This design comes from an exercise in tuning for small area on the open sky130 flow, not from production work.
The RTL was checked by simulation tests, not by an equivalence proof against the original design.
The series may have gaps, and a smaller design here may also do less where the tests do not look.
The clock cells of runs 5 to 10 come from the design's own scripts or RTL, not from TritonCTS.
No driver is modelled on the clock port, so clock power and skew are understated where the tree is cut down; a real chip needs a root buffer or a tree.

==> design/flow/design.v <==
`timescale 1ns / 1ps
module display_controller(
	input clk,
	input rst,
	output hSync, vSync,
	output reg bright,
	output reg[9:0] hCount, 
	output reg [9:0] vCount  
	);
	reg pulse;
	reg clk25;
	always @(posedge clk, posedge rst)
		begin
		if (rst)
			begin
			pulse <= 0;
			clk25 <= 0;
			end
		else
			begin
			pulse <= ~pulse;
			if (~pulse)
				clk25 <= ~clk25;
			end
		end
	wire tick25;
	assign tick25 = ~pulse & ~clk25;
	always @ (posedge clk, posedge rst)
		begin
		if (rst)
			begin
			hCount <= 0;
			vCount <= 0;
			end
		else if (tick25)
			begin
			if (hCount < 10'd799)
				begin
				hCount <= hCount + 1;
				end
			else if (vCount < 10'd524)
				begin
				hCount <= 0;
				vCount <= vCount + 1;
				end
			else
				begin
				hCount <= 0;
				vCount <= 0;
				end
			end
		end
	assign hSync = (hCount < 96) ? 0:1;
	assign vSync = (vCount < 2) ? 0:1;
	always @(posedge clk, posedge rst)
		begin
		if (rst)
			bright <= 0;
		else if (tick25)
			begin
			if(hCount > 10'd143 && hCount < 10'd784 && vCount > 10'd34 && vCount < 10'd516)
				bright <= 1;
			else
				bright <= 0;
			end
		end	
endmodule
`timescale 1ns / 1ps
module block_controller(
	input clk,
	input move_en,  
	input bright,
	input rst,
	input up, input down, input left, input right,
	input [9:0] hCount, vCount,
	output reg [11:0] rgb,
	output reg [11:0] background
   );
	wire block_fill;
	wire apple_fill;
	reg [9:0] xpos, ypos;
	reg [9:0] appXPos, appYPos;
	reg [1:0] direction;
	reg apple, apple_inX, apple_inY;
	parameter RED   = 12'b1111_0000_0000;
	parameter BLUE = 12'b1111_1111_0000;
	parameter SPEED = 1'd1;
	always@ (*) begin
    	if(~bright )	 
			rgb = 12'b0000_0000_0000;
		else if (apple_fill) 
			rgb = RED; 
		else if (block_fill) 
			rgb = RED; 
		else	
			rgb=background;
	end
	assign apple_fill = vCount>=(appYPos-5) && vCount<=(appYPos+5) && hCount>=(appXPos-5) && hCount<=(appXPos+5);
	assign block_fill= vCount>=(ypos-5) && vCount<=(ypos+5) && hCount>=(xpos-5) && hCount<=(xpos+5);
	always@(posedge clk, posedge rst) 
	begin
		if(rst)
		begin 
			xpos<=450;
			ypos<=250;
			appXPos<=450;
			appYPos <= 250;
			direction<=2'b00;
		end
		else if (move_en) begin
			if(right)
			begin
				direction <= 2'b00;
			end
			else if(left)
			begin
				direction <= 2'b01;
			end
			else if(up)
			begin
				direction <= 2'b10;
			end
			else if(down)
			begin
				direction <= 2'b11;
			end
			if(direction == 2'b00) begin
				xpos<=xpos+SPEED;  
				if(xpos==800)  
					xpos<=150;
			end
			else if(direction == 2'b01) begin
				xpos<=xpos-SPEED;
				if(xpos==150)
					xpos<=800;
			end
			else if(direction == 2'b10) begin
				ypos<=ypos-SPEED;
				if(ypos==34)
					ypos<=514;
			end
			else if(direction == 2'b11) begin
				ypos<=ypos+SPEED;
				if(ypos==514)
					ypos<=34;
			end
		end
	end
	always@(posedge clk, posedge rst) begin
		if(rst)
			background <= 12'b1111_1111_1111;
		else if (move_en)
			background <= 12'b0000_1111_1111;
	end
endmodule
`timescale 1ns / 1ps
module vga_top(
	input ClkPort,
	input BtnC,
	input BtnU,
	input BtnR,
	input BtnL,
	input BtnD,
	output hSync, vSync,
	output [3:0] vgaR, vgaG, vgaB,
	output An0, An1, An2, An3, An4, An5, An6, An7,
	output Ca, Cb, Cc, Cd, Ce, Cf, Cg, Dp,
	output MemOE, MemWR, RamCS, QuadSpiFlashCS
	);
	wire Reset;
	assign Reset=BtnC;
	wire bright;
	wire[9:0] hc, vc;
	wire[15:0] score;
	wire up,down,left,right;
	wire [3:0] anode;
	wire [11:0] rgb;
	wire rst;
	reg [3:0]	SSD;
	wire [3:0]	SSD3, SSD2, SSD1, SSD0;
	reg [7:0]  	SSD_CATHODES;
	wire [1:0] 	ssdscan_clk;
	reg [27:0]	DIV_CLK;
	always @ (posedge ClkPort, posedge Reset)  
	begin : CLOCK_DIVIDER
      if (Reset)
			DIV_CLK <= 0;
	  else
			DIV_CLK <= DIV_CLK + 1'b1;
	end
	wire move_en;
	assign move_en=(DIV_CLK[11:0] == 12'h7FF);  
	wire [11:0] background;
	display_controller dc(.clk(ClkPort), .rst(Reset), .hSync(hSync), .vSync(vSync), .bright(bright), .hCount(hc), .vCount(vc));
	block_controller sc(.clk(ClkPort), .move_en(move_en), .bright(bright), .rst(BtnC), .up(BtnU), .down(BtnD),.left(BtnL),.right(BtnR),.hCount(hc), .vCount(vc), .rgb(rgb), .background(background));
	assign vgaR = rgb[11 : 8];
	assign vgaG = rgb[7  : 4];
	assign vgaB = rgb[3  : 0];
	assign {MemOE, MemWR, RamCS, QuadSpiFlashCS} = 4'b1111;
	assign SSD3 = 4'b0000;
	assign SSD2 = background[11:8];
	assign SSD1 = background[7:4];
	assign SSD0 = background[3:0];
	assign ssdscan_clk = DIV_CLK[19:18];
	assign An0	= !(~(ssdscan_clk[1]) && ~(ssdscan_clk[0]));   
	assign An1	= !(~(ssdscan_clk[1]) &&  (ssdscan_clk[0]));   
	assign An2	=  !((ssdscan_clk[1]) && ~(ssdscan_clk[0]));   
	assign An3	=  !((ssdscan_clk[1]) &&  (ssdscan_clk[0]));   
	assign {An7, An6, An5, An4} = 4'b1111;
	always @ (ssdscan_clk, SSD0, SSD1, SSD2, SSD3)
	begin : SSD_SCAN_OUT
		case (ssdscan_clk) 
				  2'b00: SSD = SSD0;
				  2'b01: SSD = SSD1;
				  2'b10: SSD = SSD2;
				  2'b11: SSD = SSD3;
		endcase 
	end
	always @ (SSD) 
	begin : HEX_TO_SSD
		case (SSD)  
			4'b0000: SSD_CATHODES = 8'b00000010;  
			4'b0001: SSD_CATHODES = 8'b10011110;  
			4'b0010: SSD_CATHODES = 8'b00100100;  
			4'b0011: SSD_CATHODES = 8'b00001100;  
			4'b0100: SSD_CATHODES = 8'b10011000;  
			4'b0101: SSD_CATHODES = 8'b01001000;  
			4'b0110: SSD_CATHODES = 8'b01000000;  
			4'b0111: SSD_CATHODES = 8'b00011110;  
			4'b1000: SSD_CATHODES = 8'b00000000;  
			4'b1001: SSD_CATHODES = 8'b00001000;  
			4'b1010: SSD_CATHODES = 8'b00010000;  
			4'b1011: SSD_CATHODES = 8'b11000000;  
			4'b1100: SSD_CATHODES = 8'b01100010;  
			4'b1101: SSD_CATHODES = 8'b10000100;  
			4'b1110: SSD_CATHODES = 8'b01100000;  
			4'b1111: SSD_CATHODES = 8'b01110000;  
			default: SSD_CATHODES = 8'bXXXXXXXX;  
		endcase
	end	
	assign {Ca, Cb, Cc, Cd, Ce, Cf, Cg, Dp} = {SSD_CATHODES};
endmodule
==> design/flow/run.sh <==
#!/bin/bash
# synth_recipe.tcl (not shown) runs the flow's synth.tcl, then flattens the netlist and writes it again
# the make line also repeats each setting of config.mk as NAME=value (left out here)
make -C /OpenROAD-flow-scripts/flow DESIGN_CONFIG=/design/flow/config.mk WORK_HOME=/design/flow/orfs CLKGATE_MAP_FILE= SYNTH_SCRIPT=/design/flow/synth_recipe.tcl finish
==> design/flow/config.mk <==
export PLATFORM = sky130hd
export DESIGN_NAME = vga_top
export DESIGN_NICKNAME = vga_top
export VERILOG_FILES = /design/flow/design.v
export SDC_FILE = /design/flow/constraint.sdc
export NUM_CORES = 4
export LEC_CHECK = 0
export CAP_MARGIN = 20
export CORE_MARGIN = 2
export CORE_UTILIZATION = 35
export PLACE_DENSITY = 0.6
export SLEW_MARGIN = 20
==> design/flow/constraint.sdc <==
create_clock -name core_clock -period 10.0 [get_ports {ClkPort}]
set_input_delay 2.0000 -clock core_clock [delete_from_list [all_inputs] [get_ports {ClkPort}]]
set_output_delay 2.0000 -clock core_clock [all_outputs]
set_load 0.01 [all_outputs]
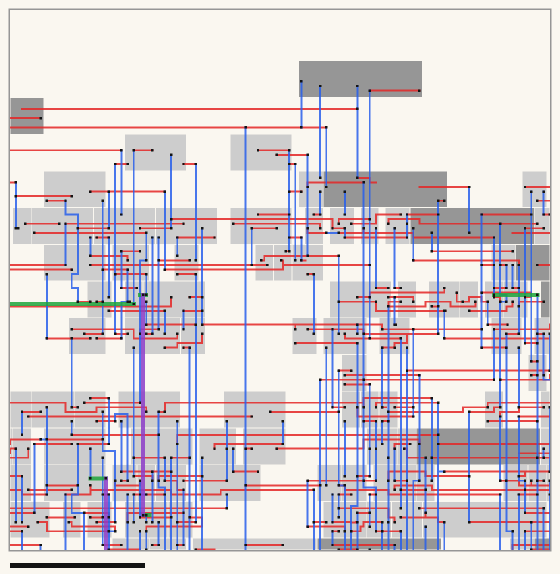
Fig. 1. A small window of the routed layout (run 1).
Bar = 10 um. Window x 78 to 118, y 78 to 118 um. Cells in grey, sequential cells in the stronger grey; small squares are vias.
legend:
  blue:
    layer: M2
  purple:
    layer: M4
  green:
    layer: M3
  red:
    layer: M1
cells with their middle in the window: 81
netlist names of flops here include: dc.vCount (4)
sequential cells in the window: 4
most frequent: ha_1 (16), o21ai_0 (11), nand2_1 (9)

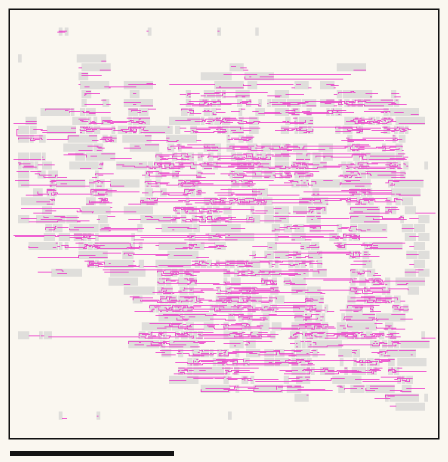
Fig. 2. Metal 1 (run 1).
Bar = 50 um.
share of all routed wire: 48%
wire length on this layer: 6400 um
main direction: horizontal
nets with wire on the layer: 672
longest straight run: 48.3 um

==> impl_metrics.env, run 1 <==
export IMPL_grt_max_degree=67
export IMPL_synth_async_reset_ratio=1.00
export IMPL_grt_pass1_vias=4630
export IMPL_rr_startpoint="sc.ypos[0]"
export IMPL_fin_nets=732
export IMPL_finalSetupViolCount=0
export IMPL_io_pins=40
export IMPL_fin_worst_skew_ns=0.00511
export IMPL_ant_nets=0
export IMPL_cts_hold_buf=0
export IMPL_vias=4917
export IMPL_multi_input_area_um2=3560
export IMPL_htree_levels=3
export IMPL_cts_tree="done"
export IMPL_ys_types=64
export IMPL_hold_violations=0
export IMPL_crit_path_start_kind="register"
export IMPL_dpl_hpwl_mm=9.82
export IMPL_critPathRequiredTime_ns=8.00
export IMPL_layout_commonest_cell="o21ai_0"
export IMPL_ys_warnings_count=3
export IMPL_drv_slew=0
export IMPL_antenna_found_initial=0
export IMPL_initial_core_util=0.355
export IMPL_rr_worst_depth=7
export IMPL_finalCritPeriodShare=0.611
export IMPL_coreArea_um2=15700
export IMPL_die_x_um=130
export IMPL_final_layout_size_suffix_gt1_frac=0.0603
export IMPL_worstReg2RegEnd="sc.ypos[8]"
export IMPL_cp_max_fo=7
export IMPL_post_place_cells=880
export IMPL_syn_area_um2=5590
export IMPL_status="finished clean"
export IMPL_yosysSeqAreaShare=0.298
export IMPL_drtIter0Drc=352
export IMPL_setup_worst_path_class="reg -> out"
export IMPL_slew_headroom=0.312
export IMPL_post_drt_via_cell_ratio=5.49
export IMPL_rows=46
export IMPL_numCtsBuffers=9
export IMPL_cts_resized_gates=0
export IMPL_die_h_um=130
export IMPL_grt_use_total=0.166
export IMPL_hold_depth=1
export IMPL_placed_cell_area_um2=5880
export IMPL_worst_pin_slew_ns=1.02
export IMPL_drtPass1Iterations=5
export IMPL_rsz0062_at_grt="no"
export IMPL_grt_ovfl_total=0
export IMPL_root_buffer="clkbuf_16"
export IMPL_postCtsSetupRepairBufs=0
export IMPL_cts_buffer_depth=2
export IMPL_final_cell_mix="o21ai_0 (72), nor2_1 (63), dfrtp_1 (55)"
export IMPL_postSynthAreaPerCell_um2=8.21
export IMPL_drc=0
export IMPL_dieArea_um2=17000
export IMPL_clock_sinks=66
export IMPL_syn_inst=680
export IMPL_finalInstanceArea_um2=6190
export IMPL_arrival_ns=4.11
export IMPL_ys_dominant_reg_cell="dfrtp_1"
export IMPL_drv_cap=0
export IMPL_clk_pin_slew_ns=0.06
export IMPL_min_from="DIV_CLK[17]"
export IMPL_drt_wirelength_per_cell_um=15.0
export IMPL_ys_ff_latch=66
export IMPL_synth_edff_count=0
export IMPL_insertion_delay_ns=0.34
export IMPL_holdPathEnd="DIV_CLK[17]"
export IMPL_antenna_cells=0
export IMPL_drt_total_wl_mm=13.5
export IMPL_grt_first_pass_wirelength_mm=22.6
export IMPL_setup_worst_path_end_class="primary output"
export IMPL_port_buffers=27
export IMPL_place_congestion=0.888
export IMPL_r2r_setup_slack_ns=7.44
export IMPL_area_delta_synth_final_pct=10.9
export IMPL_ff_latch_area_um2=1670
export IMPL_fillCellCount=1618
export IMPL_hold_path_class="reg -> reg"
export IMPL_clock_fmax_mhz=164
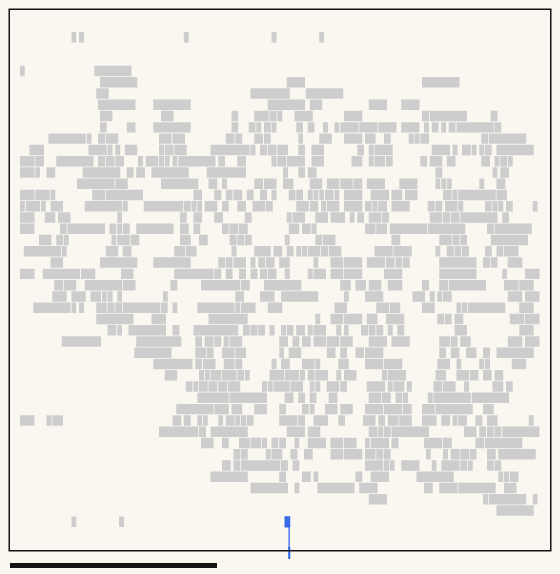
Fig. 3. I/O nets highlighted (run 1).
Bar = 50 um.
legend:
  blue:
    port: Dp
    bits: 1
    direction: output
    end_cells: 1
    buffers: 0
    wire: 5.60 um

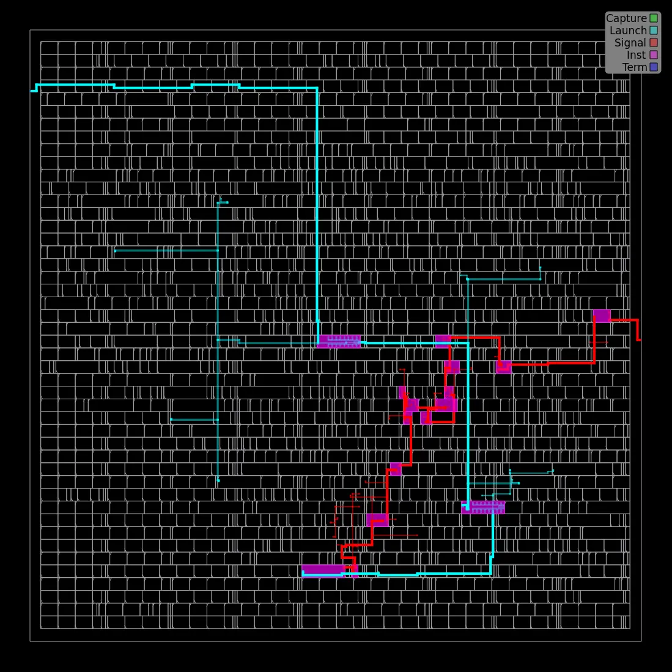
Fig. 4. Worst path highlighted (run 1).
Finished Layout Cells: 896
final worst path period need: 6.11 ns
final core occ: 0.394
Fin Setup TNS: 0 ns

[run 1: cell usage after synthesis (all sizes together) (2+ instances only)]
library cell	n	area, um2
a211o	2	17.5
a211oi	5	37.5
a21boi	3	22.5
a21o	6	45.0
a21oi	24	120
a31oi	11	68.8
a41o	3	30.0
and2	5	31.3
and3	10	62.6
and4	8	70.1
and4b	2	20.0
buf	31	214
clkbuf	23	86.3
conb	2	7.51
dfrtp	55	1380
dfstp	11	289
ha	51	638
inv	28	105
mux2i	2	20.0
nand2	47	179
nand2b	10	62.6
nand3	26	130
nand4	17	106
nor2	63	236
nor2b	9	56.3
nor3	25	130
nor3b	3	22.5
nor4	7	43.8
o211ai	3	22.5
o21a	6	45.0
o21ai	73	365
o21bai	2	15.0
o22ai	8	50.1
o2bb2ai	4	35.0
o31a	3	26.3
o31ai	6	58.8
o32ai	2	17.5
or2	5	31.3
or3	3	23.8
or4	5	37.5
xnor2	35	307
xor2	21	184
[run 1: area by class of cell]
class | instances | share of cell area
sequential | 66 | 0.269
inverter | 28 | 0.0170
clock buffer | 10 | 0.0370
tap | 216 | 0.0436
clock inverter | 6 | 0.0145
multi-input combinational | 542 | 0.574
timing repair buffer | 28 | 0.0448
[run 1: critical path: stages (launching register included)]
cell	delay, ns
dfrtp_1	0.44
inv_1	0.18
ha_1	0.26
nor2b_1	0.10
nor3_1	0.26
nand2_1	0.11
xor2_1	0.16
ha_1	0.32
nand4_1	0.14
nor3_1	0.21
a211o_1	0.14
o311ai_0	0.18
o41ai_1	0.62
clkdlybuf4s50_1	0.67
[run 1: sequential cells by signal (all words and copies together) (netlist names)]
signal,cells
sc.xpos,10
dc.vCount,10
dc.pulse,1
dc.bright,1
sc.ypos,10
dc.hCount,10
DIV_CLK,20
sc.background,1
sc.direction,2
dc.clk25,1
[run 1: through the flow]
step	setup WS [ns]	hold WS, ns
after floorplan	4.90	0.428
after global placement	4.41	0.454
after detailed placement	4.22	0.466
after CTS	3.84	0.479
after global routing	3.56	0.485
final	3.89	0.471
[run 1: logic make-up (layout without fill, tap and decap cells)]
group,after synthesis,after routing,share of synthesized area
XOR/XNOR,56,56,0.0878
AND/OR/NAND/NOR,251,251,0.232
multiplexers,3,3,0.00560
adder cells (fa/ha/maj),51,51,0.114
flip-flops,66,66,0.298
other,2,12,0.00134
buffers and inverters,82,72,0.0726
AO/OA/AOI/OAI,169,169,0.188
[run 1: worst max path at each step]
| stage | slack [ns] | depth (start not counted) | startpoint | end |
|---|---|---|---|---|
| 4_1_cts | 3.84 | 13 | sc.xpos[0] | vgaR[0] |
| 6_report | 3.89 | 13 | sc.xpos[0] | vgaR[0] |
| 5_1_grt | 3.56 | 14 | sc.ypos[0] | vgaR[3] |
| 2_1_floorplan | 4.90 | 11 | sc.ypos[7] | vgaR[1] |
| 3_3_place_gp | 4.41 | 12 | sc.ypos[1] | vgaR[0] |
| 3_5_place_dp | 4.22 | 13 | sc.xpos[0] | vgaR[0] |
[run 1: per-layer routing]
layer  GRT usage  vias to the layer above  wire [um]
met5           0                        -          0
met4      0.0595                        0        249
met3      0.0299                       21        591
met2       0.268                      134       6210
met1       0.224                     2355       6400
li1            -                     2407          -
Fig. 5: run 1, cell area per tile
Bar = 50 um. The die is cut into 13 by 13 equal tiles; white is low, dark blue is high, 0 to 100% covered.
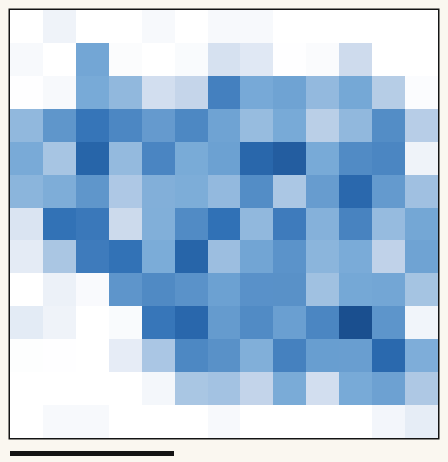

==> run 2: a larger rewrite; changed files in full <==
==> design/flow/design.v <==
`timescale 1ns / 1ps
module vga_top(
	input ClkPort,
	input BtnC,
	input BtnU,
	input BtnR,
	input BtnL,
	input BtnD,
	output hSync, vSync,
	output [3:0] vgaR, vgaG, vgaB,
	output An0, An1, An2, An3, An4, An5, An6, An7,
	output Ca, Cb, Cc, Cd, Ce, Cf, Cg, Dp,
	output MemOE, MemWR, RamCS, QuadSpiFlashCS
	);
	reg [6:0] E;
	reg [19:7] D;
	reg [4:0] hh;
	reg [9:0] v;
	reg [9:0] p;	 
	reg [8:0] q;	 
	reg [1:0] dir;
	wire [9:0] h = {hh, E[6:2]};
	wire [7:0] cE;
	assign cE[0] = 1'b1;
	wire dtick = (E == 7'd2);		 
	wire [13:0] cD;
	assign cD[0] = dtick;
	wire [5:0] cH;
	assign cH[0] = cE[7];
	wire hend = hh[4] & hh[3];		 
	wire vtick = cE[7] & hend;
	wire [10:0] cV;
	assign cV[0] = vtick;
	wire vend = v[9] & v[3] & v[2];		 
	wire step = dtick & (D[11:7] == 5'b01111);
	wire dnx = dir[0];		 
	wire dny = ~dir[0];		 
	wire [10:0] cx;
	wire [9:0] cy;
	assign cx[0] = 1'b1;
	assign cy[0] = 1'b1;
	genvar i;
	generate
		for (i = 0; i < 7; i = i + 1) begin : gE
			assign cE[i+1] = cE[i] & E[i];
		end
		for (i = 0; i < 13; i = i + 1) begin : gD
			assign cD[i+1] = cD[i] & D[i+7];
		end
		for (i = 0; i < 5; i = i + 1) begin : gH
			assign cH[i+1] = cH[i] & hh[i];
		end
		for (i = 0; i < 10; i = i + 1) begin : gV
			assign cV[i+1] = cV[i] & v[i];
		end
		for (i = 0; i < 10; i = i + 1) begin : gx
			assign cx[i+1] = cx[i] & (p[i] ^ dnx);
		end
		for (i = 0; i < 9; i = i + 1) begin : gy
			assign cy[i+1] = cy[i] & (q[i] ^ dny);
		end
	endgenerate
	wire wrapx = dnx ? (~p[9] & ~p[8] & ~p[6] & ~p[5] & ~p[3] & ~p[2] & ~p[1])
	                 : (p[9] & p[8] & p[4] & p[3] & p[1] & p[0]);
	wire wrapy = dny ? (~q[8] & ~q[7] & ~q[6] & ~q[5] & ~q[1])
	                 : (&q[8:2] & q[0]);
	always @(posedge ClkPort, posedge BtnC) begin
		if (BtnC) begin
			E <= 7'd3;
			D <= 0;
			hh <= 0;
			v <= 0;
			p <= 10'd445;
			q <= 9'd245;
			dir <= 0;
		end else begin
			E <= E ^ cE[6:0];
			D <= D ^ cD[12:0];
			hh <= (cE[7] & hend) ? 5'd0 : hh ^ cH[4:0];
			v <= (vtick & vend) ? 10'd0 : v ^ cV[9:0];
			if (step) begin
				if (BtnR) dir <= 2'd0;
				else if (BtnL) dir <= 2'd1;
				else if (BtnU) dir <= 2'd2;
				else if (BtnD) dir <= 2'd3;
				if (~dir[1]) p <= wrapx ? (dir[0] ? 10'd795 : 10'd145) : p ^ cx[9:0];
				if (dir[1]) q <= wrapy ? (dir[0] ? 9'd29 : 9'd509) : q ^ cy[8:0];
			end
		end
	end
	wire bh = (h[9] & ~h[8]) | (~h[9] & h[8]) | (h[7] & h[5]) | (h[7] & h[6]) | (h[8] & ~h[4]) |
	          (h[7] & h[4] & (h[3] | h[2] | h[1] | h[0])) | (h[9] & ~h[3] & ~h[2] & ~h[1] & ~h[0]);
	wire bv = v[8] | v[7] | v[6] | (v[5] & (v[4] | v[3] | v[2] | (v[1] & v[0]))) | (v[9] & ~v[3] & ~v[2]);
	wire bright = bh & bv;
	wire [9:0] dx;
	wire [8:0] dy;
	wire [10:0] bx;
	wire [9:0] by;
	assign bx[0] = 1'b0;
	assign by[0] = 1'b0;
	generate
		for (i = 0; i < 10; i = i + 1) begin : gdx
			assign dx[i] = h[i] ^ p[i] ^ bx[i];
			assign bx[i+1] = (~h[i] & p[i]) | (~h[i] & bx[i]) | (p[i] & bx[i]);
		end
		for (i = 0; i < 9; i = i + 1) begin : gdy
			assign dy[i] = v[i] ^ q[i] ^ by[i];
			assign by[i+1] = (~v[i] & q[i]) | (~v[i] & by[i]) | (q[i] & by[i]);
		end
	endgenerate
	wire inx = (dx[9:4] == 0) & ~(dx[3] & (dx[2] | (dx[1] & dx[0])));
	wire iny = (dy[8:4] == 0) & ~(dy[3] & (dy[2] | (dy[1] & dy[0])));
	wire ah = h[8] & h[7] & ((h[6] & ~h[5] & ~h[4] & ~h[3]) | (~h[6] & h[5] & h[4] & h[3] & h[2] & (h[1] | h[0])));
	wire av = ~v[8] & v[7] & v[6] & v[5] & v[4] & (v[3] | (v[2] & (v[1] | v[0])));
	wire red = (inx & iny) | (ah & av);
	assign hSync = h[9] | h[8] | h[7] | (h[6] & h[5]);
	assign vSync = |v[9:1];
	assign vgaR = {4{bright & red}};
	assign vgaG = {4{bright & ~red}};
	assign vgaB = {4{bright & ~red}};
	assign An0 = ~(~D[19] & ~D[18]);
	assign An1 = ~(~D[19] & D[18]);
	assign An2 = ~(D[19] & ~D[18]);
	assign An3 = ~(D[19] & D[18]);
	assign {An7, An6, An5, An4} = 4'b1111;
	wire digF = ~D[19];
	assign {Ca, Cb, Cc, Cd, Ce, Cf, Cg, Dp} = {1'b0, digF, digF, digF, 1'b0, 1'b0, ~digF, 1'b0};
	assign {MemOE, MemWR, RamCS, QuadSpiFlashCS} = 4'b1111;
endmodule
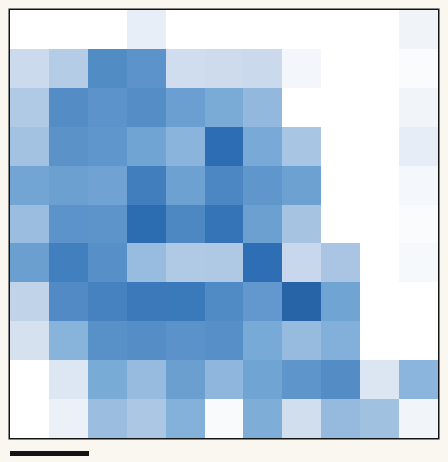
Fig. 6. Cell area per tile (run 2).
Bar = 20 um. The die is cut into 11 by 11 equal tiles; white is low, dark blue is high, 0 to 100% covered.
emptiest ninth of the die: top right
fullest tile: 79%
tiles over 75% full: 2.5%
nearly empty tiles: 22%

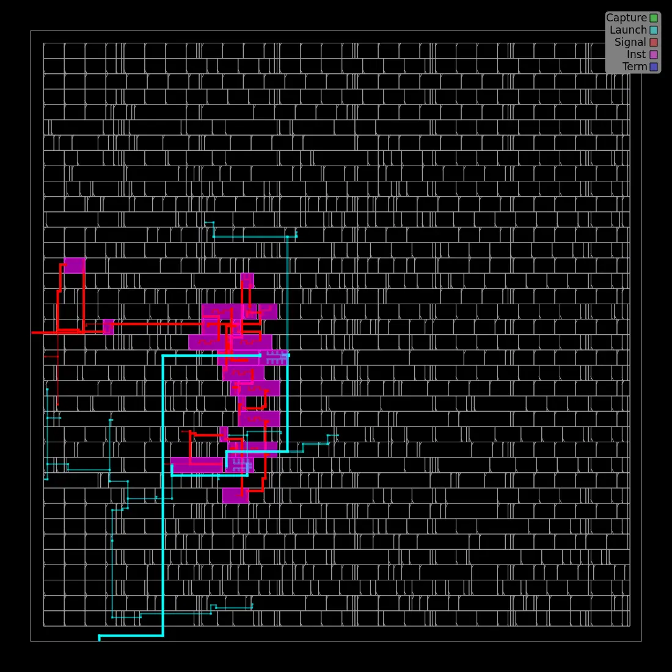
Fig. 7. Worst path highlighted (run 2).
final worst path period need: 7.77 ns
Setup WS post-layout: 2.23 ns

==> impl_metrics.env, run 2 <==
export IMPL_status="finished clean"
export IMPL_root_buffer="clkbuf_8"
export IMPL_area_delta_synth_final_pct=9.73
export IMPL_cpPeakStageDelay_ns=0.63
export IMPL_place_congestion=0.840
export IMPL_fillCellCount=1086
export IMPL_setup_worst_path_class="reg -> out"
export IMPL_synth_top_area_frac=0.269
export IMPL_instances_no_fill=539
export IMPL_numCtsBuffers=5
export IMPL_regMostFlops="D"
export IMPL_ant_nets=0
export IMPL_drtIter0Drc=116
export IMPL_dieArea_um2=11700
export IMPL_grt_ovfl_total=0
export IMPL_drv_cap=0
export IMPL_cp_max_fo=4
export IMPL_crit_path_start_kind="register"
export IMPL_cts_tree="done"
export IMPL_synth_async_reset_ratio=1.00
export IMPL_layout_commonest_cell="dfrtp_1"
export IMPL_vias=2703
export IMPL_synth_top_cells_by_count="dfrtp_1 (41), ha_1 (36), inv_1 (35)"
export IMPL_syn_inst=386
export IMPL_cts_buffer_depth=2
export IMPL_worst_pin_slew_ns=0.711
export IMPL_die_x_um=108
export IMPL_crit_path_top_delay_cell="clkdlybuf4s50_1"
export IMPL_drv_slew=0
export IMPL_io_pins=40
export IMPL_antenna_cells=0
export IMPL_clock_sinks=56
export IMPL_clock_fmax_mhz=129
export IMPL_synth_area_leaders="dfrtp_1 (27%), ha_1 (12%), dfstp_2 (10%)"
export IMPL_finalSetupViolCount=0
export IMPL_yosys_area_top_type="dfrtp_1"
export IMPL_cp_common_cell="fa_1"
export IMPL_finalCritPeriodShare=0.777
export IMPL_rows=38
export IMPL_path_cells="inv_1 -> ha_1 -> fa_1 -> inv_1 -> fa_1 -> inv_1 -> fa_1 -> inv_1 -> fa_1 -> inv_1 -> fa_1 -> fa_1 -> fa_1 -> fa_1 -> nand4_1 -> nor4_1 -> o221ai_1 -> o31a_1 -> nor3_1 -> clkdlybuf4s50_1"
export IMPL_dp_slack_ns=2.56
export IMPL_grt_pass1_vias=2622
export IMPL_syn_area_um2=3810
export IMPL_arrival_ns=5.77
export IMPL_grt_first_pass_wirelength_mm=12.7
export IMPL_yosysSeqAreaShare=0.373
export IMPL_drc=0
export IMPL_die_h_um=108
export IMPL_fin_util=0.389
export IMPL_cts_hold_buf=0
export IMPL_grt_max_degree=57
export IMPL_drt_wirelength_per_cell_um=13.4
export IMPL_rsz0062_at_grt="no"
export IMPL_fin_setup_tns_ns=0
export IMPL_grt_use_total=0.135
export IMPL_fin_worst_skew_ns=0.00668
export IMPL_final_cell_mix="dfrtp_1 (41), ha_1 (36), inv_1 (34)"
export IMPL_slew_headroom=0.526
export IMPL_largestRegisters="D x13, p x10, v x10"
export IMPL_ys_warnings_count=1
export IMPL_postSynthAreaPerCell_um2=9.86
export IMPL_htree_levels=2
export IMPL_drtPass1Iterations=4
export IMPL_setup_worst_path_end_class="primary output"
export IMPL_final_layout_size_suffix_gt1_frac=0.0852
export IMPL_hold_violations=0
export IMPL_ys_dominant_reg_cell="dfrtp_1"
export IMPL_drt_total_wl_mm=7.21
export IMPL_ys_types=59
export IMPL_postCtsSetupRepairBufs=0
export IMPL_post_drt_via_cell_ratio=5.01
export IMPL_hold_path_class="reg -> reg"
export IMPL_cts_resized_gates=0
export IMPL_port_buffers=27
export IMPL_ys_ff_latch=56
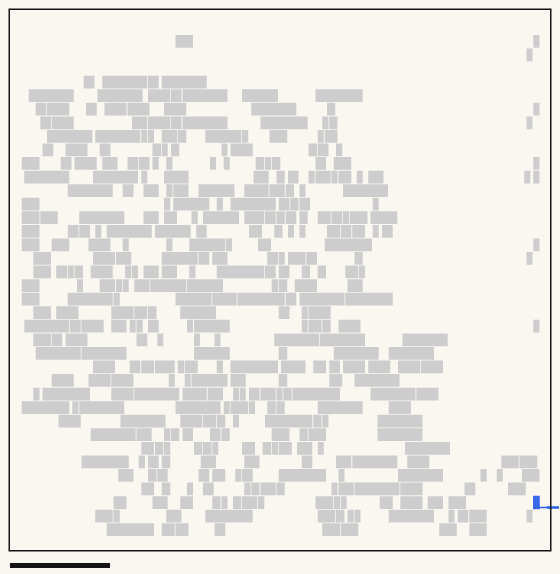
Fig. 8. I/O nets highlighted (run 2).
Bar = 20 um.
legend:
  blue:
    port: Dp
    bits: 1
    direction: output
    end_cells: 1
    buffers: 0
    wire: 2.90 um

run 2: cell types whose count changed after synthesis, sizes merged, moves of 16 or more:
cell    change
clkbuf     -18
nand2      -24
nand3      -18
nor2       -37
o21ai      -58
xnor2      -28
xor2       -16
run 2: worst max-delay path, delay by kind of cell (launching register included):
kind | cells | cell delay (ns)
AOI/OAI and AO/OA | 2 | 0.50
adders and majority gates | 9 | 2.87
and+or+nand+nor | 3 | 0.72
DFF | 1 | 0.41
buffers and inverters | 6 | 0.95
run 2: path summary, 6_finish.rpt:
kind	cells past startpoint	slack (ns)	start	end
min in group asynchronous	3	2.19	BtnC	p[9]
worst min register to register	1	0.48	E[0]	E[0]
worst max register to register	19	6.21	E[0]	v[9]
max in group asynchronous	3	7.34	BtnC	q[3]
worst max-delay path	20	2.23	E[2]	vgaR[1]
worst min-delay path	1	0.48	E[0]	E[0]
run 2: cells by family (layout without fill, tap and decap cells):
group,after synthesis,after routing,share of synthesized area
other,2,12,0.00197
multiplexers,3,3,0.00789
AO/OA/AOI/OAI,66,66,0.122
adder cells (fa/ha/maj),51,51,0.197
XOR/XNOR,12,12,0.0276
buffers and inverters,69,72,0.0930
AND/OR/NAND/NOR,127,127,0.177
flip-flops,56,56,0.373
run 2: area by class of cell:
class                   count  area [um2]  share of cell area
repair buffers             29         285              0.0683
clock inverters             3        26.3             0.00629
flip-flops and latches     56        1420               0.340
well taps                 140         175              0.0419
multi-input cells         271        2070               0.496
clock buffers               5        68.8              0.0165
inverters                  35         131              0.0314
run 2: routing by layer:
metal / GRT usage / vias up / wire length [um]
li1: - / 1330 / -
met1: 0.182 / 1313 / 3430
met2: 0.225 / 51 / 3440
met3: 0.0175 / 9 / 209
met4: 0.0458 / 0 / 127
met5: 0 / - / 0
run 2: through the flow:
stage / area [um2] / hold slack, ns
after detailed placement: 4080 / 0.457
after CTS: 4180 / 0.485
after global placement: 4080 / 0.451
final: 4180 / 0.479
after global routing: 4180 / 0.497
after floorplan: 3840 / 0.441
Fig. 9: run 2, a small window of the routed layout
Bar = 10 um. Window x 61 to 101, y 61 to 101 um. Cells in grey, sequential cells in the stronger grey; small squares are vias.
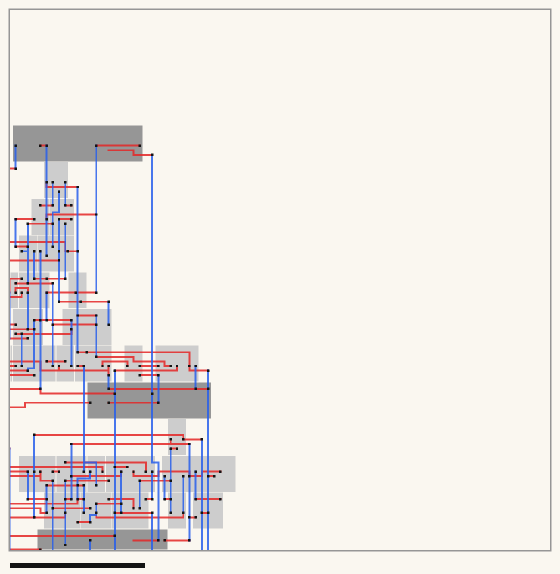

==> run 3, diff against run 2 <==
--- a/design/flow/design.v
+++ b/design/flow/design.v
@@ -37,8 +37,14 @@
 	wire dny = ~dir[0];		 
 	wire [10:0] cx;
 	wire [9:0] cy;
-	assign cx[0] = 1'b1;
-	assign cy[0] = 1'b1;
+	wire wrapx = dnx ? (~p[9] & ~p[8] & ~p[6] & ~p[5] & ~p[3] & ~p[2] & ~p[1])
+	                 : (p[9] & p[8] & p[4] & p[3] & p[1] & p[0]);
+	wire wrapy = dny ? (~q[8] & ~q[7] & ~q[6] & ~q[5] & ~q[1])
+	                 : (&q[8:2] & q[0]);
+	wire mvx = step & ~dir[1];
+	wire mvy = step & dir[1];
+	assign cx[0] = mvx & ~wrapx;
+	assign cy[0] = mvy & ~wrapy;
 	genvar i;
 	generate
 		for (i = 0; i < 7; i = i + 1) begin : gE
@@ -60,10 +66,6 @@
 			assign cy[i+1] = cy[i] & (q[i] ^ dny);
 		end
 	endgenerate
-	wire wrapx = dnx ? (~p[9] & ~p[8] & ~p[6] & ~p[5] & ~p[3] & ~p[2] & ~p[1])
-	                 : (p[9] & p[8] & p[4] & p[3] & p[1] & p[0]);
-	wire wrapy = dny ? (~q[8] & ~q[7] & ~q[6] & ~q[5] & ~q[1])
-	                 : (&q[8:2] & q[0]);
 	always @(posedge ClkPort, posedge BtnC) begin
 		if (BtnC) begin
 			E <= 7'd3;
@@ -78,13 +80,13 @@
 			D <= D ^ cD[12:0];
 			hh <= (cE[7] & hend) ? 5'd0 : hh ^ cH[4:0];
 			v <= (vtick & vend) ? 10'd0 : v ^ cV[9:0];
+			p <= (mvx & wrapx) ? (dir[0] ? 10'd795 : 10'd145) : p ^ cx[9:0];
+			q <= (mvy & wrapy) ? (dir[0] ? 9'd29 : 9'd509) : q ^ cy[8:0];
 			if (step) begin
 				if (BtnR) dir <= 2'd0;
 				else if (BtnL) dir <= 2'd1;
 				else if (BtnU) dir <= 2'd2;
 				else if (BtnD) dir <= 2'd3;
-				if (~dir[1]) p <= wrapx ? (dir[0] ? 10'd795 : 10'd145) : p ^ cx[9:0];
-				if (dir[1]) q <= wrapy ? (dir[0] ? 9'd29 : 9'd509) : q ^ cy[8:0];
 			end
 		end
 	end
==> design/flow/flow/run.sh (new file) <==
#!/bin/bash
# Own layout flow: the standard flow (standard synthesis unchanged), with
#  - port buffers of the smallest buffer cell,
#  - every combinational cell downsized to its smallest variant after floorplan
#    (repair_design / repair_timing later size up whatever needs it).
set -euo pipefail
W=$(pwd)
F=$W/flow
bash standard.sh \
  "BUFFER_PORTS_ARGS=-buffer_cell sky130_fd_sc_hd__buf_1" \
  "POST_FLOORPLAN_TCL=$F/downsize.tcl" \
  "CTS_ARGS=-sink_clustering_enable -repair_clock_nets -dont_use_dummy_load -buf_list sky130_fd_sc_hd__clkbuf_8" \
  finish > $W/flow_make.log 2>&1
==> design/flow/flow/downsize.tcl (new file) <==
# Replace each combinational cell by the smallest-area variant of the same function
# (same base name, different drive strength). Registers and physical cells are kept.
set_dont_use $::env(DONT_USE_CELLS)
proc smallest_variant { base } {
  set best ""
  set best_area 1e9
  foreach lc [get_lib_cells "*/sky130_fd_sc_hd__${base}_*"] {
    set n [get_name $lc]
    if { ![regexp "^sky130_fd_sc_hd__${base}_\[0-9\]+\$" $n] } { continue }
    if { [get_property $lc dont_use] } { continue }
    set a [get_property $lc area]
    if { $a < $best_area - 1e-6 || ($a < $best_area + 1e-6 && [string match "*_1" $n]) } {
      set best $n
      set best_area $a
    }
  }
  return $best
}
set n_changed 0
foreach inst [get_cells *] {
  set m [get_property $inst ref_name]
  if { ![regexp {^sky130_fd_sc_hd__(.+)_([0-9]+)$} $m -> base sz] } { continue }
  if { [string match "df*" $base] || [string match "sdf*" $base] || [string match "tap*" $base]
       || [string match "fill*" $base] || [string match "decap*" $base] || [string match "conb" $base] } { continue }
  set v [smallest_variant $base]
  if { $v ne "" && $v ne $m } {
    replace_cell $inst [lindex [get_lib_cells "*/$v"] 0]
    incr n_changed
  }
}
puts "downsize: replaced $n_changed cells"
==> design/flow/standard.sh (new file) <==
#!/bin/bash
# synth_recipe.tcl (not shown) runs the flow's synth.tcl, then flattens the netlist and writes it again
# the make line also repeats each setting of config.mk as NAME=value (left out here)
make -C /OpenROAD-flow-scripts/flow DESIGN_CONFIG=/design/flow/config.mk WORK_HOME=/design/flow/orfs CLKGATE_MAP_FILE= SYNTH_SCRIPT=/design/flow/synth_recipe.tcl "${@:-finish}"
removed: design/flow/run.sh
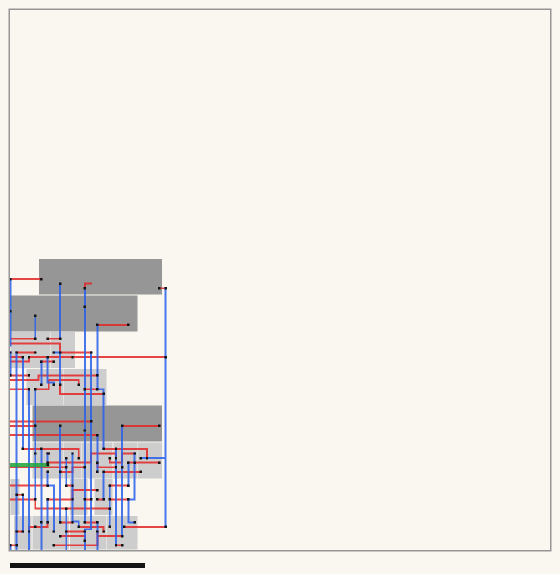
Fig. 10. A small window of the routed layout (run 3).
Bar = 10 um. Window x 60 to 100, y 60 to 100 um. Cells in grey, sequential cells in the stronger grey; small squares are vias.
legend:
  blue:
    layer: M2
  green:
    layer: M3
  red:
    layer: M1
netlist names of flops here include: q (3)
most frequent: nor3_1 (3), nor2_1 (3)
sequential cells in the window: 3
cells with their middle in the window: 18

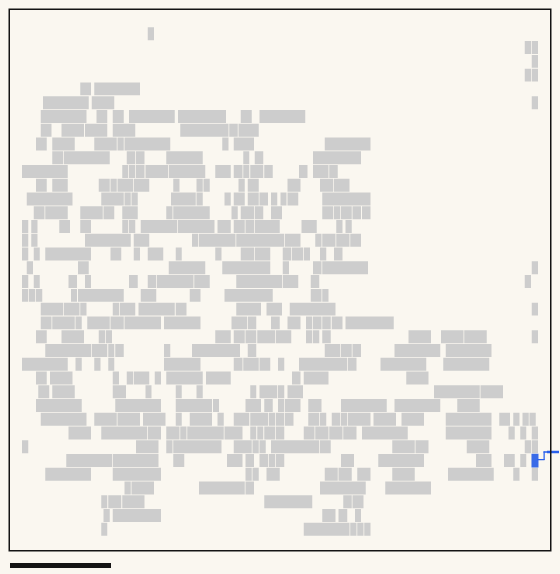
Fig. 11. I/O nets highlighted (run 3).
Bar = 20 um.
legend:
  blue:
    port: Dp
    bits: 1
    direction: output
    end_cells: 1
    buffers: 0
    wire: 3.60 um

==> impl_metrics.env, run 3 <==
export IMPL_drt_total_wl_mm=6.53
export IMPL_slew_headroom=0.503
export IMPL_fin_hold_ws_ns=0.475
export IMPL_syn_area_um2=3690
export IMPL_place_congestion=0.790
export IMPL_cts_buffer_depth=2
export IMPL_postSynthAreaPerCell_um2=10.1
export IMPL_cp_top_family="adder cells"
export IMPL_cts_tree="done"
export IMPL_synth_area_leaders="dfrtp_1 (28%), ha_1 (12%), dfstp_2 (11%)"
export IMPL_crit_path_start_kind="register"
export IMPL_rsz0062_at_grt="no"
export IMPL_setup_worst_path_class="reg -> out"
export IMPL_fin_worst_skew_ns=0.0208
export IMPL_drv_cap=0
export IMPL_root_buffer="clkbuf_8"
export IMPL_cp_common_cell="fa_1"
export IMPL_min_from="E[0]"
export IMPL_finalCritPeriodShare=0.716
export IMPL_regMostFlops="D"
export IMPL_vias=2546
export IMPL_drv_slew=0
export IMPL_drc=0
export IMPL_synth_async_reset_ratio=1.00
export IMPL_worst_pin_slew_ns=0.739
export IMPL_syn_inst=365
export IMPL_die_x_um=107
export IMPL_grt_ovfl_total=0
export IMPL_ys_ff_latch=56
export IMPL_layout_commonest_cell="dfrtp_1"
export IMPL_ys_warnings_count=1
export IMPL_drtIter0Drc=104
export IMPL_fin_setup_tns_ns=0
export IMPL_dp_slack_ns=3.16
export IMPL_largestRegisters="D x13, p x10, v x10"
export IMPL_cts_resized_gates=0
export IMPL_crit_path_top_delay_cell="fa_1"
export IMPL_cts_hold_buf=0
export IMPL_htree_levels=2
export IMPL_dieArea_um2=11400
export IMPL_cp_max_fo=4
export IMPL_rr_startpoint="E[0]"
export IMPL_numCtsBuffers=5
export IMPL_multi_input_area_um2=1980
export IMPL_yosys_area_top_type="dfrtp_1"
export IMPL_grt_max_degree=57
export IMPL_grt_pass1_vias=2365
export IMPL_yosysSeqAreaShare=0.385
export IMPL_hold_violations=0
export IMPL_finalSetupViolCount=0
export IMPL_grt_use_total=0.123
export IMPL_clock_sinks=56
export IMPL_rows=37
export IMPL_fillCellCount=1039
export IMPL_clock_fmax_mhz=140
export IMPL_cpPeakStageDelay_ns=0.49
export IMPL_final_cell_mix="dfrtp_1 (41), ha_1 (36), inv_1 (29)"
export IMPL_setup_worst_path_end_class="primary output"
export IMPL_ys_types=50
export IMPL_final_layout_size_suffix_gt1_frac=0.0632
export IMPL_ant_nets=0
export IMPL_grt_first_pass_wirelength_mm=11.4
export IMPL_hold_path_class="reg -> reg"
export IMPL_status="finished clean"
export IMPL_critPathBufInv=6
export IMPL_antenna_cells=0
export IMPL_die_h_um=107
export IMPL_area_delta_synth_final_pct=5.02
export IMPL_synth_top_area_frac=0.278
export IMPL_drtPass1Iterations=5
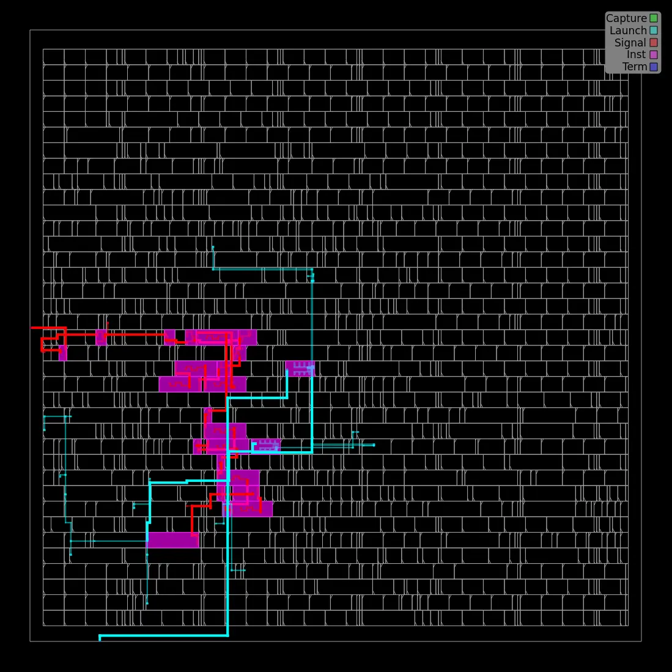
Fig. 12. Worst path highlighted (run 3).
Finished Layout Cells: 516
final worst path period need: 7.16 ns
Setup WS post-layout: 2.84 ns

run 3: cell types whose count changed after synthesis, sizes merged, moves of 3 or more:
| cell | delta |
|---|---|
| xnor2 | +3 |
| nand2b | -3 |
| nand2 | -3 |
| a31oi | -3 |
| xor2 | +5 |
| o22a | -4 |
| buf | -3 |
| inv | -5 |
run 3: stage by stage:
stage	std cells	cell area (um2)	util
5_1_grt	516	3880	0.377
2_1_floorplan	375	3730	-
3_5_place_dp	511	3810	0.371
4_1_cts	516	3880	0.377
3_3_place_gp	511	3810	0.371
6_report	516	3880	0.377
run 3: worst paths after layout:
| kind | end | slack, ns | cells after the start |
|---|---|---|---|
| max in group asynchronous | p[9] | 7.66 | 3 |
| worst max-delay path | vgaR[3] | 2.84 | 21 |
| worst max register to register | v[9] | 6.19 | 19 |
| worst min register to register | E[0] | 0.48 | 1 |
| min in group asynchronous | dir[1] | 1.86 | 3 |
| worst min-delay path | E[0] | 0.48 | 1 |
run 3: layout make-up:
type                    instances  area share
flip-flops and latches         56       0.366
multi-input cells             259       0.511
well taps                     136      0.0439
repair buffers                 30      0.0319
clock buffers                   5      0.0177
inverters                      30      0.0290
run 3: kinds of logic after synthesis:
logic type | after synthesis | share of synthesized area
and+or+nand+nor | 121 | 0.178
muxes | 5 | 0.0142
AOI/OAI and AO/OA | 50 | 0.0844
other | 2 | 0.00203
DFF | 56 | 0.385
xor gates and xnor gates | 20 | 0.0474
buffers and inverters | 60 | 0.0861
adders and majority gates | 51 | 0.203
run 3: metal layers:
layer / wire, um / up-vias / track usage
li1: - / 1248 / -
met1: 3060 / 1233 / 0.170
met2: 3120 / 57 / 0.202
met3: 278 / 8 / 0.0213
met4: 75 / 0 / 0.0306
met5: 0 / - / 0
Fig. 13: run 3, metal 1
Bar = 20 um.
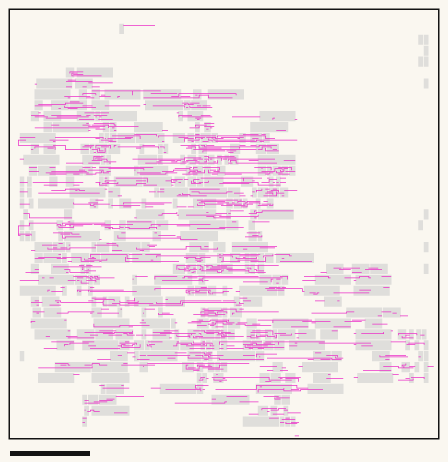

==> run 4, diff against run 3 <==
--- a/design/flow/design.v
+++ b/design/flow/design.v
@@ -16,7 +16,6 @@
 	reg [19:7] D;
 	reg [4:0] hh;
 	reg [9:0] v;
-	reg [9:0] p;	 
 	reg [8:0] q;	 
 	reg [1:0] dir;
 	wire [9:0] h = {hh, E[6:2]};
@@ -33,17 +32,28 @@
 	assign cV[0] = vtick;
 	wire vend = v[9] & v[3] & v[2];		 
 	wire step = dtick & (D[11:7] == 5'b01111);
-	wire dnx = dir[0];		 
+	reg [9:0] ex;
+	reg [1:0] xmode;
+	reg atend;
+	wire pix = (E[1:0] == 2'b11);
+	wire skip = ~xmode[1] & xmode[0];
+	wire pr = xmode[1] & ~xmode[0];
+	wire pl = xmode[1] & xmode[0];
+	wire right = step & ~dir[1] & ~dir[0];
+	wire left = step & ~dir[1] & dir[0];
+	wire h144 = ~h[9] & ~h[8] & h[7] & ~h[6] & ~h[5] & h[4] & ~h[3] & ~h[2] & ~h[1] & ~h[0];
+	wire h794 = h[9] & h[8] & h[4] & h[3] & ~h[2] & h[1] & ~h[0];
+	wire hS = dir[0] ? h144 : h794;
+	wire ld0 = pix & ((pr & h144) | (pl & h794));
+	wire exend = ex[9] & ex[8] & ex[4] & ex[3] & ex[2] & ex[1] & ex[0];	 
+	wire ex0 = ~|ex;
+	wire [10:0] cx;
+	assign cx[0] = (pix & ~skip) | left;
 	wire dny = ~dir[0];		 
-	wire [10:0] cx;
 	wire [9:0] cy;
-	wire wrapx = dnx ? (~p[9] & ~p[8] & ~p[6] & ~p[5] & ~p[3] & ~p[2] & ~p[1])
-	                 : (p[9] & p[8] & p[4] & p[3] & p[1] & p[0]);
 	wire wrapy = dny ? (~q[8] & ~q[7] & ~q[6] & ~q[5] & ~q[1])
 	                 : (&q[8:2] & q[0]);
-	wire mvx = step & ~dir[1];
 	wire mvy = step & dir[1];
-	assign cx[0] = mvx & ~wrapx;
 	assign cy[0] = mvy & ~wrapy;
 	genvar i;
 	generate
@@ -60,7 +70,7 @@
 			assign cV[i+1] = cV[i] & v[i];
 		end
 		for (i = 0; i < 10; i = i + 1) begin : gx
-			assign cx[i+1] = cx[i] & (p[i] ^ dnx);
+			assign cx[i+1] = cx[i] & ex[i];
 		end
 		for (i = 0; i < 9; i = i + 1) begin : gy
 			assign cy[i+1] = cy[i] & (q[i] ^ dny);
@@ -72,7 +82,9 @@
 			D <= 0;
 			hh <= 0;
 			v <= 0;
-			p <= 10'd445;
+			ex <= 10'd355;
+			xmode <= 2'd0;
+			atend <= 1'b0;
 			q <= 9'd245;
 			dir <= 0;
 		end else begin
@@ -80,7 +92,11 @@
 			D <= D ^ cD[12:0];
 			hh <= (cE[7] & hend) ? 5'd0 : hh ^ cH[4:0];
 			v <= (vtick & vend) ? 10'd0 : v ^ cV[9:0];
-			p <= (mvx & wrapx) ? (dir[0] ? 10'd795 : 10'd145) : p ^ cx[9:0];
+			ex <= (ld0 | (cx[0] & exend)) ? 10'd0 : ex ^ cx[9:0];
+			if (right) xmode <= atend ? 2'd2 : 2'd1;
+			else if (left & atend) xmode <= 2'd3;
+			else if (pix & (skip | ld0)) xmode <= 2'd0;
+			if (pix & hS) atend <= (~xmode[1] & ~xmode[0] & exend) | (skip & ex0) | (xmode[1] & (xmode[0] ^ dir[0]));
 			q <= (mvy & wrapy) ? (dir[0] ? 9'd29 : 9'd509) : q ^ cy[8:0];
 			if (step) begin
 				if (BtnR) dir <= 2'd0;
@@ -94,23 +110,17 @@
 	          (h[7] & h[4] & (h[3] | h[2] | h[1] | h[0])) | (h[9] & ~h[3] & ~h[2] & ~h[1] & ~h[0]);
 	wire bv = v[8] | v[7] | v[6] | (v[5] & (v[4] | v[3] | v[2] | (v[1] & v[0]))) | (v[9] & ~v[3] & ~v[2]);
 	wire bright = bh & bv;
-	wire [9:0] dx;
 	wire [8:0] dy;
-	wire [10:0] bx;
 	wire [9:0] by;
-	assign bx[0] = 1'b0;
 	assign by[0] = 1'b0;
 	generate
-		for (i = 0; i < 10; i = i + 1) begin : gdx
-			assign dx[i] = h[i] ^ p[i] ^ bx[i];
-			assign bx[i+1] = (~h[i] & p[i]) | (~h[i] & bx[i]) | (p[i] & bx[i]);
-		end
 		for (i = 0; i < 9; i = i + 1) begin : gdy
 			assign dy[i] = v[i] ^ q[i] ^ by[i];
 			assign by[i+1] = (~v[i] & q[i]) | (~v[i] & by[i]) | (q[i] & by[i]);
 		end
 	endgenerate
-	wire inx = (dx[9:4] == 0) & ~(dx[3] & (dx[2] | (dx[1] & dx[0])));
+	wire exlo = skip ? ((ex[3:0] != 4'd0) & ~(ex[3] & ex[2])) : ~(ex[3] & (ex[2] | (ex[1] & ex[0])));
+	wire inx = ~xmode[1] & (ex[9:4] == 6'd0) & exlo;
 	wire iny = (dy[8:4] == 0) & ~(dy[3] & (dy[2] | (dy[1] & dy[0])));
 	wire ah = h[8] & h[7] & ((h[6] & ~h[5] & ~h[4] & ~h[3]) | (~h[6] & h[5] & h[4] & h[3] & h[2] & (h[1] | h[0])));
 	wire av = ~v[8] & v[7] & v[6] & v[5] & v[4] & (v[3] | (v[2] & (v[1] | v[0])));
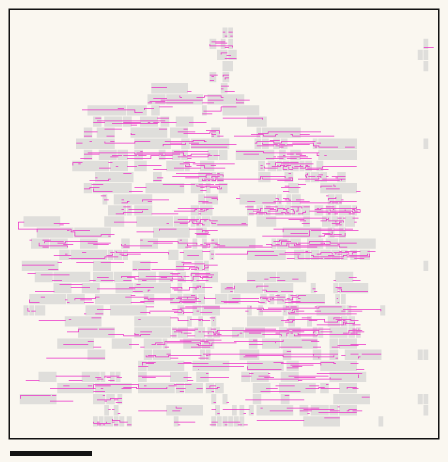
Fig. 14. Metal 1 (run 4).
Bar = 20 um.
wire length on this layer: 2800 um
main direction: horizontal
nets with wire on the layer: 375

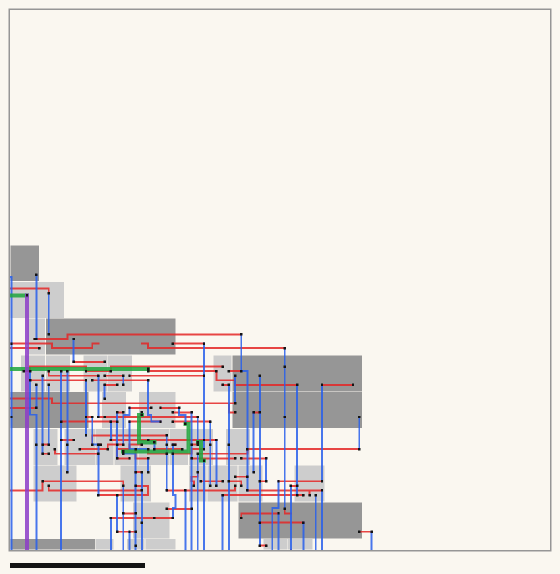
Fig. 15. A small window of the routed layout (run 4).
Bar = 10 um. Window x 59 to 99, y 59 to 99 um. Cells in grey, sequential cells in the stronger grey; small squares are vias.
legend:
  red:
    layer: M1
  green:
    layer: M3
  purple:
    layer: M4
  blue:
    layer: M2
cells with their middle in the window: 29
sequential cells in the window: 5
netlist names of flops here include: q (5)
most frequent: o21ai_1 (7), inv_1 (4), dfstp_2 (4)

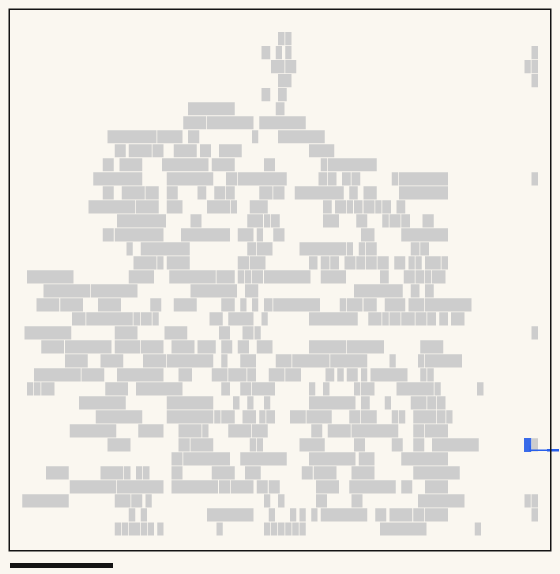
Fig. 16. I/O nets highlighted (run 4).
Bar = 20 um.
legend:
  blue:
    port: Dp
    bits: 1
    direction: output
    end_cells: 1
    buffers: 0
    wire: 4.30 um

==> impl_metrics.env, run 4 <==
export IMPL_status="finished clean"
export IMPL_ff_latch_area_um2=1490
export IMPL_htree_levels=3
export IMPL_r2r_setup_slack_ns=6.10
export IMPL_largestRegisters="D x13, ex x10, v x10"
export IMPL_crit_path_start_kind="register"
export IMPL_vias=2415
export IMPL_min_from="E[0]"
export IMPL_clock_fmax_mhz=149
export IMPL_regMostFlops="D"
export IMPL_finalCritPeriodShare=0.669
export IMPL_yosysSeqAreaShare=0.419
export IMPL_ys_ff_latch=59
export IMPL_hold_depth=1
export IMPL_drt_total_wl_mm=6.16
export IMPL_worstReg2RegEnd="v[9]"
export IMPL_cp_max_fo=4
export IMPL_fin_setup_tns_ns=0
export IMPL_finalSetupViolCount=0
export IMPL_syn_area_um2=3560
export IMPL_synth_top_area_frac=0.323
export IMPL_yosys_area_top_type="dfrtp_1"
export IMPL_postSynthAreaPerCell_um2=10.7
export IMPL_synth_top_cells_by_count="dfrtp_1 (46), ha_1 (44), inv_1 (26)"
export IMPL_clock_sinks=59
export IMPL_final_cell_mix="dfrtp_1 (46), ha_1 (44), and2_1 (27), buf_1 (27), inv_1 (25)"
export IMPL_area_delta_synth_final_pct=6.05
export IMPL_cts_resized_gates=0
export IMPL_final_layout_size_suffix_gt1_frac=0.0702
export IMPL_rr_startpoint="E[0]"
export IMPL_fin_worst_skew_ns=0.0154
export IMPL_drc=0
export IMPL_synth_async_reset_ratio=1.00
export IMPL_dieArea_um2=11000
export IMPL_dpl_hpwl_mm=4.59
export IMPL_syn_inst=333
export IMPL_hold_violations=0
export IMPL_fin_hold_ws_ns=0.462
export IMPL_rr_worst_depth=19
export IMPL_die_h_um=105
export IMPL_cts_tree="done"
export IMPL_grt_first_pass_wirelength_mm=11.1
export IMPL_rsz0062_at_grt="no"
export IMPL_worst_pin_slew_ns=0.809
export IMPL_holdPathEnd="E[0]"
export IMPL_grt_use_total=0.126
export IMPL_slew_headroom=0.456
export IMPL_rows=36
export IMPL_drv_cap=0
export IMPL_synth_area_leaders="dfrtp_1 (32%), ha_1 (15%), dfstp_2 (9.6%)"
export IMPL_finalInstanceArea_um2=3770
export IMPL_multi_input_area_um2=1780
export IMPL_drtIter0Drc=117
export IMPL_ys_types=51
export IMPL_ant_nets=0
export IMPL_fillCellCount=981
export IMPL_cts_buffer_depth=2
export IMPL_setup_worst_path_end_class="primary output"
export IMPL_die_x_um=105
export IMPL_setup_worst_path_class="reg -> out"
export IMPL_drv_slew=0
export IMPL_layout_commonest_cell="dfrtp_1"
export IMPL_grt_pass1_vias=2408
export IMPL_drtPass1Iterations=4
export IMPL_antenna_cells=0
export IMPL_numCtsBuffers=9
export IMPL_ys_warnings_count=1
export IMPL_hold_path_class="reg -> reg"
==> run 4: changes by cell type in the layout (fill, tap and decap cells not counted), moves of 4 or more <==
cell,change
a31oi_1,+5
and2_1,+10
clkbuf_8,+4
dfrtp_1,+5
fa_1,-8
ha_1,+8
inv_1,-4
nand2_1,-4
nor2_1,-16
nor3_1,-7
xnor2_1,-5
xor2_1,-6
==> run 4: cell families (layout without fill, tap and decap cells) <==
logic type / Yosys count / count (layout) / synth area share
muxes: 2 / 2 / 0.00703
DFF: 59 / 59 / 0.419
AOI/OAI and AO/OA: 56 / 56 / 0.102
other: 2 / 12 / 0.00211
xor gates and xnor gates: 9 / 9 / 0.0221
adders and majority gates: 51 / 51 / 0.194
and+or+nand+nor: 103 / 103 / 0.174
buffers and inverters: 51 / 64 / 0.0791
==> run 4: layer usage <==
metal	track usage	routed length (um)	up-vias	share of wire
met5	0	0	-	0
met4	0.0600	129	0	0.021
met3	0.0337	244	11	0.040
met2	0.207	2990	50	0.49
met1	0.154	2800	1164	0.45
li1	-	-	1190	-
==> run 4: area by class of cell <==
type	instances	area share
Multi-Input combinational cell	233	0.471
Clock buffer	9	0.0328
Sequential cell	59	0.395
Timing Repair Buffer	29	0.0308
Tap cell	133	0.0441
Inverter	26	0.0259
==> run 4: how the worst max path moves through the flow <==
stage | start | to | slack, ns | depth (start not counted)
floorplan | v[0] | vgaR[1] | 3.84 | 17
global placement | v[0] | vgaR[0] | 3.67 | 17
detailed placement | v[0] | vgaR[3] | 3.58 | 17
CTS | v[0] | vgaR[3] | 3.22 | 17
global route | v[0] | vgaR[3] | 2.98 | 17
finish | v[0] | vgaR[3] | 3.31 | 17
==> run 4: worst max-delay path, cell delays in order (launching register included) <==
cell and delay, ns:
dfrtp_1 0.38, inv_1 0.07, ha_1 0.20, fa_1 0.35, inv_1 0.07, fa_1 0.16, inv_1 0.05, fa_1 0.37
fa_1 0.39, fa_1 0.38, fa_1 0.38, fa_1 0.49, nand4_1 0.09, nor2_1 0.08, o21ai_1 0.07, o41ai_1 0.42
and2_1 0.24, buf_1 0.17
==> run 4: stage by stage <==
stage / std cells / util / setup WS, ns
4_1_cts: 489 / 0.384 / 3.22
3_3_place_gp: 480 / 0.372 / 3.67
5_1_grt: 489 / 0.384 / 2.98
6_report: 489 / 0.384 / 3.31
2_1_floorplan: 343 / - / 3.84
3_5_place_dp: 480 / 0.372 / 3.58
Fig. 17: run 4, cell area per tile
Bar = 20 um. The die is cut into 10 by 10 equal tiles; white is low, dark blue is high, 0 to 100% covered.
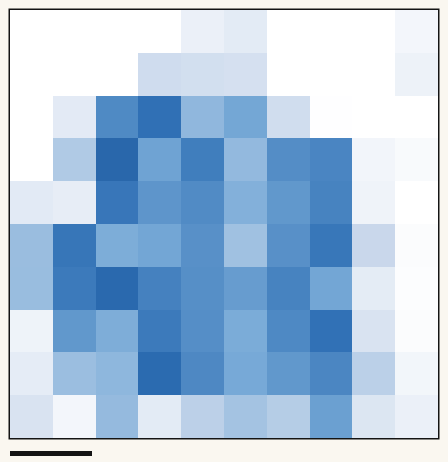

==> run 5, diff against run 4 <==
--- a/design/flow/flow/run.sh
+++ b/design/flow/flow/run.sh
@@ -10,4 +10,5 @@
   "BUFFER_PORTS_ARGS=-buffer_cell sky130_fd_sc_hd__buf_1" \
   "POST_FLOORPLAN_TCL=$F/downsize.tcl" \
   "CTS_ARGS=-sink_clustering_enable -repair_clock_nets -dont_use_dummy_load -buf_list sky130_fd_sc_hd__clkbuf_8" \
+  "POST_CTS_TCL=$F/clock1.tcl" \
   finish > $W/flow_make.log 2>&1
==> design/flow/flow/clock1.tcl (new file) <==
# Replace the clock tree that CTS built by four clock buffers, each driving the
# clock sinks of one quarter of the layout directly (the design has only a few
# dozen registers); the clock port drives the four buffers.
set clk_buf_master "sky130_fd_sc_hd__clkbuf_8"
set block [ord::get_db_block]
set db [ord::get_db]
set root [$block findNet ClkPort]
set sinks {}
set bufs {}
set nets {}
set todo [list $root]
while { [llength $todo] > 0 } {
  set net [lindex $todo 0]
  set todo [lrange $todo 1 end]
  foreach it [$net getITerms] {
    if { [$it isOutputSignal] } { continue }
    set inst [$it getInst]
    set m [[$inst getMaster] getName]
    if { [string match "*clkbuf*" $m] || [string match "*clkinv*" $m] || [string match "*__buf_*" $m] } {
      if { [string match "*clkinv*" $m] } { error "clock1: inverter in the clock tree" }
      lappend bufs $inst
      foreach o [$inst getITerms] {
        if { [$o isOutputSignal] && [$o getNet] != "NULL" } {
          lappend todo [$o getNet]
          lappend nets [$o getNet]
        }
      }
    } else {
      lappend sinks $it
    }
  }
}
puts "clock1: [llength $bufs] clock buffers, [llength $sinks] sinks"
set master [$db findMaster $clk_buf_master]
# sink positions
set pts {}
foreach it $sinks {
  set b [[$it getInst] getBBox]
  lappend pts [list [expr { ([$b xMin] + [$b xMax]) / 2 }] [expr { ([$b yMin] + [$b yMax]) / 2 }] $it]
}
# split into four groups: by y at the median, then each half by x at its median
proc halves { pts idx } {
  set s [lsort -integer -index $idx $pts]
  set h [expr { [llength $s] / 2 }]
  return [list [lrange $s 0 [expr { $h - 1 }]] [lrange $s $h end]]
}
set groups {}
foreach half [halves $pts 1] {
  foreach q [halves $half 0] { lappend groups $q }
}
foreach inst $bufs {
  foreach it [$inst getITerms] { $it disconnect }
  odb::dbInst_destroy $inst
}
foreach net $nets { odb::dbNet_destroy $net }
set k 0
foreach g $groups {
  set newnet [odb::dbNet_create $block "clknet_leaf_$k"]
  $newnet setSigType CLOCK
  set newbuf [odb::dbInst_create $block $master "clkbuf_leaf_$k"]
  [$newbuf findITerm A] connect $root
  [$newbuf findITerm X] connect $newnet
  set sx 0
  set sy 0
  foreach p $g {
    set it [lindex $p 2]
    $it disconnect
    $it connect $newnet
    set sx [expr { $sx + [lindex $p 0] }]
    set sy [expr { $sy + [lindex $p 1] }]
  }
  set n [llength $g]
  $newbuf setLocation [expr { $sx / $n }] [expr { $sy / $n }]
  $newbuf setPlacementStatus PLACED
  puts "clock1: buffer $k drives $n sinks"
  incr k
}
global_connect
detailed_placement
check_placement -verbose
estimate_parasitics -placement
report_clock_min_period
report_checks -path_delay min -format full_clock_expanded -group_path_count 1
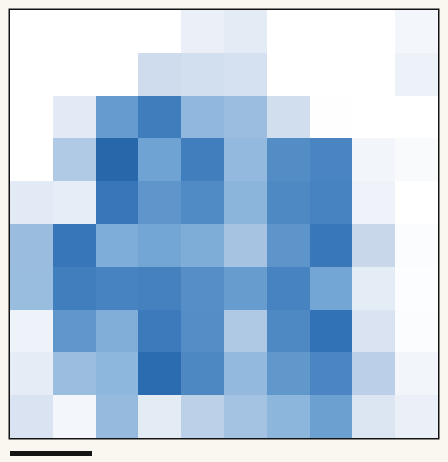
Fig. 18. Cell area per tile (run 5).
Bar = 20 um. The die is cut into 10 by 10 equal tiles; white is low, dark blue is high, 0 to 100% covered.
fullest tile: 78%
mean over tiles: 32%
densest ninth of the die: middle
emptiest ninth of the die: top right
tiles over 75% full: 2.0%

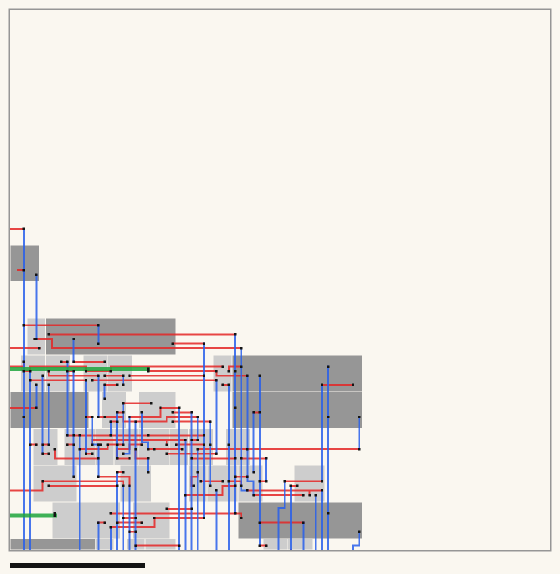
Fig. 19. A small window of the routed layout (run 5).
Bar = 10 um. Window x 59 to 99, y 59 to 99 um. Cells in grey, sequential cells in the stronger grey; small squares are vias.
legend:
  blue:
    layer: M2
  green:
    layer: M3
  red:
    layer: M1
cells with their middle in the window: 29
netlist names of flops here include: q (5)
most frequent: o21ai_1 (7), inv_1 (4), dfstp_2 (4)
sequential cells in the window: 5

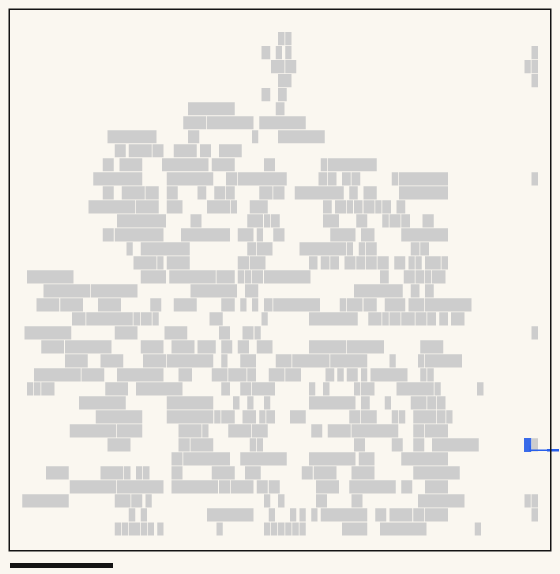
Fig. 20. I/O nets highlighted (run 5).
Bar = 20 um.
legend:
  blue:
    port: Dp
    bits: 1
    direction: output
    end_cells: 1
    buffers: 0
    wire: 4.30 um

==> impl_metrics.env, run 5 <==
export IMPL_status="finished clean"
export IMPL_drv_slew=0
export IMPL_cp_common_cell="fa_1"
export IMPL_regMostFlops="D"
export IMPL_clk_pin_slew_ns=0.09
export IMPL_ant_nets=0
export IMPL_clock_sinks=59
export IMPL_cpPeakStageDelay_ns=0.49
export IMPL_rows=36
export IMPL_drt_total_wl_mm=6.11
export IMPL_antenna_cells=0
export IMPL_drv_cap=0
export IMPL_arrival_ns=4.53
export IMPL_synth_async_reset_ratio=1.00
export IMPL_coreArea_um2=9820
export IMPL_hold_violations=0
export IMPL_syn_inst=333
export IMPL_final_layout_size_suffix_gt1_frac=0.0570
export IMPL_area_delta_synth_final_pct=4.11
export IMPL_rsz0062_at_grt="no"
export IMPL_grt_first_pass_wirelength_mm=11.0
export IMPL_path_cells="inv_1 -> ha_1 -> fa_1 -> inv_1 -> fa_1 -> inv_1 -> fa_1 -> fa_1 -> fa_1 -> fa_1 -> fa_1 -> nand4_1 -> nor2_1 -> o21ai_1 -> o41ai_1 -> and2_1 -> buf_1"
export IMPL_insertion_delay_ns=0.16
export IMPL_fillCellCount=984
export IMPL_final_cell_mix="dfrtp_1 (46), ha_1 (44), and2_1 (27), buf_1 (27), inv_1 (25)"
export IMPL_largestRegisters="D x13, ex x10, v x10"
export IMPL_setup_worst_path_end_class="primary output"
export IMPL_grt_pass1_vias=2369
export IMPL_postSynthAreaPerCell_um2=10.7
export IMPL_crit_path_top_delay_cell="fa_1"
export IMPL_dpl_hpwl_mm=4.59
export IMPL_largest_reg_flops=13
export IMPL_yosysSeqAreaShare=0.419
export IMPL_place_congestion=0.827
export IMPL_worst_pin_slew_ns=0.810
export IMPL_vias=2369
export IMPL_setup_worst_path_class="reg -> out"
export IMPL_synth_most_common_cell="dfrtp_1"
export IMPL_io_pins=40
export IMPL_grt_max_degree=60
export IMPL_multi_input_area_um2=1780
export IMPL_finalCritPeriodShare=0.653
export IMPL_fin_setup_tns_ns=0
export IMPL_finalSetupViolCount=0
export IMPL_initial_core_util=0.363
export IMPL_drtIter0Drc=112
export IMPL_slew_headroom=0.455
export IMPL_post_drt_via_cell_ratio=4.89
export IMPL_drc=0
export IMPL_hold_path_class="reg -> reg"
export IMPL_drt_wirelength_per_cell_um=12.6
export IMPL_ff_latch_area_um2=1490
export IMPL_grt_use_total=0.123
export IMPL_die_x_um=105
export IMPL_critPathRequiredTime_ns=8.00
export IMPL_fin_worst_skew_ns=0.0149
export IMPL_layout_commonest_cell="dfrtp_1"
export IMPL_synth_edff_count=0
export IMPL_final_min_clock_period_ns=6.53
export IMPL_synth_top_area_frac=0.323
export IMPL_yosys_area_top_type="dfrtp_1"
export IMPL_die_h_um=105
export IMPL_ys_types=51
export IMPL_syn_area_um2=3560
export IMPL_cp_max_fo=4
export IMPL_antenna_found_initial=0
export IMPL_synth_area_leaders="dfrtp_1 (32%), ha_1 (15%), dfstp_2 (9.6%)"
export IMPL_clock_fmax_mhz=153
export IMPL_ys_warnings_count=1
export IMPL_synth_top_cells_by_count="dfrtp_1 (46), ha_1 (44), inv_1 (26)"
export IMPL_crit_path_start_kind="register"
export IMPL_ys_ff_latch=59
export IMPL_grt_ovfl_total=0
export IMPL_drtPass1Iterations=4
export IMPL_ys_dominant_reg_cell="dfrtp_1"
export IMPL_fin_nets=410
export IMPL_dieArea_um2=11000
export IMPL_port_buffers=27
-- run 5: kinds of logic (layout without fill, tap and decap cells) --
group | count (synthesis) | in the layout | share of synthesized area
xor+xnor | 9 | 9 | 0.0221
fa+ha+maj | 51 | 51 | 0.194
simple gates | 103 | 103 | 0.174
compound gates | 56 | 56 | 0.102
other cells | 2 | 12 | 0.00211
mux | 2 | 2 | 0.00703
buf+inv | 51 | 59 | 0.0791
flops | 59 | 59 | 0.419
-- run 5: critical path: cells and delay by family (launching register included) --
| family | cells | cell delay, ns |
|---|---|---|
| adders and majority gates | 8 | 2.72 |
| AOI/OAI and AO/OA | 2 | 0.49 |
| and+or+nand+nor | 3 | 0.41 |
| DFF | 1 | 0.39 |
| buffers and inverters | 4 | 0.36 |
-- run 5: final cells by class --
cell class | instances | share of cell area
inverter | 26 | 0.0263
timing repair buffer | 29 | 0.0314
tap | 133 | 0.0449
sequential | 59 | 0.403
multi-input combinational | 233 | 0.480
buffer | 4 | 0.0149
-- run 5: worst paths after layout --
kind / slack (ns) / endpoint / startpoint / cells past startpoint
setup / recovery: 3.47 / vgaR[3] / v[0] / 17
hold / removal: 0.47 / E[0] / E[0] / 1
setup reg to reg: 6.12 / v[9] / E[0] / 19
hold reg to reg: 0.47 / E[0] / E[0] / 1
max in group asynchronous: 7.50 / ex[2] / BtnC / 3
min in group asynchronous: 2.02 / atend / BtnC / 3
-- run 5: metal layers --
metal,part of all wire,track usage,routed length (um)
met2,0.49,0.210,3010
met3,0.039,0.0318,237
met1,0.45,0.153,2780
met4,0.014,0.0400,84
met5,0,0,0
-- run 5: per-stage QoR --
stage,area (um2),hold slack (ns),util,cells,worst slack [ns]
after global placement,3650,0.448,0.372,480,3.67
after floorplan,3600,0.441,-,343,3.84
final,3710,0.470,0.377,484,3.47
after detailed placement,3650,0.450,0.372,480,3.58
after global routing,3710,0.509,0.377,484,3.13
Fig. 21: run 5, metal 1
Bar = 20 um.
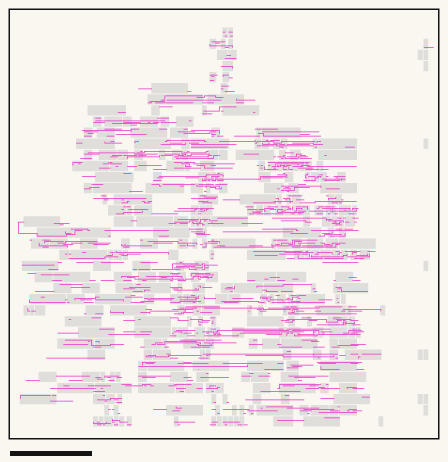

==> run 6, diff against run 5 <==
--- a/design/flow/config.mk
+++ b/design/flow/config.mk
@@ -7,6 +7,6 @@
 export LEC_CHECK = 0
 export CAP_MARGIN = 20
 export CORE_MARGIN = 2
-export CORE_UTILIZATION = 35
-export PLACE_DENSITY = 0.6
+export CORE_UTILIZATION = 60
+export PLACE_DENSITY = 0.75
 export SLEW_MARGIN = 20
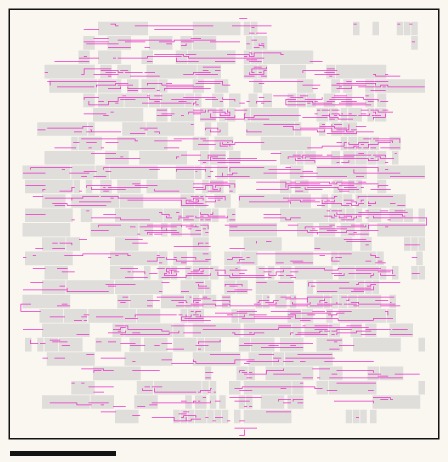
Fig. 22. Metal 1 (run 6).
Bar = 20 um.
wire length on this layer: 2650 um
longest straight run: 23.5 um
share of all routed wire: 45%

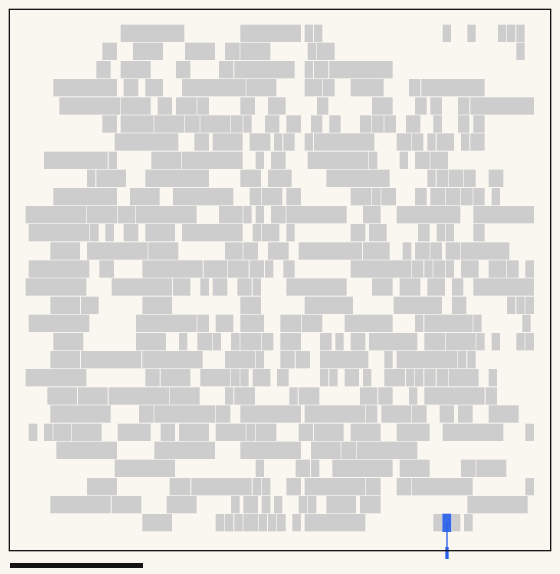
Fig. 23. I/O nets highlighted (run 6).
Bar = 20 um.
legend:
  blue:
    port: Dp
    bits: 1
    direction: output
    end_cells: 1
    buffers: 0
    wire: 4.00 um

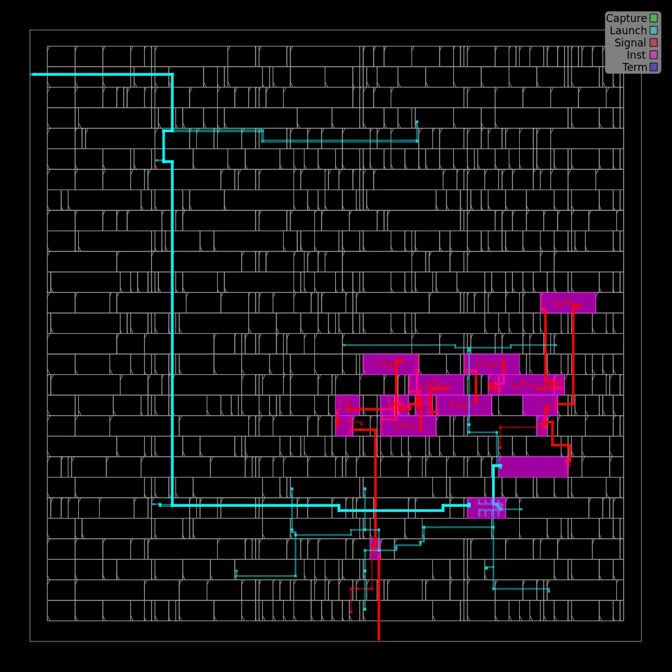
Fig. 24. Worst path highlighted (run 6).
Setup WS post-layout: 3.49 ns
final worst path period need: 6.51 ns

==> impl_metrics.env, run 6 <==
export IMPL_drc=0
export IMPL_synth_most_common_cell="dfrtp_1"
export IMPL_hold_violations=0
export IMPL_area_delta_synth_final_pct=2.07
export IMPL_worstReg2RegEnd="v[9]"
export IMPL_port_buffers=27
export IMPL_slew_headroom=0.484
export IMPL_synth_top_cells_by_count="dfrtp_1 (46), ha_1 (44), inv_1 (26)"
export IMPL_clk_pin_slew_ns=0.10
export IMPL_synth_async_reset_ratio=1.00
export IMPL_arrival_ns=4.51
export IMPL_syn_inst=333
export IMPL_critPathRequiredTime_ns=8.00
export IMPL_drtIter0Drc=126
export IMPL_status="finished clean"
export IMPL_rsz0062_at_grt="no"
export IMPL_drt_wirelength_per_cell_um=13.9
export IMPL_crit_path_start_kind="register"
export IMPL_ys_types=51
export IMPL_layout_commonest_cell="dfrtp_1"
export IMPL_rr_startpoint="E[0]"
export IMPL_post_place_cells=422
export IMPL_synth_area_leaders="dfrtp_1 (32%), ha_1 (15%), dfstp_2 (9.6%)"
export IMPL_fin_setup_tns_ns=0
export IMPL_regMostFlops="D"
export IMPL_hold_depth=1
export IMPL_dieArea_um2=6570
export IMPL_die_h_um=81.0
export IMPL_fillCellCount=492
export IMPL_final_cell_mix="dfrtp_1 (46), ha_1 (44), and2_1 (27), buf_1 (27), inv_1 (25)"
export IMPL_post_drt_via_cell_ratio=5.61
export IMPL_grt_ovfl_total=0
export IMPL_hold_path_class="reg -> reg"
export IMPL_clock_sinks=59
export IMPL_postSynthAreaPerCell_um2=10.7
export IMPL_min_from="E[0]"
export IMPL_instances_no_fill=426
export IMPL_rows=28
export IMPL_place_congestion=0.856
export IMPL_largest_reg_flops=13
export IMPL_clock_fmax_mhz=154
export IMPL_die_x_um=81.0
export IMPL_drt_total_wl_mm=5.93
export IMPL_antenna_cells=0
export IMPL_finalCritPeriodShare=0.651
export IMPL_coreArea_um2=5820
export IMPL_yosys_area_top_type="dfrtp_1"
export IMPL_dpl_hpwl_mm=4.45
export IMPL_synth_top_area_frac=0.323
export IMPL_drv_cap=0
export IMPL_largestRegisters="D x13, ex x10, v x10"
export IMPL_initial_core_util=0.612
export IMPL_synth_edff_count=0
export IMPL_grt_pass1_vias=2267
export IMPL_ys_ff_latch=59
export IMPL_syn_area_um2=3560
export IMPL_antenna_found_initial=0
export IMPL_drtPass1Iterations=4
export IMPL_fin_worst_skew_ns=0.0168
export IMPL_yosysSeqAreaShare=0.419
export IMPL_holdPathEnd="E[0]"
export IMPL_drv_slew=0
export IMPL_grt_first_pass_wirelength_mm=10.1
export IMPL_final_layout_size_suffix_gt1_frac=0.0570
export IMPL_setup_worst_path_class="reg -> out"
export IMPL_setup_worst_path_end_class="primary output"
export IMPL_insertion_delay_ns=0.16
export IMPL_fin_nets=410
export IMPL_worst_pin_slew_ns=0.766
export IMPL_cp_max_fo=4
export IMPL_grt_use_total=0.201
export IMPL_ys_dominant_reg_cell="dfrtp_1"
export IMPL_rr_worst_depth=19
export IMPL_finalSetupViolCount=0
export IMPL_r2r_setup_slack_ns=6.09
export IMPL_grt_max_degree=60
export IMPL_ys_warnings_count=1
export IMPL_io_pins=40
export IMPL_vias=2388
export IMPL_ant_nets=0
==> run 6: cell counts after synthesis <==
Identical to the previous run, type by type.
==> run 6: area by class of cell <==
class	count	area, um2	area share
Buffer	4	55.1	0.0152
Sequential cell	59	1490	0.411
Timing Repair Buffer	29	116	0.0320
Multi-Input combinational cell	233	1780	0.489
Tap cell	75	93.8	0.0258
Inverter	26	97.6	0.0269
==> run 6: worst max-delay path: stages (launching register included) <==
cell	delay [ns]
dfrtp_1	0.38
inv_1	0.07
ha_1	0.21
fa_1	0.37
inv_1	0.08
fa_1	0.15
inv_1	0.04
fa_1	0.37
fa_1	0.39
fa_1	0.39
fa_1	0.39
fa_1	0.49
nand4_1	0.09
nor2_1	0.08
o21ai_1	0.07
o41ai_1	0.35
and2_1	0.25
buf_1	0.18
==> run 6: how the worst max path moves through the flow <==
| stage | startpoint | endpoint | slack (ns) | cells past startpoint |
|---|---|---|---|---|
| floorplan | v[0] | vgaR[1] | 3.84 | 17 |
| detailed placement | v[0] | vgaR[1] | 3.66 | 17 |
| global placement | v[0] | vgaR[0] | 3.78 | 17 |
| global route | v[0] | vgaR[1] | 3.13 | 17 |
| finish | v[0] | vgaR[1] | 3.49 | 17 |
==> run 6: kinds of logic after synthesis <==
group	Yosys count	share of synthesized area
mux	2	0.00703
simple gates	103	0.174
buf+inv	51	0.0791
fa+ha+maj	51	0.194
other cells	2	0.00211
flops	59	0.419
compound gates	56	0.102
xor+xnor	9	0.0221
==> run 6: routing by layer <==
metal / vias to the layer above / wire length, um / global-route usage
met5: - / 0 / 0
met3: 12 / 266 / 0.0500
met1: 1156 / 2650 / 0.256
met4: 0 / 93 / 0.0508
li1: 1172 / - / -
met2: 48 / 2920 / 0.344
==> run 6: per-stage QoR <==
| step | setup WS [ns] | util | instance area [um2] | hold WS (ns) |
|---|---|---|---|---|
| 2_1_floorplan | 3.84 | - | 3600 | 0.441 |
| 3_3_place_gp | 3.78 | 0.615 | 3580 | 0.448 |
| 3_5_place_dp | 3.66 | 0.615 | 3580 | 0.462 |
| 5_1_grt | 3.13 | 0.625 | 3630 | 0.494 |
| 6_report | 3.49 | 0.625 | 3630 | 0.479 |
Fig. 25: run 6, a small window of the routed layout
Bar = 10 um. Window x 41 to 81, y 41 to 81 um. Cells in grey, sequential cells in the stronger grey; small squares are vias.
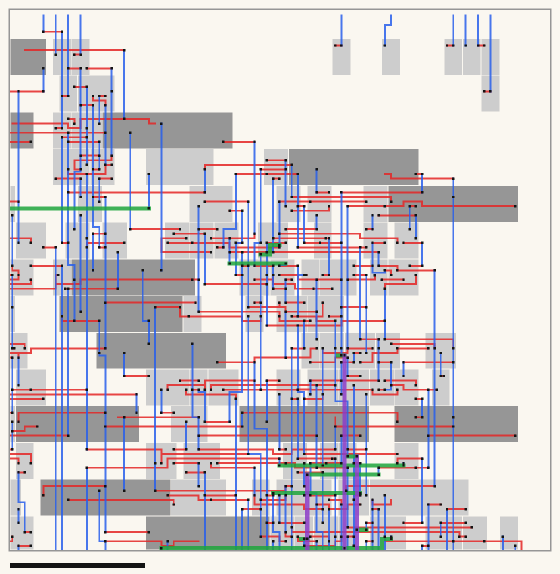

==> run 7, diff against run 6 <==
--- a/design/flow/flow/clock1.tcl
+++ b/design/flow/flow/clock1.tcl
@@ -45,9 +45,9 @@
   return [list [lrange $s 0 [expr { $h - 1 }]] [lrange $s $h end]]
 }
 set groups {}
-foreach half [halves $pts 1] {
-  foreach q [halves $half 0] { lappend groups $q }
-}
+set s [lsort -integer -index 1 $pts]
+set n3 [expr { [llength $s] / 3 }]
+lappend groups [lrange $s 0 [expr { $n3 - 1 }]] [lrange $s $n3 [expr { 2 * $n3 - 1 }]] [lrange $s [expr { 2 * $n3 }] end]
 foreach inst $bufs {
   foreach it [$inst getITerms] { $it disconnect }
   odb::dbInst_destroy $inst
--- a/design/flow/flow/downsize.tcl
+++ b/design/flow/flow/downsize.tcl
@@ -29,3 +29,43 @@
   }
 }
 puts "downsize: replaced $n_changed cells"
+
+# Drive every constant output from one tie cell: its HI pin for the ones and its
+# LO pin for the zeros (the floorplan step left one tie cell per load).
+set block [ord::get_db_block]
+set keep ""
+set keep_hi ""
+set keep_lo ""
+set n_tie 0
+foreach inst [$block getInsts] {
+  if { [[$inst getMaster] getName] ne "sky130_fd_sc_hd__conb_1" } { continue }
+  incr n_tie
+  if { $keep eq "" } {
+    set keep $inst
+    continue
+  }
+  foreach pin { HI LO } {
+    set it [$inst findITerm $pin]
+    set net [$it getNet]
+    if { $net eq "NULL" } { continue }
+    set knet [[$keep findITerm $pin] getNet]
+    if { $knet eq "NULL" } {
+      $it disconnect
+      [$keep findITerm $pin] connect $net
+      continue
+    }
+    foreach l [$net getITerms] {
+      if { [$l getInst] == $inst } { continue }
+      $l disconnect
+      $l connect $knet
+    }
+    foreach bt [$net getBTerms] {
+      # a port on this net: move the port to the kept net
+      $bt connect $knet
+    }
+    $it disconnect
+    odb::dbNet_destroy $net
+  }
+  odb::dbInst_destroy $inst
+}
+puts "tie merge: $n_tie tie cells merged into one"
--- a/design/flow/config.mk
+++ b/design/flow/config.mk
@@ -7,6 +7,6 @@
 export LEC_CHECK = 0
 export CAP_MARGIN = 20
 export CORE_MARGIN = 2
-export CORE_UTILIZATION = 60
-export PLACE_DENSITY = 0.75
+export CORE_UTILIZATION = 35
+export PLACE_DENSITY = 0.6
 export SLEW_MARGIN = 20
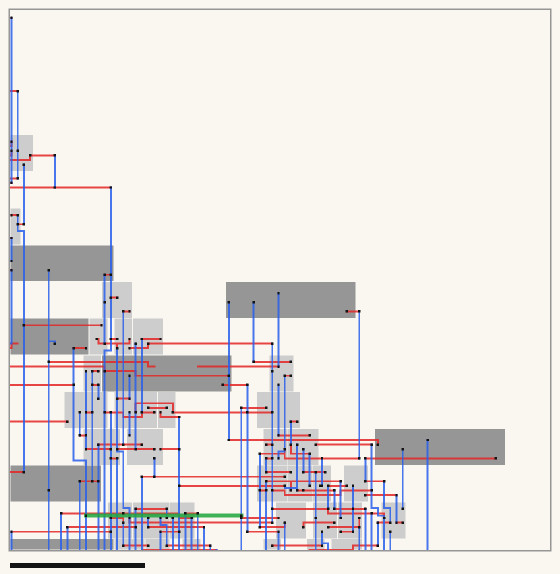
Fig. 26. A small window of the routed layout (run 7).
Bar = 10 um. Window x 59 to 99, y 59 to 99 um. Cells in grey, sequential cells in the stronger grey; small squares are vias.
legend:
  blue:
    layer: M2
  red:
    layer: M1
  green:
    layer: M3
most frequent: o21ai_1 (6)
sequential cells in the window: 6
cells with their middle in the window: 32
netlist names of flops here include: q (4), dir (2)

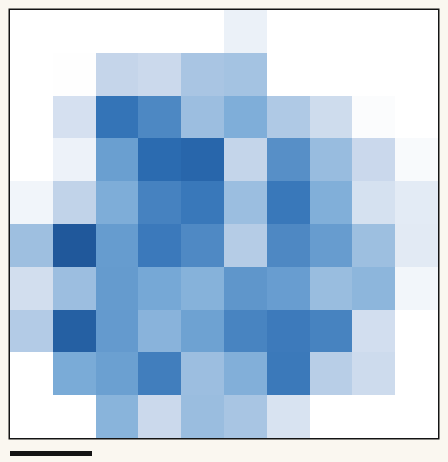
Fig. 27. Cell area per tile (run 7).
Bar = 20 um. The die is cut into 10 by 10 equal tiles; white is low, dark blue is high, 0 to 100% covered.
densest ninth of the die: middle
emptiest ninth of the die: top right
tiles over 75% full: 4.0%

==> impl_metrics.env, run 7 <==
export IMPL_ys_ff_latch=59
export IMPL_largestRegisters="D x13, ex x10, v x10"
export IMPL_finalCritPeriodShare=0.657
export IMPL_synth_async_reset_ratio=1.00
export IMPL_grt_max_degree=60
export IMPL_synth_top_family_by_area="adder cells"
export IMPL_place_congestion=0.876
export IMPL_synth_top_cells_by_count="dfrtp_1 (46), ha_1 (44), inv_1 (26)"
export IMPL_fin_nets=399
export IMPL_postLayoutSetupSlackWorst_ns=3.43
export IMPL_postSynthAreaPerCell_um2=10.7
export IMPL_grt_pass1_vias=2331
export IMPL_path_cells="inv_1 -> ha_1 -> fa_1 -> inv_1 -> fa_1 -> inv_1 -> fa_1 -> fa_1 -> fa_1 -> fa_1 -> fa_1 -> xnor2_1 -> xnor2_1 -> o41ai_1 -> nor2b_1 -> buf_1"
export IMPL_regMostFlops="D"
export IMPL_drc=0
export IMPL_drv_cap=0
export IMPL_layout_commonest_cell="dfrtp_1"
export IMPL_die_x_um=105
export IMPL_grt_most_used_layer="met2"
export IMPL_met2_usage=0.205
export IMPL_ant_nets=0
export IMPL_coreArea_um2=9820
export IMPL_slew_headroom=0.502
export IMPL_crit_path_start_kind="register"
export IMPL_synth_area_leaders="dfrtp_1 (32%), ha_1 (15%), dfstp_2 (9.6%)"
export IMPL_post_drt_via_cell_ratio=5.03
export IMPL_synth_top_area_frac=0.323
export IMPL_drt_wirelength_per_cell_um=13.2
export IMPL_vias=2373
export IMPL_clock_sinks=59
export IMPL_final_layout_size_suffix_gt1_frac=0.0560
export IMPL_grt_use_total=0.118
export IMPL_synth_xor_area_share=0.0221
export IMPL_initial_core_util=0.363
export IMPL_clk_pin_slew_ns=0.12
export IMPL_yosys_area_share_simple=0.174
export IMPL_worst_pin_slew_ns=0.747
export IMPL_yosys_area_top_type="dfrtp_1"
export IMPL_hold_violations=0
export IMPL_crit_path_top_delay_cell="nor2b_1"
export IMPL_grt_first_pass_wirelength_mm=10.7
export IMPL_synth_most_common_cell="dfrtp_1"
export IMPL_status="finished clean"
export IMPL_cp_max_fo=8
export IMPL_syn_inst=333
export IMPL_dieArea_um2=11000
export IMPL_io_pins=40
export IMPL_arrival_ns=4.57
export IMPL_ys_dominant_reg_cell="dfrtp_1"
export IMPL_port_buffers=27
export IMPL_cp_top_family="adder cells"
export IMPL_fin_setup_tns_ns=0
export IMPL_rsz0062_at_grt="no"
export IMPL_drtIter0Drc=101
export IMPL_synth_edff_count=0
export IMPL_final_min_clock_period_ns=6.57
export IMPL_gr_usage_met1=0.154
export IMPL_setup_worst_path_class="reg -> out"
export IMPL_insertion_delay_ns=0.17
export IMPL_die_h_um=105
export IMPL_antenna_found_initial=0
export IMPL_ys_warnings_count=1
export IMPL_critPathBufInv=4
export IMPL_clock_fmax_mhz=152
export IMPL_rows=36
export IMPL_grt_met3_usage=0.0137
export IMPL_drt_total_wl_mm=6.24
export IMPL_dpl_hpwl_mm=4.68
export IMPL_critPathRequiredTime_ns=8.00
export IMPL_syn_area_um2=3560
export IMPL_largest_reg_flops=13
export IMPL_fin_worst_skew_ns=0.00989
export IMPL_yosysSeqAreaShare=0.419
export IMPL_min_from="E[0]"
export IMPL_grt_ovfl_total=0
export IMPL_area_delta_synth_final_pct=2.57
export IMPL_synthMuxAreaShare=0.00703
export IMPL_cpPeakStageDelay_ns=0.50
export IMPL_setup_worst_path_end_class="primary output"
export IMPL_synth_adder_area_share=0.194
export IMPL_rr_startpoint="E[0]"
export IMPL_drv_slew=0
export IMPL_hold_path_class="reg -> reg"
export IMPL_worstSetupStartpoint="v[0]"
export IMPL_final_cell_mix="dfrtp_1 (46), ha_1 (44), and2_1 (27), buf_1 (27), inv_1 (25)"
export IMPL_antenna_cells=0
export IMPL_dp_slack_ns=3.59
export IMPL_ys_types=51
export IMPL_synth_compound_area_frac=0.102
export IMPL_drtPass1Iterations=4
export IMPL_cp_common_cell="fa_1"
export IMPL_finalSetupViolCount=0
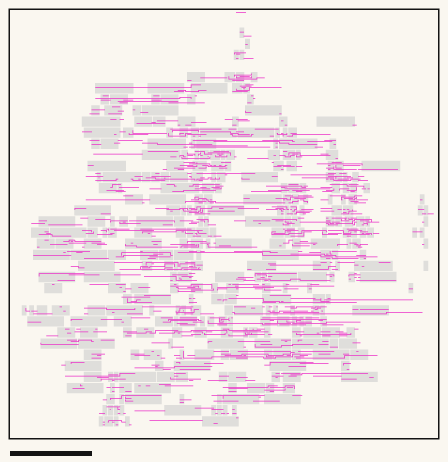
Fig. 28. Metal 1 (run 7).
Bar = 20 um.
main direction: horizontal
wire length on this layer: 2930 um
nets with wire on the layer: 372

-- run 7: area by class of cell --
type | instances | area, um2
Inverter | 26 | 97.6
Buffer | 3 | 41.3
Tap cell | 133 | 166
Timing Repair Buffer | 29 | 116
Sequential cell | 59 | 1490
Multi-Input combinational cell | 222 | 1740
Fill cell | 1018 | 6170
-- run 7: per-layer routing --
metal,routed length (um),vias to the layer above
met3,148,8
met5,0,-
met2,3070,38
met1,2930,1167
met4,96,0
li1,-,1160
-- run 7: path summary, 6_finish.rpt --
kind,endpoint,slack (ns),cells past startpoint
max in group asynchronous,v[8],7.50,3
min in group asynchronous,D[13],1.99,3
worst max-delay path,vgaB[1],3.43,16
worst min register to register,E[0],0.48,1
worst min-delay path,E[0],0.48,1
worst max register to register,v[9],6.08,19
-- run 7: stage by stage --
stage | util | hold WS, ns | area (um2) | cells
after global placement | 0.368 | 0.447 | 3610 | 469
after detailed placement | 0.368 | 0.452 | 3610 | 469
final | 0.372 | 0.479 | 3650 | 472
after global routing | 0.372 | 0.506 | 3650 | 472
after floorplan | - | 0.441 | 3600 | 343
-- run 7: cell families after synthesis --
| logic type | count (synthesis) |
|---|---|
| AOI/OAI and AO/OA | 56 |
| xor gates and xnor gates | 9 |
| adders and majority gates | 51 |
| buffers and inverters | 51 |
| DFF | 59 |
| muxes | 2 |
| other | 2 |
| and+or+nand+nor | 103 |
Fig. 29: run 7, I/O nets highlighted
Bar = 20 um.
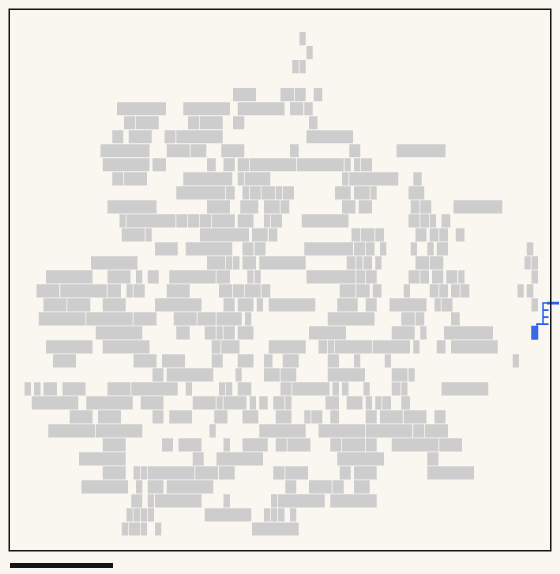

==> run 8, diff against run 7 <==
--- a/design/flow/flow/clock1.tcl
+++ b/design/flow/flow/clock1.tcl
@@ -1,7 +1,7 @@
 # Replace the clock tree that CTS built by four clock buffers, each driving the
 # clock sinks of one quarter of the layout directly (the design has only a few
 # dozen registers); the clock port drives the four buffers.
-set clk_buf_master "sky130_fd_sc_hd__clkbuf_8"
+set clk_buf_master "sky130_fd_sc_hd__clkbuf_16"
 set block [ord::get_db_block]
 set db [ord::get_db]
 set root [$block findNet ClkPort]
@@ -45,9 +45,7 @@
   return [list [lrange $s 0 [expr { $h - 1 }]] [lrange $s $h end]]
 }
 set groups {}
-set s [lsort -integer -index 1 $pts]
-set n3 [expr { [llength $s] / 3 }]
-lappend groups [lrange $s 0 [expr { $n3 - 1 }]] [lrange $s $n3 [expr { 2 * $n3 - 1 }]] [lrange $s [expr { 2 * $n3 }] end]
+foreach half [halves $pts 1] { lappend groups $half }
 foreach inst $bufs {
   foreach it [$inst getITerms] { $it disconnect }
   odb::dbInst_destroy $inst
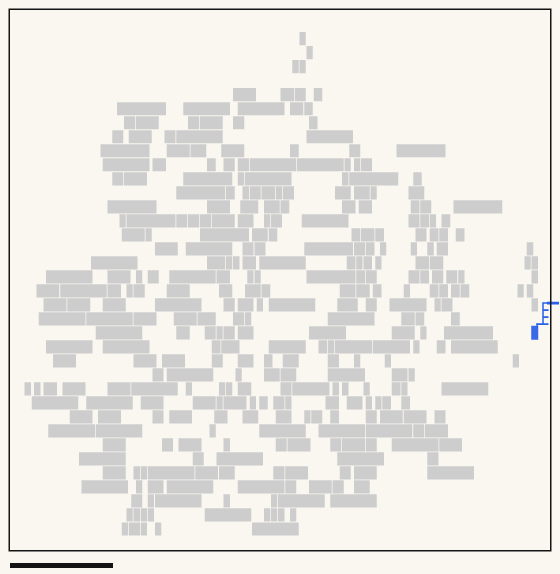
Fig. 30. I/O nets highlighted (run 8).
Bar = 20 um.
legend:
  blue:
    port: Dp
    bits: 1
    direction: output
    end_cells: 1
    buffers: 0
    wire: 9.80 um

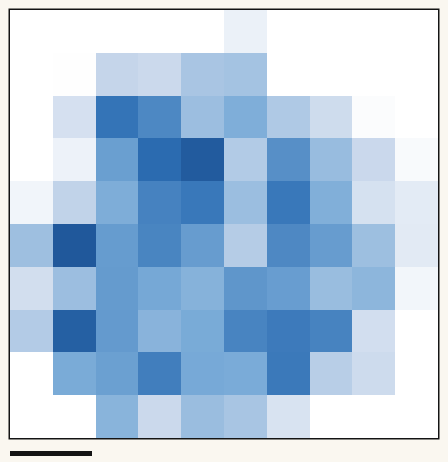
Fig. 31. Cell area per tile (run 8).
Bar = 20 um. The die is cut into 10 by 10 equal tiles; white is low, dark blue is high, 0 to 100% covered.
densest ninth of the die: middle
tiles over 75% full: 4.0%
fullest tile: 84%

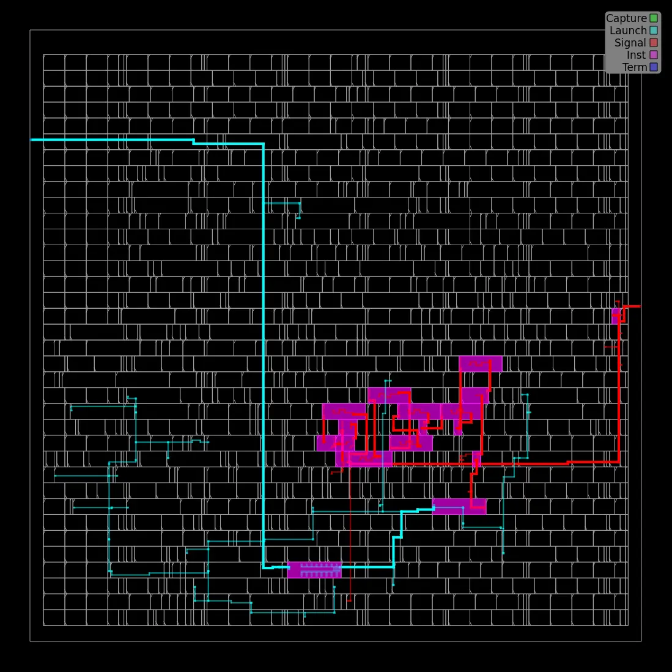
Fig. 32. Worst path highlighted (run 8).
final core occ: 0.373
Finished Layout Cells: 471
final worst path period need: 6.57 ns
Setup WS post-layout: 3.43 ns

==> impl_metrics.env, run 8 <==
export IMPL_status="finished clean"
export IMPL_wl_met2_mm=3.09
export IMPL_synth_async_reset_ratio=1.00
export IMPL_fin_hold_ws_ns=0.477
export IMPL_synth_top_cells_by_count="dfrtp_1 (46), ha_1 (44), inv_1 (26)"
export IMPL_port_buffers=27
export IMPL_grt_max_degree=60
export IMPL_ant_nets=0
export IMPL_fin_worst_skew_ns=0.00801
export IMPL_slew_headroom=0.507
export IMPL_fin_setup_tns_ns=0
export IMPL_crit_path_top_delay_cell="nor2b_1"
export IMPL_insertion_delay_ns=0.17
export IMPL_synth_area_leaders="dfrtp_1 (32%), ha_1 (15%), dfstp_2 (9.6%)"
export IMPL_yosysSeqAreaShare=0.419
export IMPL_setup_worst_path_class="reg -> out"
export IMPL_synth_most_common_cell="dfrtp_1"
export IMPL_ys_dominant_reg_cell="dfrtp_1"
export IMPL_dr_wl_met3_um=159
export IMPL_clk_pin_slew_ns=0.11
export IMPL_grt_first_pass_wirelength_mm=10.6
export IMPL_ys_types=51
export IMPL_io_pins=40
export IMPL_vias=2361
export IMPL_synth_edff_count=0
export IMPL_coreArea_um2=9820
export IMPL_layout_commonest_cell="dfrtp_1"
export IMPL_ys_warnings_count=1
export IMPL_syn_area_um2=3560
export IMPL_grt_pass1_vias=2305
export IMPL_dieArea_um2=11000
export IMPL_rows=36
export IMPL_setup_worst_path_end_class="primary output"
export IMPL_place_congestion=0.876
export IMPL_arrival_ns=4.57
export IMPL_grt_ovfl_total=0
export IMPL_clock_sinks=59
export IMPL_largestRegisters="D x13, ex x10, v x10"
export IMPL_rsz0062_at_grt="no"
export IMPL_cp_max_fo=8
export IMPL_yosys_area_top_type="dfrtp_1"
export IMPL_die_x_um=105
export IMPL_dp_slack_ns=3.59
export IMPL_cpPeakStageDelay_ns=0.50
export IMPL_ys_ff_latch=59
export IMPL_fin_nets=398
export IMPL_worst_pin_slew_ns=0.740
export IMPL_drtPass1Iterations=4
export IMPL_finalCritPeriodShare=0.657
export IMPL_largest_reg_flops=13
export IMPL_fillCellCount=1016
export IMPL_clock_fmax_mhz=152
export IMPL_drv_slew=0
export IMPL_drv_cap=0
export IMPL_drt_met1_wl_mm=2.88
export IMPL_postSynthAreaPerCell_um2=10.7
export IMPL_finalSetupViolCount=0
export IMPL_area_delta_synth_final_pct=2.81
export IMPL_drtIter0Drc=114
export IMPL_critPathRequiredTime_ns=8.00
export IMPL_hold_path_class="reg -> reg"
export IMPL_path_cells="inv_1 -> ha_1 -> fa_1 -> inv_1 -> fa_1 -> inv_1 -> fa_1 -> fa_1 -> fa_1 -> fa_1 -> fa_1 -> xnor2_1 -> xnor2_1 -> o41ai_1 -> nor2b_1 -> buf_1"
export IMPL_drc=0
export IMPL_post_drt_via_cell_ratio=5.01
export IMPL_dpl_hpwl_mm=4.68
export IMPL_crit_path_start_kind="register"
export IMPL_drt_wirelength_per_cell_um=13.2
export IMPL_initial_core_util=0.363
export IMPL_cp_common_cell="fa_1"
export IMPL_final_layout_size_suffix_gt1_frac=0.0533
export IMPL_antenna_cells=0
export IMPL_hold_violations=0
export IMPL_final_cell_mix="dfrtp_1 (46), ha_1 (44), and2_1 (27), buf_1 (27), inv_1 (25)"
export IMPL_synth_top_area_frac=0.323
export IMPL_die_h_um=105
export IMPL_regMostFlops="D"
export IMPL_grt_use_total=0.118
export IMPL_drt_total_wl_mm=6.23
export IMPL_highest_layer="met4"
export IMPL_syn_inst=333
export IMPL_antenna_found_initial=0
[run 8: cell counts after synthesis]
No cell type changed its count.
[run 8: kinds of logic (layout without fill, tap and decap cells)]
logic type | Yosys count | after routing | synth area share
AO/OA/AOI/OAI | 56 | 56 | 0.102
XOR/XNOR | 9 | 9 | 0.0221
adder cells (fa/ha/maj) | 51 | 51 | 0.194
buffers and inverters | 51 | 57 | 0.0791
flip-flops | 59 | 59 | 0.419
multiplexers | 2 | 2 | 0.00703
other | 2 | 1 | 0.00211
AND/OR/NAND/NOR | 103 | 103 | 0.174
[run 8: worst paths after layout]
kind / startpoint / to / slack (ns) / depth (start not counted)
max: v[0] / vgaB[1] / 3.43 / 16
min: E[0] / E[0] / 0.48 / 1
max reg2reg: E[0] / v[9] / 6.09 / 19
min reg2reg: E[0] / E[0] / 0.48 / 1
max in group asynchronous: BtnC / v[9] / 7.51 / 3
min in group asynchronous: BtnC / D[13] / 1.99 / 3
[run 8: metrics by stage]
stage	utilization	cells	cell area, um2
3_3_place_gp	0.368	469	3610
6_report	0.373	471	3660
3_5_place_dp	0.368	469	3610
5_1_grt	0.373	471	3660
2_1_floorplan	-	343	3600
[run 8: worst max-delay path, delay by kind of cell (launching register included)]
family	cells	cell delay, ns
AO/OA/AOI/OAI	1	0.11
XOR/XNOR	2	0.33
flip-flops	1	0.39
buffers and inverters	4	0.41
AND/OR/NAND/NOR	1	0.50
adder cells (fa/ha/maj)	8	2.70
[run 8: cell type report]
class,instances,area [um2],area share
buffer,2,50.0,0.0137
inverter,26,97.6,0.0267
multi-input combinational,222,1740,0.475
sequential,59,1490,0.408
tap,133,166,0.0455
timing repair buffer,29,116,0.0318
[run 8: metal layers]
| metal | vias to the layer above | track usage |
|---|---|---|
| met1 | 1159 | 0.149 |
| met4 | 0 | 0.0400 |
| met5 | - | 0 |
| met2 | 35 | 0.208 |
| li1 | 1162 | - |
| met3 | 5 | 0.0137 |
Fig. 33: run 8, metal 1
Bar = 20 um.
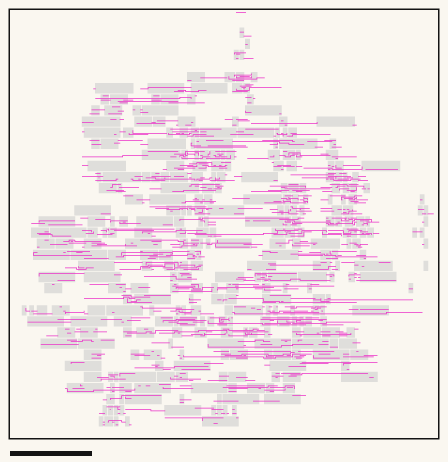

==> run 9, diff against run 8 <==
--- a/design/flow/flow/clock1.tcl
+++ b/design/flow/flow/clock1.tcl
@@ -1,7 +1,7 @@
 # Replace the clock tree that CTS built by four clock buffers, each driving the
 # clock sinks of one quarter of the layout directly (the design has only a few
 # dozen registers); the clock port drives the four buffers.
-set clk_buf_master "sky130_fd_sc_hd__clkbuf_16"
+set clk_buf_master "sky130_fd_sc_hd__clkbuf_8"
 set block [ord::get_db_block]
 set db [ord::get_db]
 set root [$block findNet ClkPort]
@@ -45,7 +45,9 @@
   return [list [lrange $s 0 [expr { $h - 1 }]] [lrange $s $h end]]
 }
 set groups {}
-foreach half [halves $pts 1] { lappend groups $half }
+foreach half [halves $pts 1] {
+  foreach q [halves $half 0] { lappend groups $q }
+}
 foreach inst $bufs {
   foreach it [$inst getITerms] { $it disconnect }
   odb::dbInst_destroy $inst
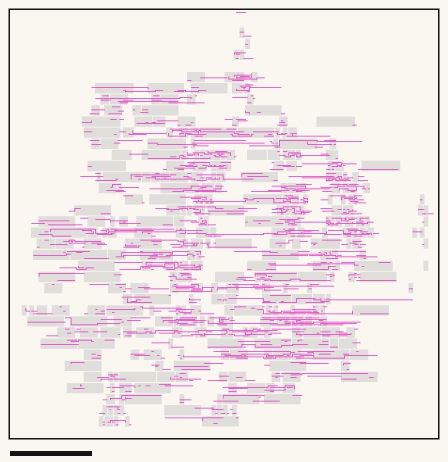
Fig. 34. Metal 1 (run 9).
Bar = 20 um.
share of all routed wire: 45%
nets with wire on the layer: 373

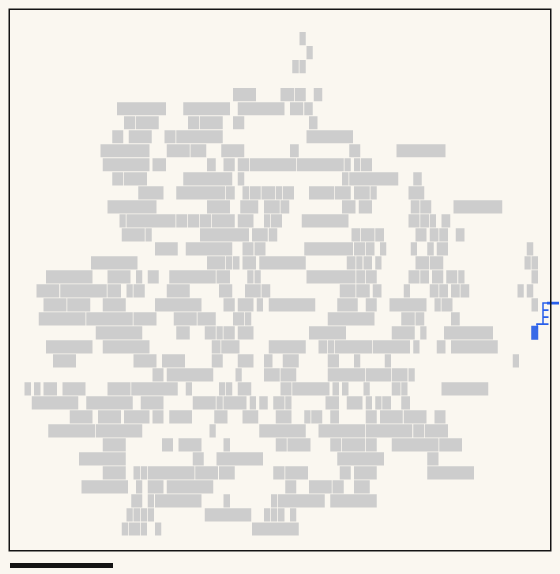
Fig. 35. I/O nets highlighted (run 9).
Bar = 20 um.
legend:
  blue:
    port: Dp
    bits: 1
    direction: output
    end_cells: 1
    buffers: 0
    wire: 9.80 um

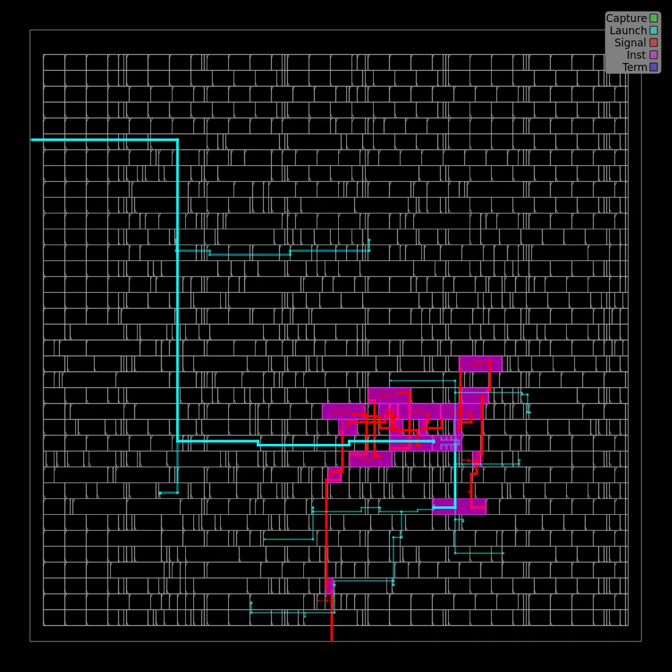
Fig. 36. Worst path highlighted (run 9).
Setup WS post-layout: 3.45 ns
final worst path period need: 6.55 ns
Finished Layout Cells: 473
final core occ: 0.373

==> impl_metrics.env, run 9 <==
export IMPL_final_layout_size_suffix_gt1_frac=0.0588
export IMPL_hold_path_class="reg -> reg"
export IMPL_cpPeakStageDelay_ns=0.49
export IMPL_die_h_um=105
export IMPL_hold_depth=1
export IMPL_drv_slew=0
export IMPL_rr_startpoint="E[0]"
export IMPL_drtIter0Drc=85
export IMPL_ant_nets=0
export IMPL_clock_fmax_mhz=153
export IMPL_arrival_ns=4.55
export IMPL_setup_worst_path_end_class="primary output"
export IMPL_grt_max_degree=60
export IMPL_synth_edff_count=0
export IMPL_slew_headroom=0.498
export IMPL_grt_ovfl_total=0
export IMPL_crit_path_start_kind="register"
export IMPL_ys_ff_latch=59
export IMPL_min_from="E[0]"
export IMPL_gr_usage_met1=0.149
export IMPL_largest_reg_flops=13
export IMPL_drv_cap=0
export IMPL_worstSetupStartpoint="v[0]"
export IMPL_yosysSeqAreaShare=0.419
export IMPL_clock_sinks=59
export IMPL_coreArea_um2=9820
export IMPL_initial_core_util=0.363
export IMPL_rsz0062_at_grt="no"
export IMPL_worst_pin_slew_ns=0.753
export IMPL_syn_inst=333
export IMPL_rr_worst_depth=19
export IMPL_hold_violations=0
export IMPL_largestRegisters="D x13, ex x10, v x10"
export IMPL_crit_path_top_delay_cell="fa_1"
export IMPL_postSynthAreaPerCell_um2=10.7
export IMPL_synth_top_area_frac=0.323
export IMPL_clk_pin_slew_ns=0.10
export IMPL_finalSetupViolCount=0
export IMPL_met2_usage=0.207
export IMPL_final_cell_mix="dfrtp_1 (46), ha_1 (44), and2_1 (27), buf_1 (27), inv_1 (25)"
export IMPL_area_delta_synth_final_pct=2.95
export IMPL_drt_wirelength_per_cell_um=13.3
export IMPL_vias=2354
export IMPL_synth_most_common_cell="dfrtp_1"
export IMPL_finalCritPeriodShare=0.655
export IMPL_fin_worst_skew_ns=0.0164
export IMPL_grt_first_pass_wirelength_mm=10.6
export IMPL_cp_common_cell="fa_1"
export IMPL_fin_nets=400
export IMPL_io_pins=40
export IMPL_ys_warnings_count=1
export IMPL_drt_total_wl_mm=6.27
export IMPL_dp_slack_ns=3.59
export IMPL_post_drt_via_cell_ratio=4.98
export IMPL_fillCellCount=1016
export IMPL_die_x_um=105
export IMPL_ys_types=51
export IMPL_grt_most_used_layer="met2"
export IMPL_insertion_delay_ns=0.16
export IMPL_antenna_found_initial=0
export IMPL_grt_pass1_vias=2329
export IMPL_drc=0
export IMPL_status="finished clean"
export IMPL_synth_async_reset_ratio=1.00
export IMPL_dieArea_um2=11000
export IMPL_layout_commonest_cell="dfrtp_1"
export IMPL_ys_dominant_reg_cell="dfrtp_1"
export IMPL_cp_max_fo=4
export IMPL_dpl_hpwl_mm=4.68
export IMPL_place_congestion=0.876
export IMPL_regMostFlops="D"
export IMPL_rows=36
export IMPL_synth_area_leaders="dfrtp_1 (32%), ha_1 (15%), dfstp_2 (9.6%)"
export IMPL_drtPass1Iterations=4
export IMPL_fin_setup_tns_ns=0
export IMPL_synth_top_cells_by_count="dfrtp_1 (46), ha_1 (44), inv_1 (26)"
export IMPL_path_cells="inv_1 -> ha_1 -> fa_1 -> inv_1 -> fa_1 -> inv_1 -> fa_1 -> fa_1 -> fa_1 -> fa_1 -> fa_1 -> nand4_1 -> nor2_1 -> o21ai_1 -> o41ai_1 -> and2_1 -> buf_1"
export IMPL_critPathRequiredTime_ns=8.00
export IMPL_antenna_cells=0
export IMPL_port_buffers=27
export IMPL_syn_area_um2=3560
export IMPL_grt_met3_usage=0.0287
export IMPL_yosys_area_top_type="dfrtp_1"
export IMPL_grt_use_total=0.120
export IMPL_fin_hold_ws_ns=0.472
export IMPL_setup_worst_path_class="reg -> out"
[run 9: routing by layer]
| metal | vias up | wire length, um |
|---|---|---|
| met5 | - | 0 |
| met2 | 41 | 3090 |
| met1 | 1147 | 2850 |
| li1 | 1158 | - |
| met4 | 0 | 93 |
| met3 | 8 | 240 |
[run 9: cell families (layout without fill, tap and decap cells)]
group	after synthesis	in the layout	share of synthesized area
adders and majority gates	51	51	0.194
xor gates and xnor gates	9	9	0.0221
muxes	2	2	0.00703
and+or+nand+nor	103	103	0.174
AOI/OAI and AO/OA	56	56	0.102
DFF	59	59	0.419
buffers and inverters	51	59	0.0791
other	2	1	0.00211
[run 9: cell type report]
| class | count | area, um2 | share of cell area |
|---|---|---|---|
| sequential | 59 | 1490 | 0.407 |
| buffer | 4 | 55.1 | 0.0150 |
| timing repair buffer | 29 | 116 | 0.0318 |
| inverter | 26 | 97.6 | 0.0266 |
| multi-input combinational | 222 | 1740 | 0.474 |
| tap | 133 | 166 | 0.0454 |
[run 9: through the flow]
| stage | cells | instance area, um2 | util |
|---|---|---|---|
| 6_report | 473 | 3660 | 0.373 |
| 5_1_grt | 473 | 3660 | 0.373 |
| 3_5_place_dp | 469 | 3610 | 0.368 |
| 3_3_place_gp | 469 | 3610 | 0.368 |
| 2_1_floorplan | 343 | 3600 | - |
[run 9: final timing paths]
kind	endpoint	slack [ns]
hold / removal	E[0]	0.47
min in group asynchronous	D[13]	2.02
hold reg to reg	E[0]	0.47
max in group asynchronous	hh[1]	7.48
setup reg to reg	v[9]	6.11
setup / recovery	vgaR[3]	3.45
[run 9: critical path, delay by kind of cell, from the launching register on]
family / cells / cell delay [ns]
adders and majority gates: 8 / 2.81
DFF: 1 / 0.38
and+or+nand+nor: 3 / 0.42
AOI/OAI and AO/OA: 2 / 0.44
buffers and inverters: 4 / 0.37
Fig. 37: run 9, cell area per tile
Bar = 20 um. The die is cut into 10 by 10 equal tiles; white is low, dark blue is high, 0 to 100% covered.
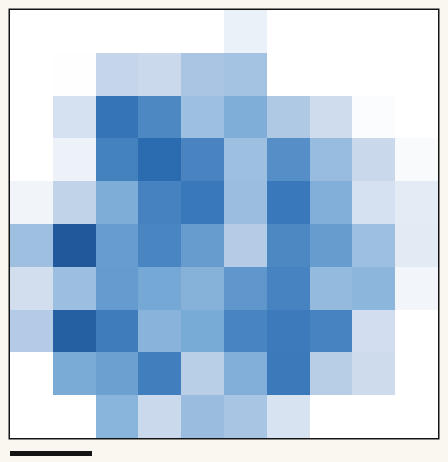

==> run 10, diff against run 9 <==
--- a/design/flow/design.v
+++ b/design/flow/design.v
@@ -90,8 +90,8 @@
 		end else begin
 			E <= E ^ cE[6:0];
 			D <= D ^ cD[12:0];
-			hh <= (cE[7] & hend) ? 5'd0 : hh ^ cH[4:0];
-			v <= (vtick & vend) ? 10'd0 : v ^ cV[9:0];
+			hh <= (hh ^ cH[4:0]) & ~({5{cE[7] & hend}} & 5'b11001);
+			v <= (v ^ cV[9:0]) & ~({10{vtick & vend}} & 10'b1000001101);
 			ex <= (ld0 | (cx[0] & exend)) ? 10'd0 : ex ^ cx[9:0];
 			if (right) xmode <= atend ? 2'd2 : 2'd1;
 			else if (left & atend) xmode <= 2'd3;
==> design/flow/flow/run.sh (replaced) <==
#!/bin/bash
# Own layout flow: the standard flow (standard.sh, with the standard synthesis
# unchanged) with these changes, all through ORFS's own variables and step hooks:
#  - input and output ports are buffered with the smallest buffer cell (buf_1);
#  - after floorplan (downsize.tcl) every combinational cell is set to its smallest
#    variant (repair_design / repair_timing later size up whatever needs it), and the
#    constant outputs share one tie cell;
#  - after CTS (clock1.tcl) the clock tree is rebuilt as four clkbuf_8 cells driven by
#    the clock port, each driving the registers of one quarter of the layout.
# make's full output goes to flow_make.log here; each ORFS step logs under orfs/logs/.
set -euo pipefail
W=$(pwd)
F=$W/flow
bash standard.sh \
  "BUFFER_PORTS_ARGS=-buffer_cell sky130_fd_sc_hd__buf_1" \
  "POST_FLOORPLAN_TCL=$F/downsize.tcl" \
  "CTS_ARGS=-sink_clustering_enable -repair_clock_nets -dont_use_dummy_load -buf_list sky130_fd_sc_hd__clkbuf_8" \
  "POST_CTS_TCL=$F/clock1.tcl" \
  finish > $W/flow_make.log 2>&1
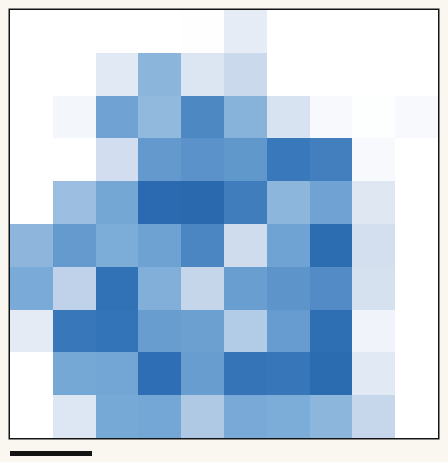
Fig. 38. Cell area per tile (run 10).
Bar = 20 um. The die is cut into 10 by 10 equal tiles; white is low, dark blue is high, 0 to 100% covered.
tiles over 75% full: 4.0%
emptiest ninth of the die: top right
nearly empty tiles: 29%

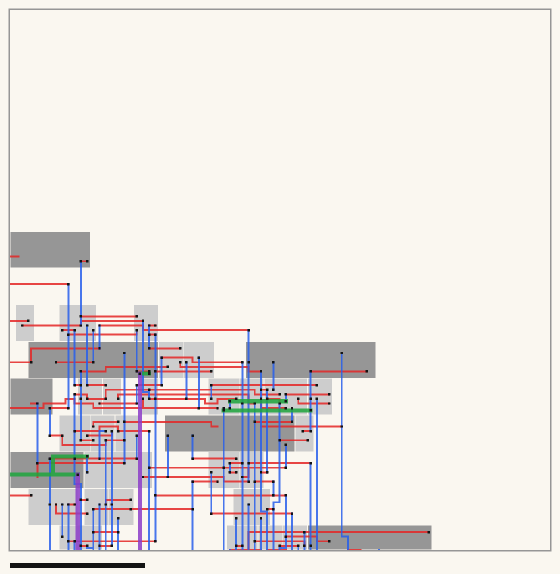
Fig. 39. A small window of the routed layout (run 10).
Bar = 10 um. Window x 58 to 98, y 58 to 98 um. Cells in grey, sequential cells in the stronger grey; small squares are vias.
legend:
  purple:
    layer: M4
  blue:
    layer: M2
  green:
    layer: M3
  red:
    layer: M1
netlist names of flops here include: q (5), dir (1)
sequential cells in the window: 6
most frequent: a21oi_1 (6), dfstp_2 (4), o21ai_1 (3)
cells with their middle in the window: 33

==> impl_metrics.env, run 10 <==
export IMPL_synth_xor_area_share=0.0199
export IMPL_grt_first_pass_wirelength_mm=10.8
export IMPL_ys_ff_latch=59
export IMPL_cpPeakStageDelay_ns=0.49
export IMPL_status="finished clean"
export IMPL_grt_use_total=0.121
export IMPL_ys_types=50
export IMPL_cp_endpoint="vgaR[2]"
export IMPL_insertion_delay_ns=0.16
export IMPL_drv_slew=0
export IMPL_fillCellCount=980
export IMPL_yosys_area_share_simple=0.174
export IMPL_regMostFlops="D"
export IMPL_synth_area_leaders="dfrtp_1 (33%), ha_1 (16%), dfstp_2 (9.7%)"
export IMPL_synth_adder_area_share=0.197
export IMPL_clock_fmax_mhz=154
export IMPL_hold_path_class="reg -> reg"
export IMPL_yosysSeqAreaShare=0.425
export IMPL_worstSetupStartpoint="v[0]"
export IMPL_place_congestion=0.819
export IMPL_instances_no_fill=466
export IMPL_drt_wirelength_per_cell_um=13.1
export IMPL_crit_path_top_delay_cell="fa_1"
export IMPL_dieArea_um2=10900
export IMPL_drv_cap=0
export IMPL_cp_max_fo=4
export IMPL_final_cell_mix="dfrtp_1 (46), ha_1 (44), buf_1 (27)"
export IMPL_antenna_cells=0
export IMPL_grt_max_degree=60
export IMPL_synth_async_reset_ratio=1.00
export IMPL_dpl_hpwl_mm=4.62
export IMPL_path_cells="inv_1 -> ha_1 -> fa_1 -> inv_1 -> fa_1 -> inv_1 -> fa_1 -> fa_1 -> fa_1 -> fa_1 -> fa_1 -> nand4_1 -> nor2_1 -> o2111ai_1 -> o32a_1 -> nor2b_1 -> buf_1"
export IMPL_initial_core_util=0.360
export IMPL_rr_startpoint="E[0]"
export IMPL_die_x_um=104
export IMPL_crit_path_start_kind="register"
export IMPL_worstReg2RegEnd="v[9]"
export IMPL_hold_violations=0
export IMPL_critPathBufInv=4
export IMPL_drt_total_wl_mm=6.13
export IMPL_setup_worst_path_class="reg -> out"
export IMPL_multi_input_area_um2=1720
export IMPL_yosys_area_top_type="dfrtp_1"
export IMPL_setup_worst_path_end_class="primary output"
export IMPL_grt_ovfl_total=0
export IMPL_rsz0062_at_grt="no"
export IMPL_drtIter0Drc=123
export IMPL_cp_top_family="adder cells"
export IMPL_port_buffers=27
export IMPL_finalCritPeriodShare=0.649
export IMPL_syn_inst=327
export IMPL_fin_nets=393
export IMPL_ant_nets=0
export IMPL_finalSetupViolCount=0
export IMPL_ys_dominant_reg_cell="dfrtp_1"
export IMPL_final_layout_size_suffix_gt1_frac=0.0601
export IMPL_ys_warnings_count=1
export IMPL_fin_setup_tns_ns=0
export IMPL_cp_num_cells=17
export IMPL_fin_worst_skew_ns=0.0164
export IMPL_critPathRequiredTime_ns=8.00
export IMPL_antenna_found_initial=0
export IMPL_area_delta_synth_final_pct=3.03
export IMPL_rows=36
export IMPL_final_min_clock_period_ns=6.49
export IMPL_synth_compound_area_frac=0.101
export IMPL_drtPass1Iterations=4
export IMPL_vias=2323
export IMPL_cp_common_cell="fa_1"
export IMPL_slew_headroom=0.513
export IMPL_synth_most_common_cell="dfrtp_1"
export IMPL_syn_area_um2=3510
export IMPL_clock_sinks=59
export IMPL_synth_top_family_by_area="adder cells"
export IMPL_post_drt_via_cell_ratio=4.98
export IMPL_post_place_cells=462
export IMPL_synth_top_area_frac=0.328
export IMPL_arrival_ns=4.49
export IMPL_synth_top_cells_by_count="dfrtp_1 (46), ha_1 (44), buf_4 (25)"
export IMPL_r2r_setup_slack_ns=6.11
export IMPL_layout_commonest_cell="dfrtp_1"
export IMPL_rr_worst_depth=18
export IMPL_worst_pin_slew_ns=0.731
export IMPL_die_h_um=104
export IMPL_largestRegisters="D x13, ex x10, v x10"
export IMPL_coreArea_um2=9770
export IMPL_io_pins=40
export IMPL_clk_pin_slew_ns=0.09
export IMPL_postSynthAreaPerCell_um2=10.7
export IMPL_synthMuxAreaShare=0.00320
export IMPL_ff_latch_area_um2=1490
export IMPL_grt_pass1_vias=2352
export IMPL_largest_reg_flops=13
export IMPL_synth_edff_count=0
export IMPL_drc=0
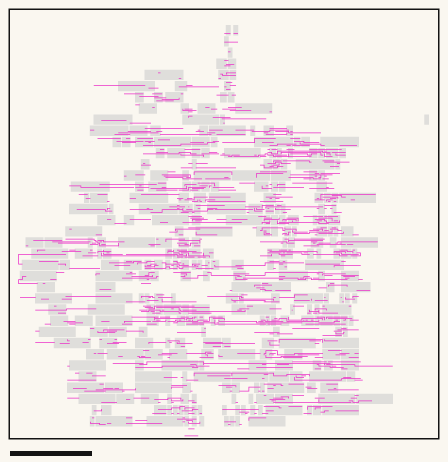
Fig. 40. Metal 1 (run 10).
Bar = 20 um.
nets with wire on the layer: 363
main direction: horizontal
longest straight run: 30.8 um
wire length on this layer: 2720 um

run 10: cell count changes after synthesis, moves of 4 or more:
cell     delta
and2_1      -8
inv_1       -6
o21ai_0     -6
a21oi_1     +5
nor2_1      +4
nor3_1      +4
run 10: worst min path at each step:
stage,from,to,depth (start not counted)
global route,E[0],E[0],1
detailed placement,E[0],E[0],1
finish,E[0],E[0],1
global placement,E[0],E[0],1
floorplan,E[0],E[0],1
run 10: logic make-up (layout without fill, tap and decap cells):
family / count (synthesis) / in the layout
XOR/XNOR: 8 / 8
multiplexers: 1 / 1
buffers and inverters: 46 / 53
AO/OA/AOI/OAI: 54 / 54
other: 2 / 1
adder cells (fa/ha/maj): 51 / 51
flip-flops: 59 / 59
AND/OR/NAND/NOR: 106 / 106
run 10: cell type report:
cell class              instances  share of cell area
multi-input cells             221               0.474
flip-flops and latches         59               0.412
well taps                     133              0.0460
repair buffers                 29              0.0321
inverters                      20              0.0207
plain buffers                   4              0.0152
run 10: layer usage:
layer  vias up  track usage  share of wire
li1       1143            -              -
met1      1141        0.147           0.44
met2        30        0.214           0.51
met3         9       0.0169          0.030
met4         0       0.0502          0.021
met5         -            0              0
run 10: per-stage QoR:
stage                     setup slack [ns]  utilization  cell area, um2  hold slack (ns)
final                                 3.51        0.370            3620            0.474
after detailed placement              3.65        0.365            3570            0.456
after floorplan                       3.79            -            3550            0.441
after global routing                  3.21        0.370            3620            0.505
after global placement                3.79        0.365            3570            0.448

-- port drivers added, routing unchanged --
In the flow no input, the clock included, has a driving cell. The finished layouts below were timed again as built, in two steps.
Step 1, drivers: a clkbuf_16 drives ClkPort and a buf_2 each remaining input, both assumed.
Step 2 adds t to the input delays and takes it off the output delays; t is the mean of the earliest and latest rising clock arrival at the registers after step 1. Input paths then give back, and output paths get back, about the clock's delay inside the block.
Three values: no drivers, after step 1, after step 2; two values: the first two.
| run | t (ns) | slack for setup (ns) | latest minus earliest clock arrival (ns) | worst data-port slew with drivers (ns) | pins driven straight from the clock port |
|---|---|---|---|---|---|
| run 1 | 0.376 | 3.894 / 3.854 / 4.230 | 0.005 / 0.006 | 0.04 | 1 |
| run 2 | 0.344 | 2.229 / 2.200 / 2.543 | 0.007 / 0.007 | 0.03 | 1 |
| run 3 | 0.335 | 2.844 / 2.815 / 3.150 | 0.024 / 0.024 | 0.03 | 1 |
| run 4 | 0.357 | 3.311 / 3.280 / 3.637 | 0.016 / 0.016 | 0.03 | 1 |
| run 5 | 0.213 | 3.470 / 3.408 / 3.621 | 0.015 / 0.014 | 0.03 | 4 |
| run 6 | 0.209 | 3.492 / 3.432 / 3.640 | 0.017 / 0.017 | 0.03 | 4 |
| run 7 | 0.217 | 3.433 / 3.386 / 3.603 | 0.010 / 0.010 | 0.03 | 3 |
| run 8 | 0.220 | 3.432 / 3.381 / 3.601 | 0.008 / 0.008 | 0.03 | 2 |
| run 9 | 0.210 | 3.448 / 3.388 / 3.598 | 0.016 / 0.016 | 0.03 | 4 |
| run 10 | 0.212 | 3.505 / 3.443 / 3.655 | 0.016 / 0.016 | 0.03 | 4 |
After both steps setup and hold are still met in every run listed.
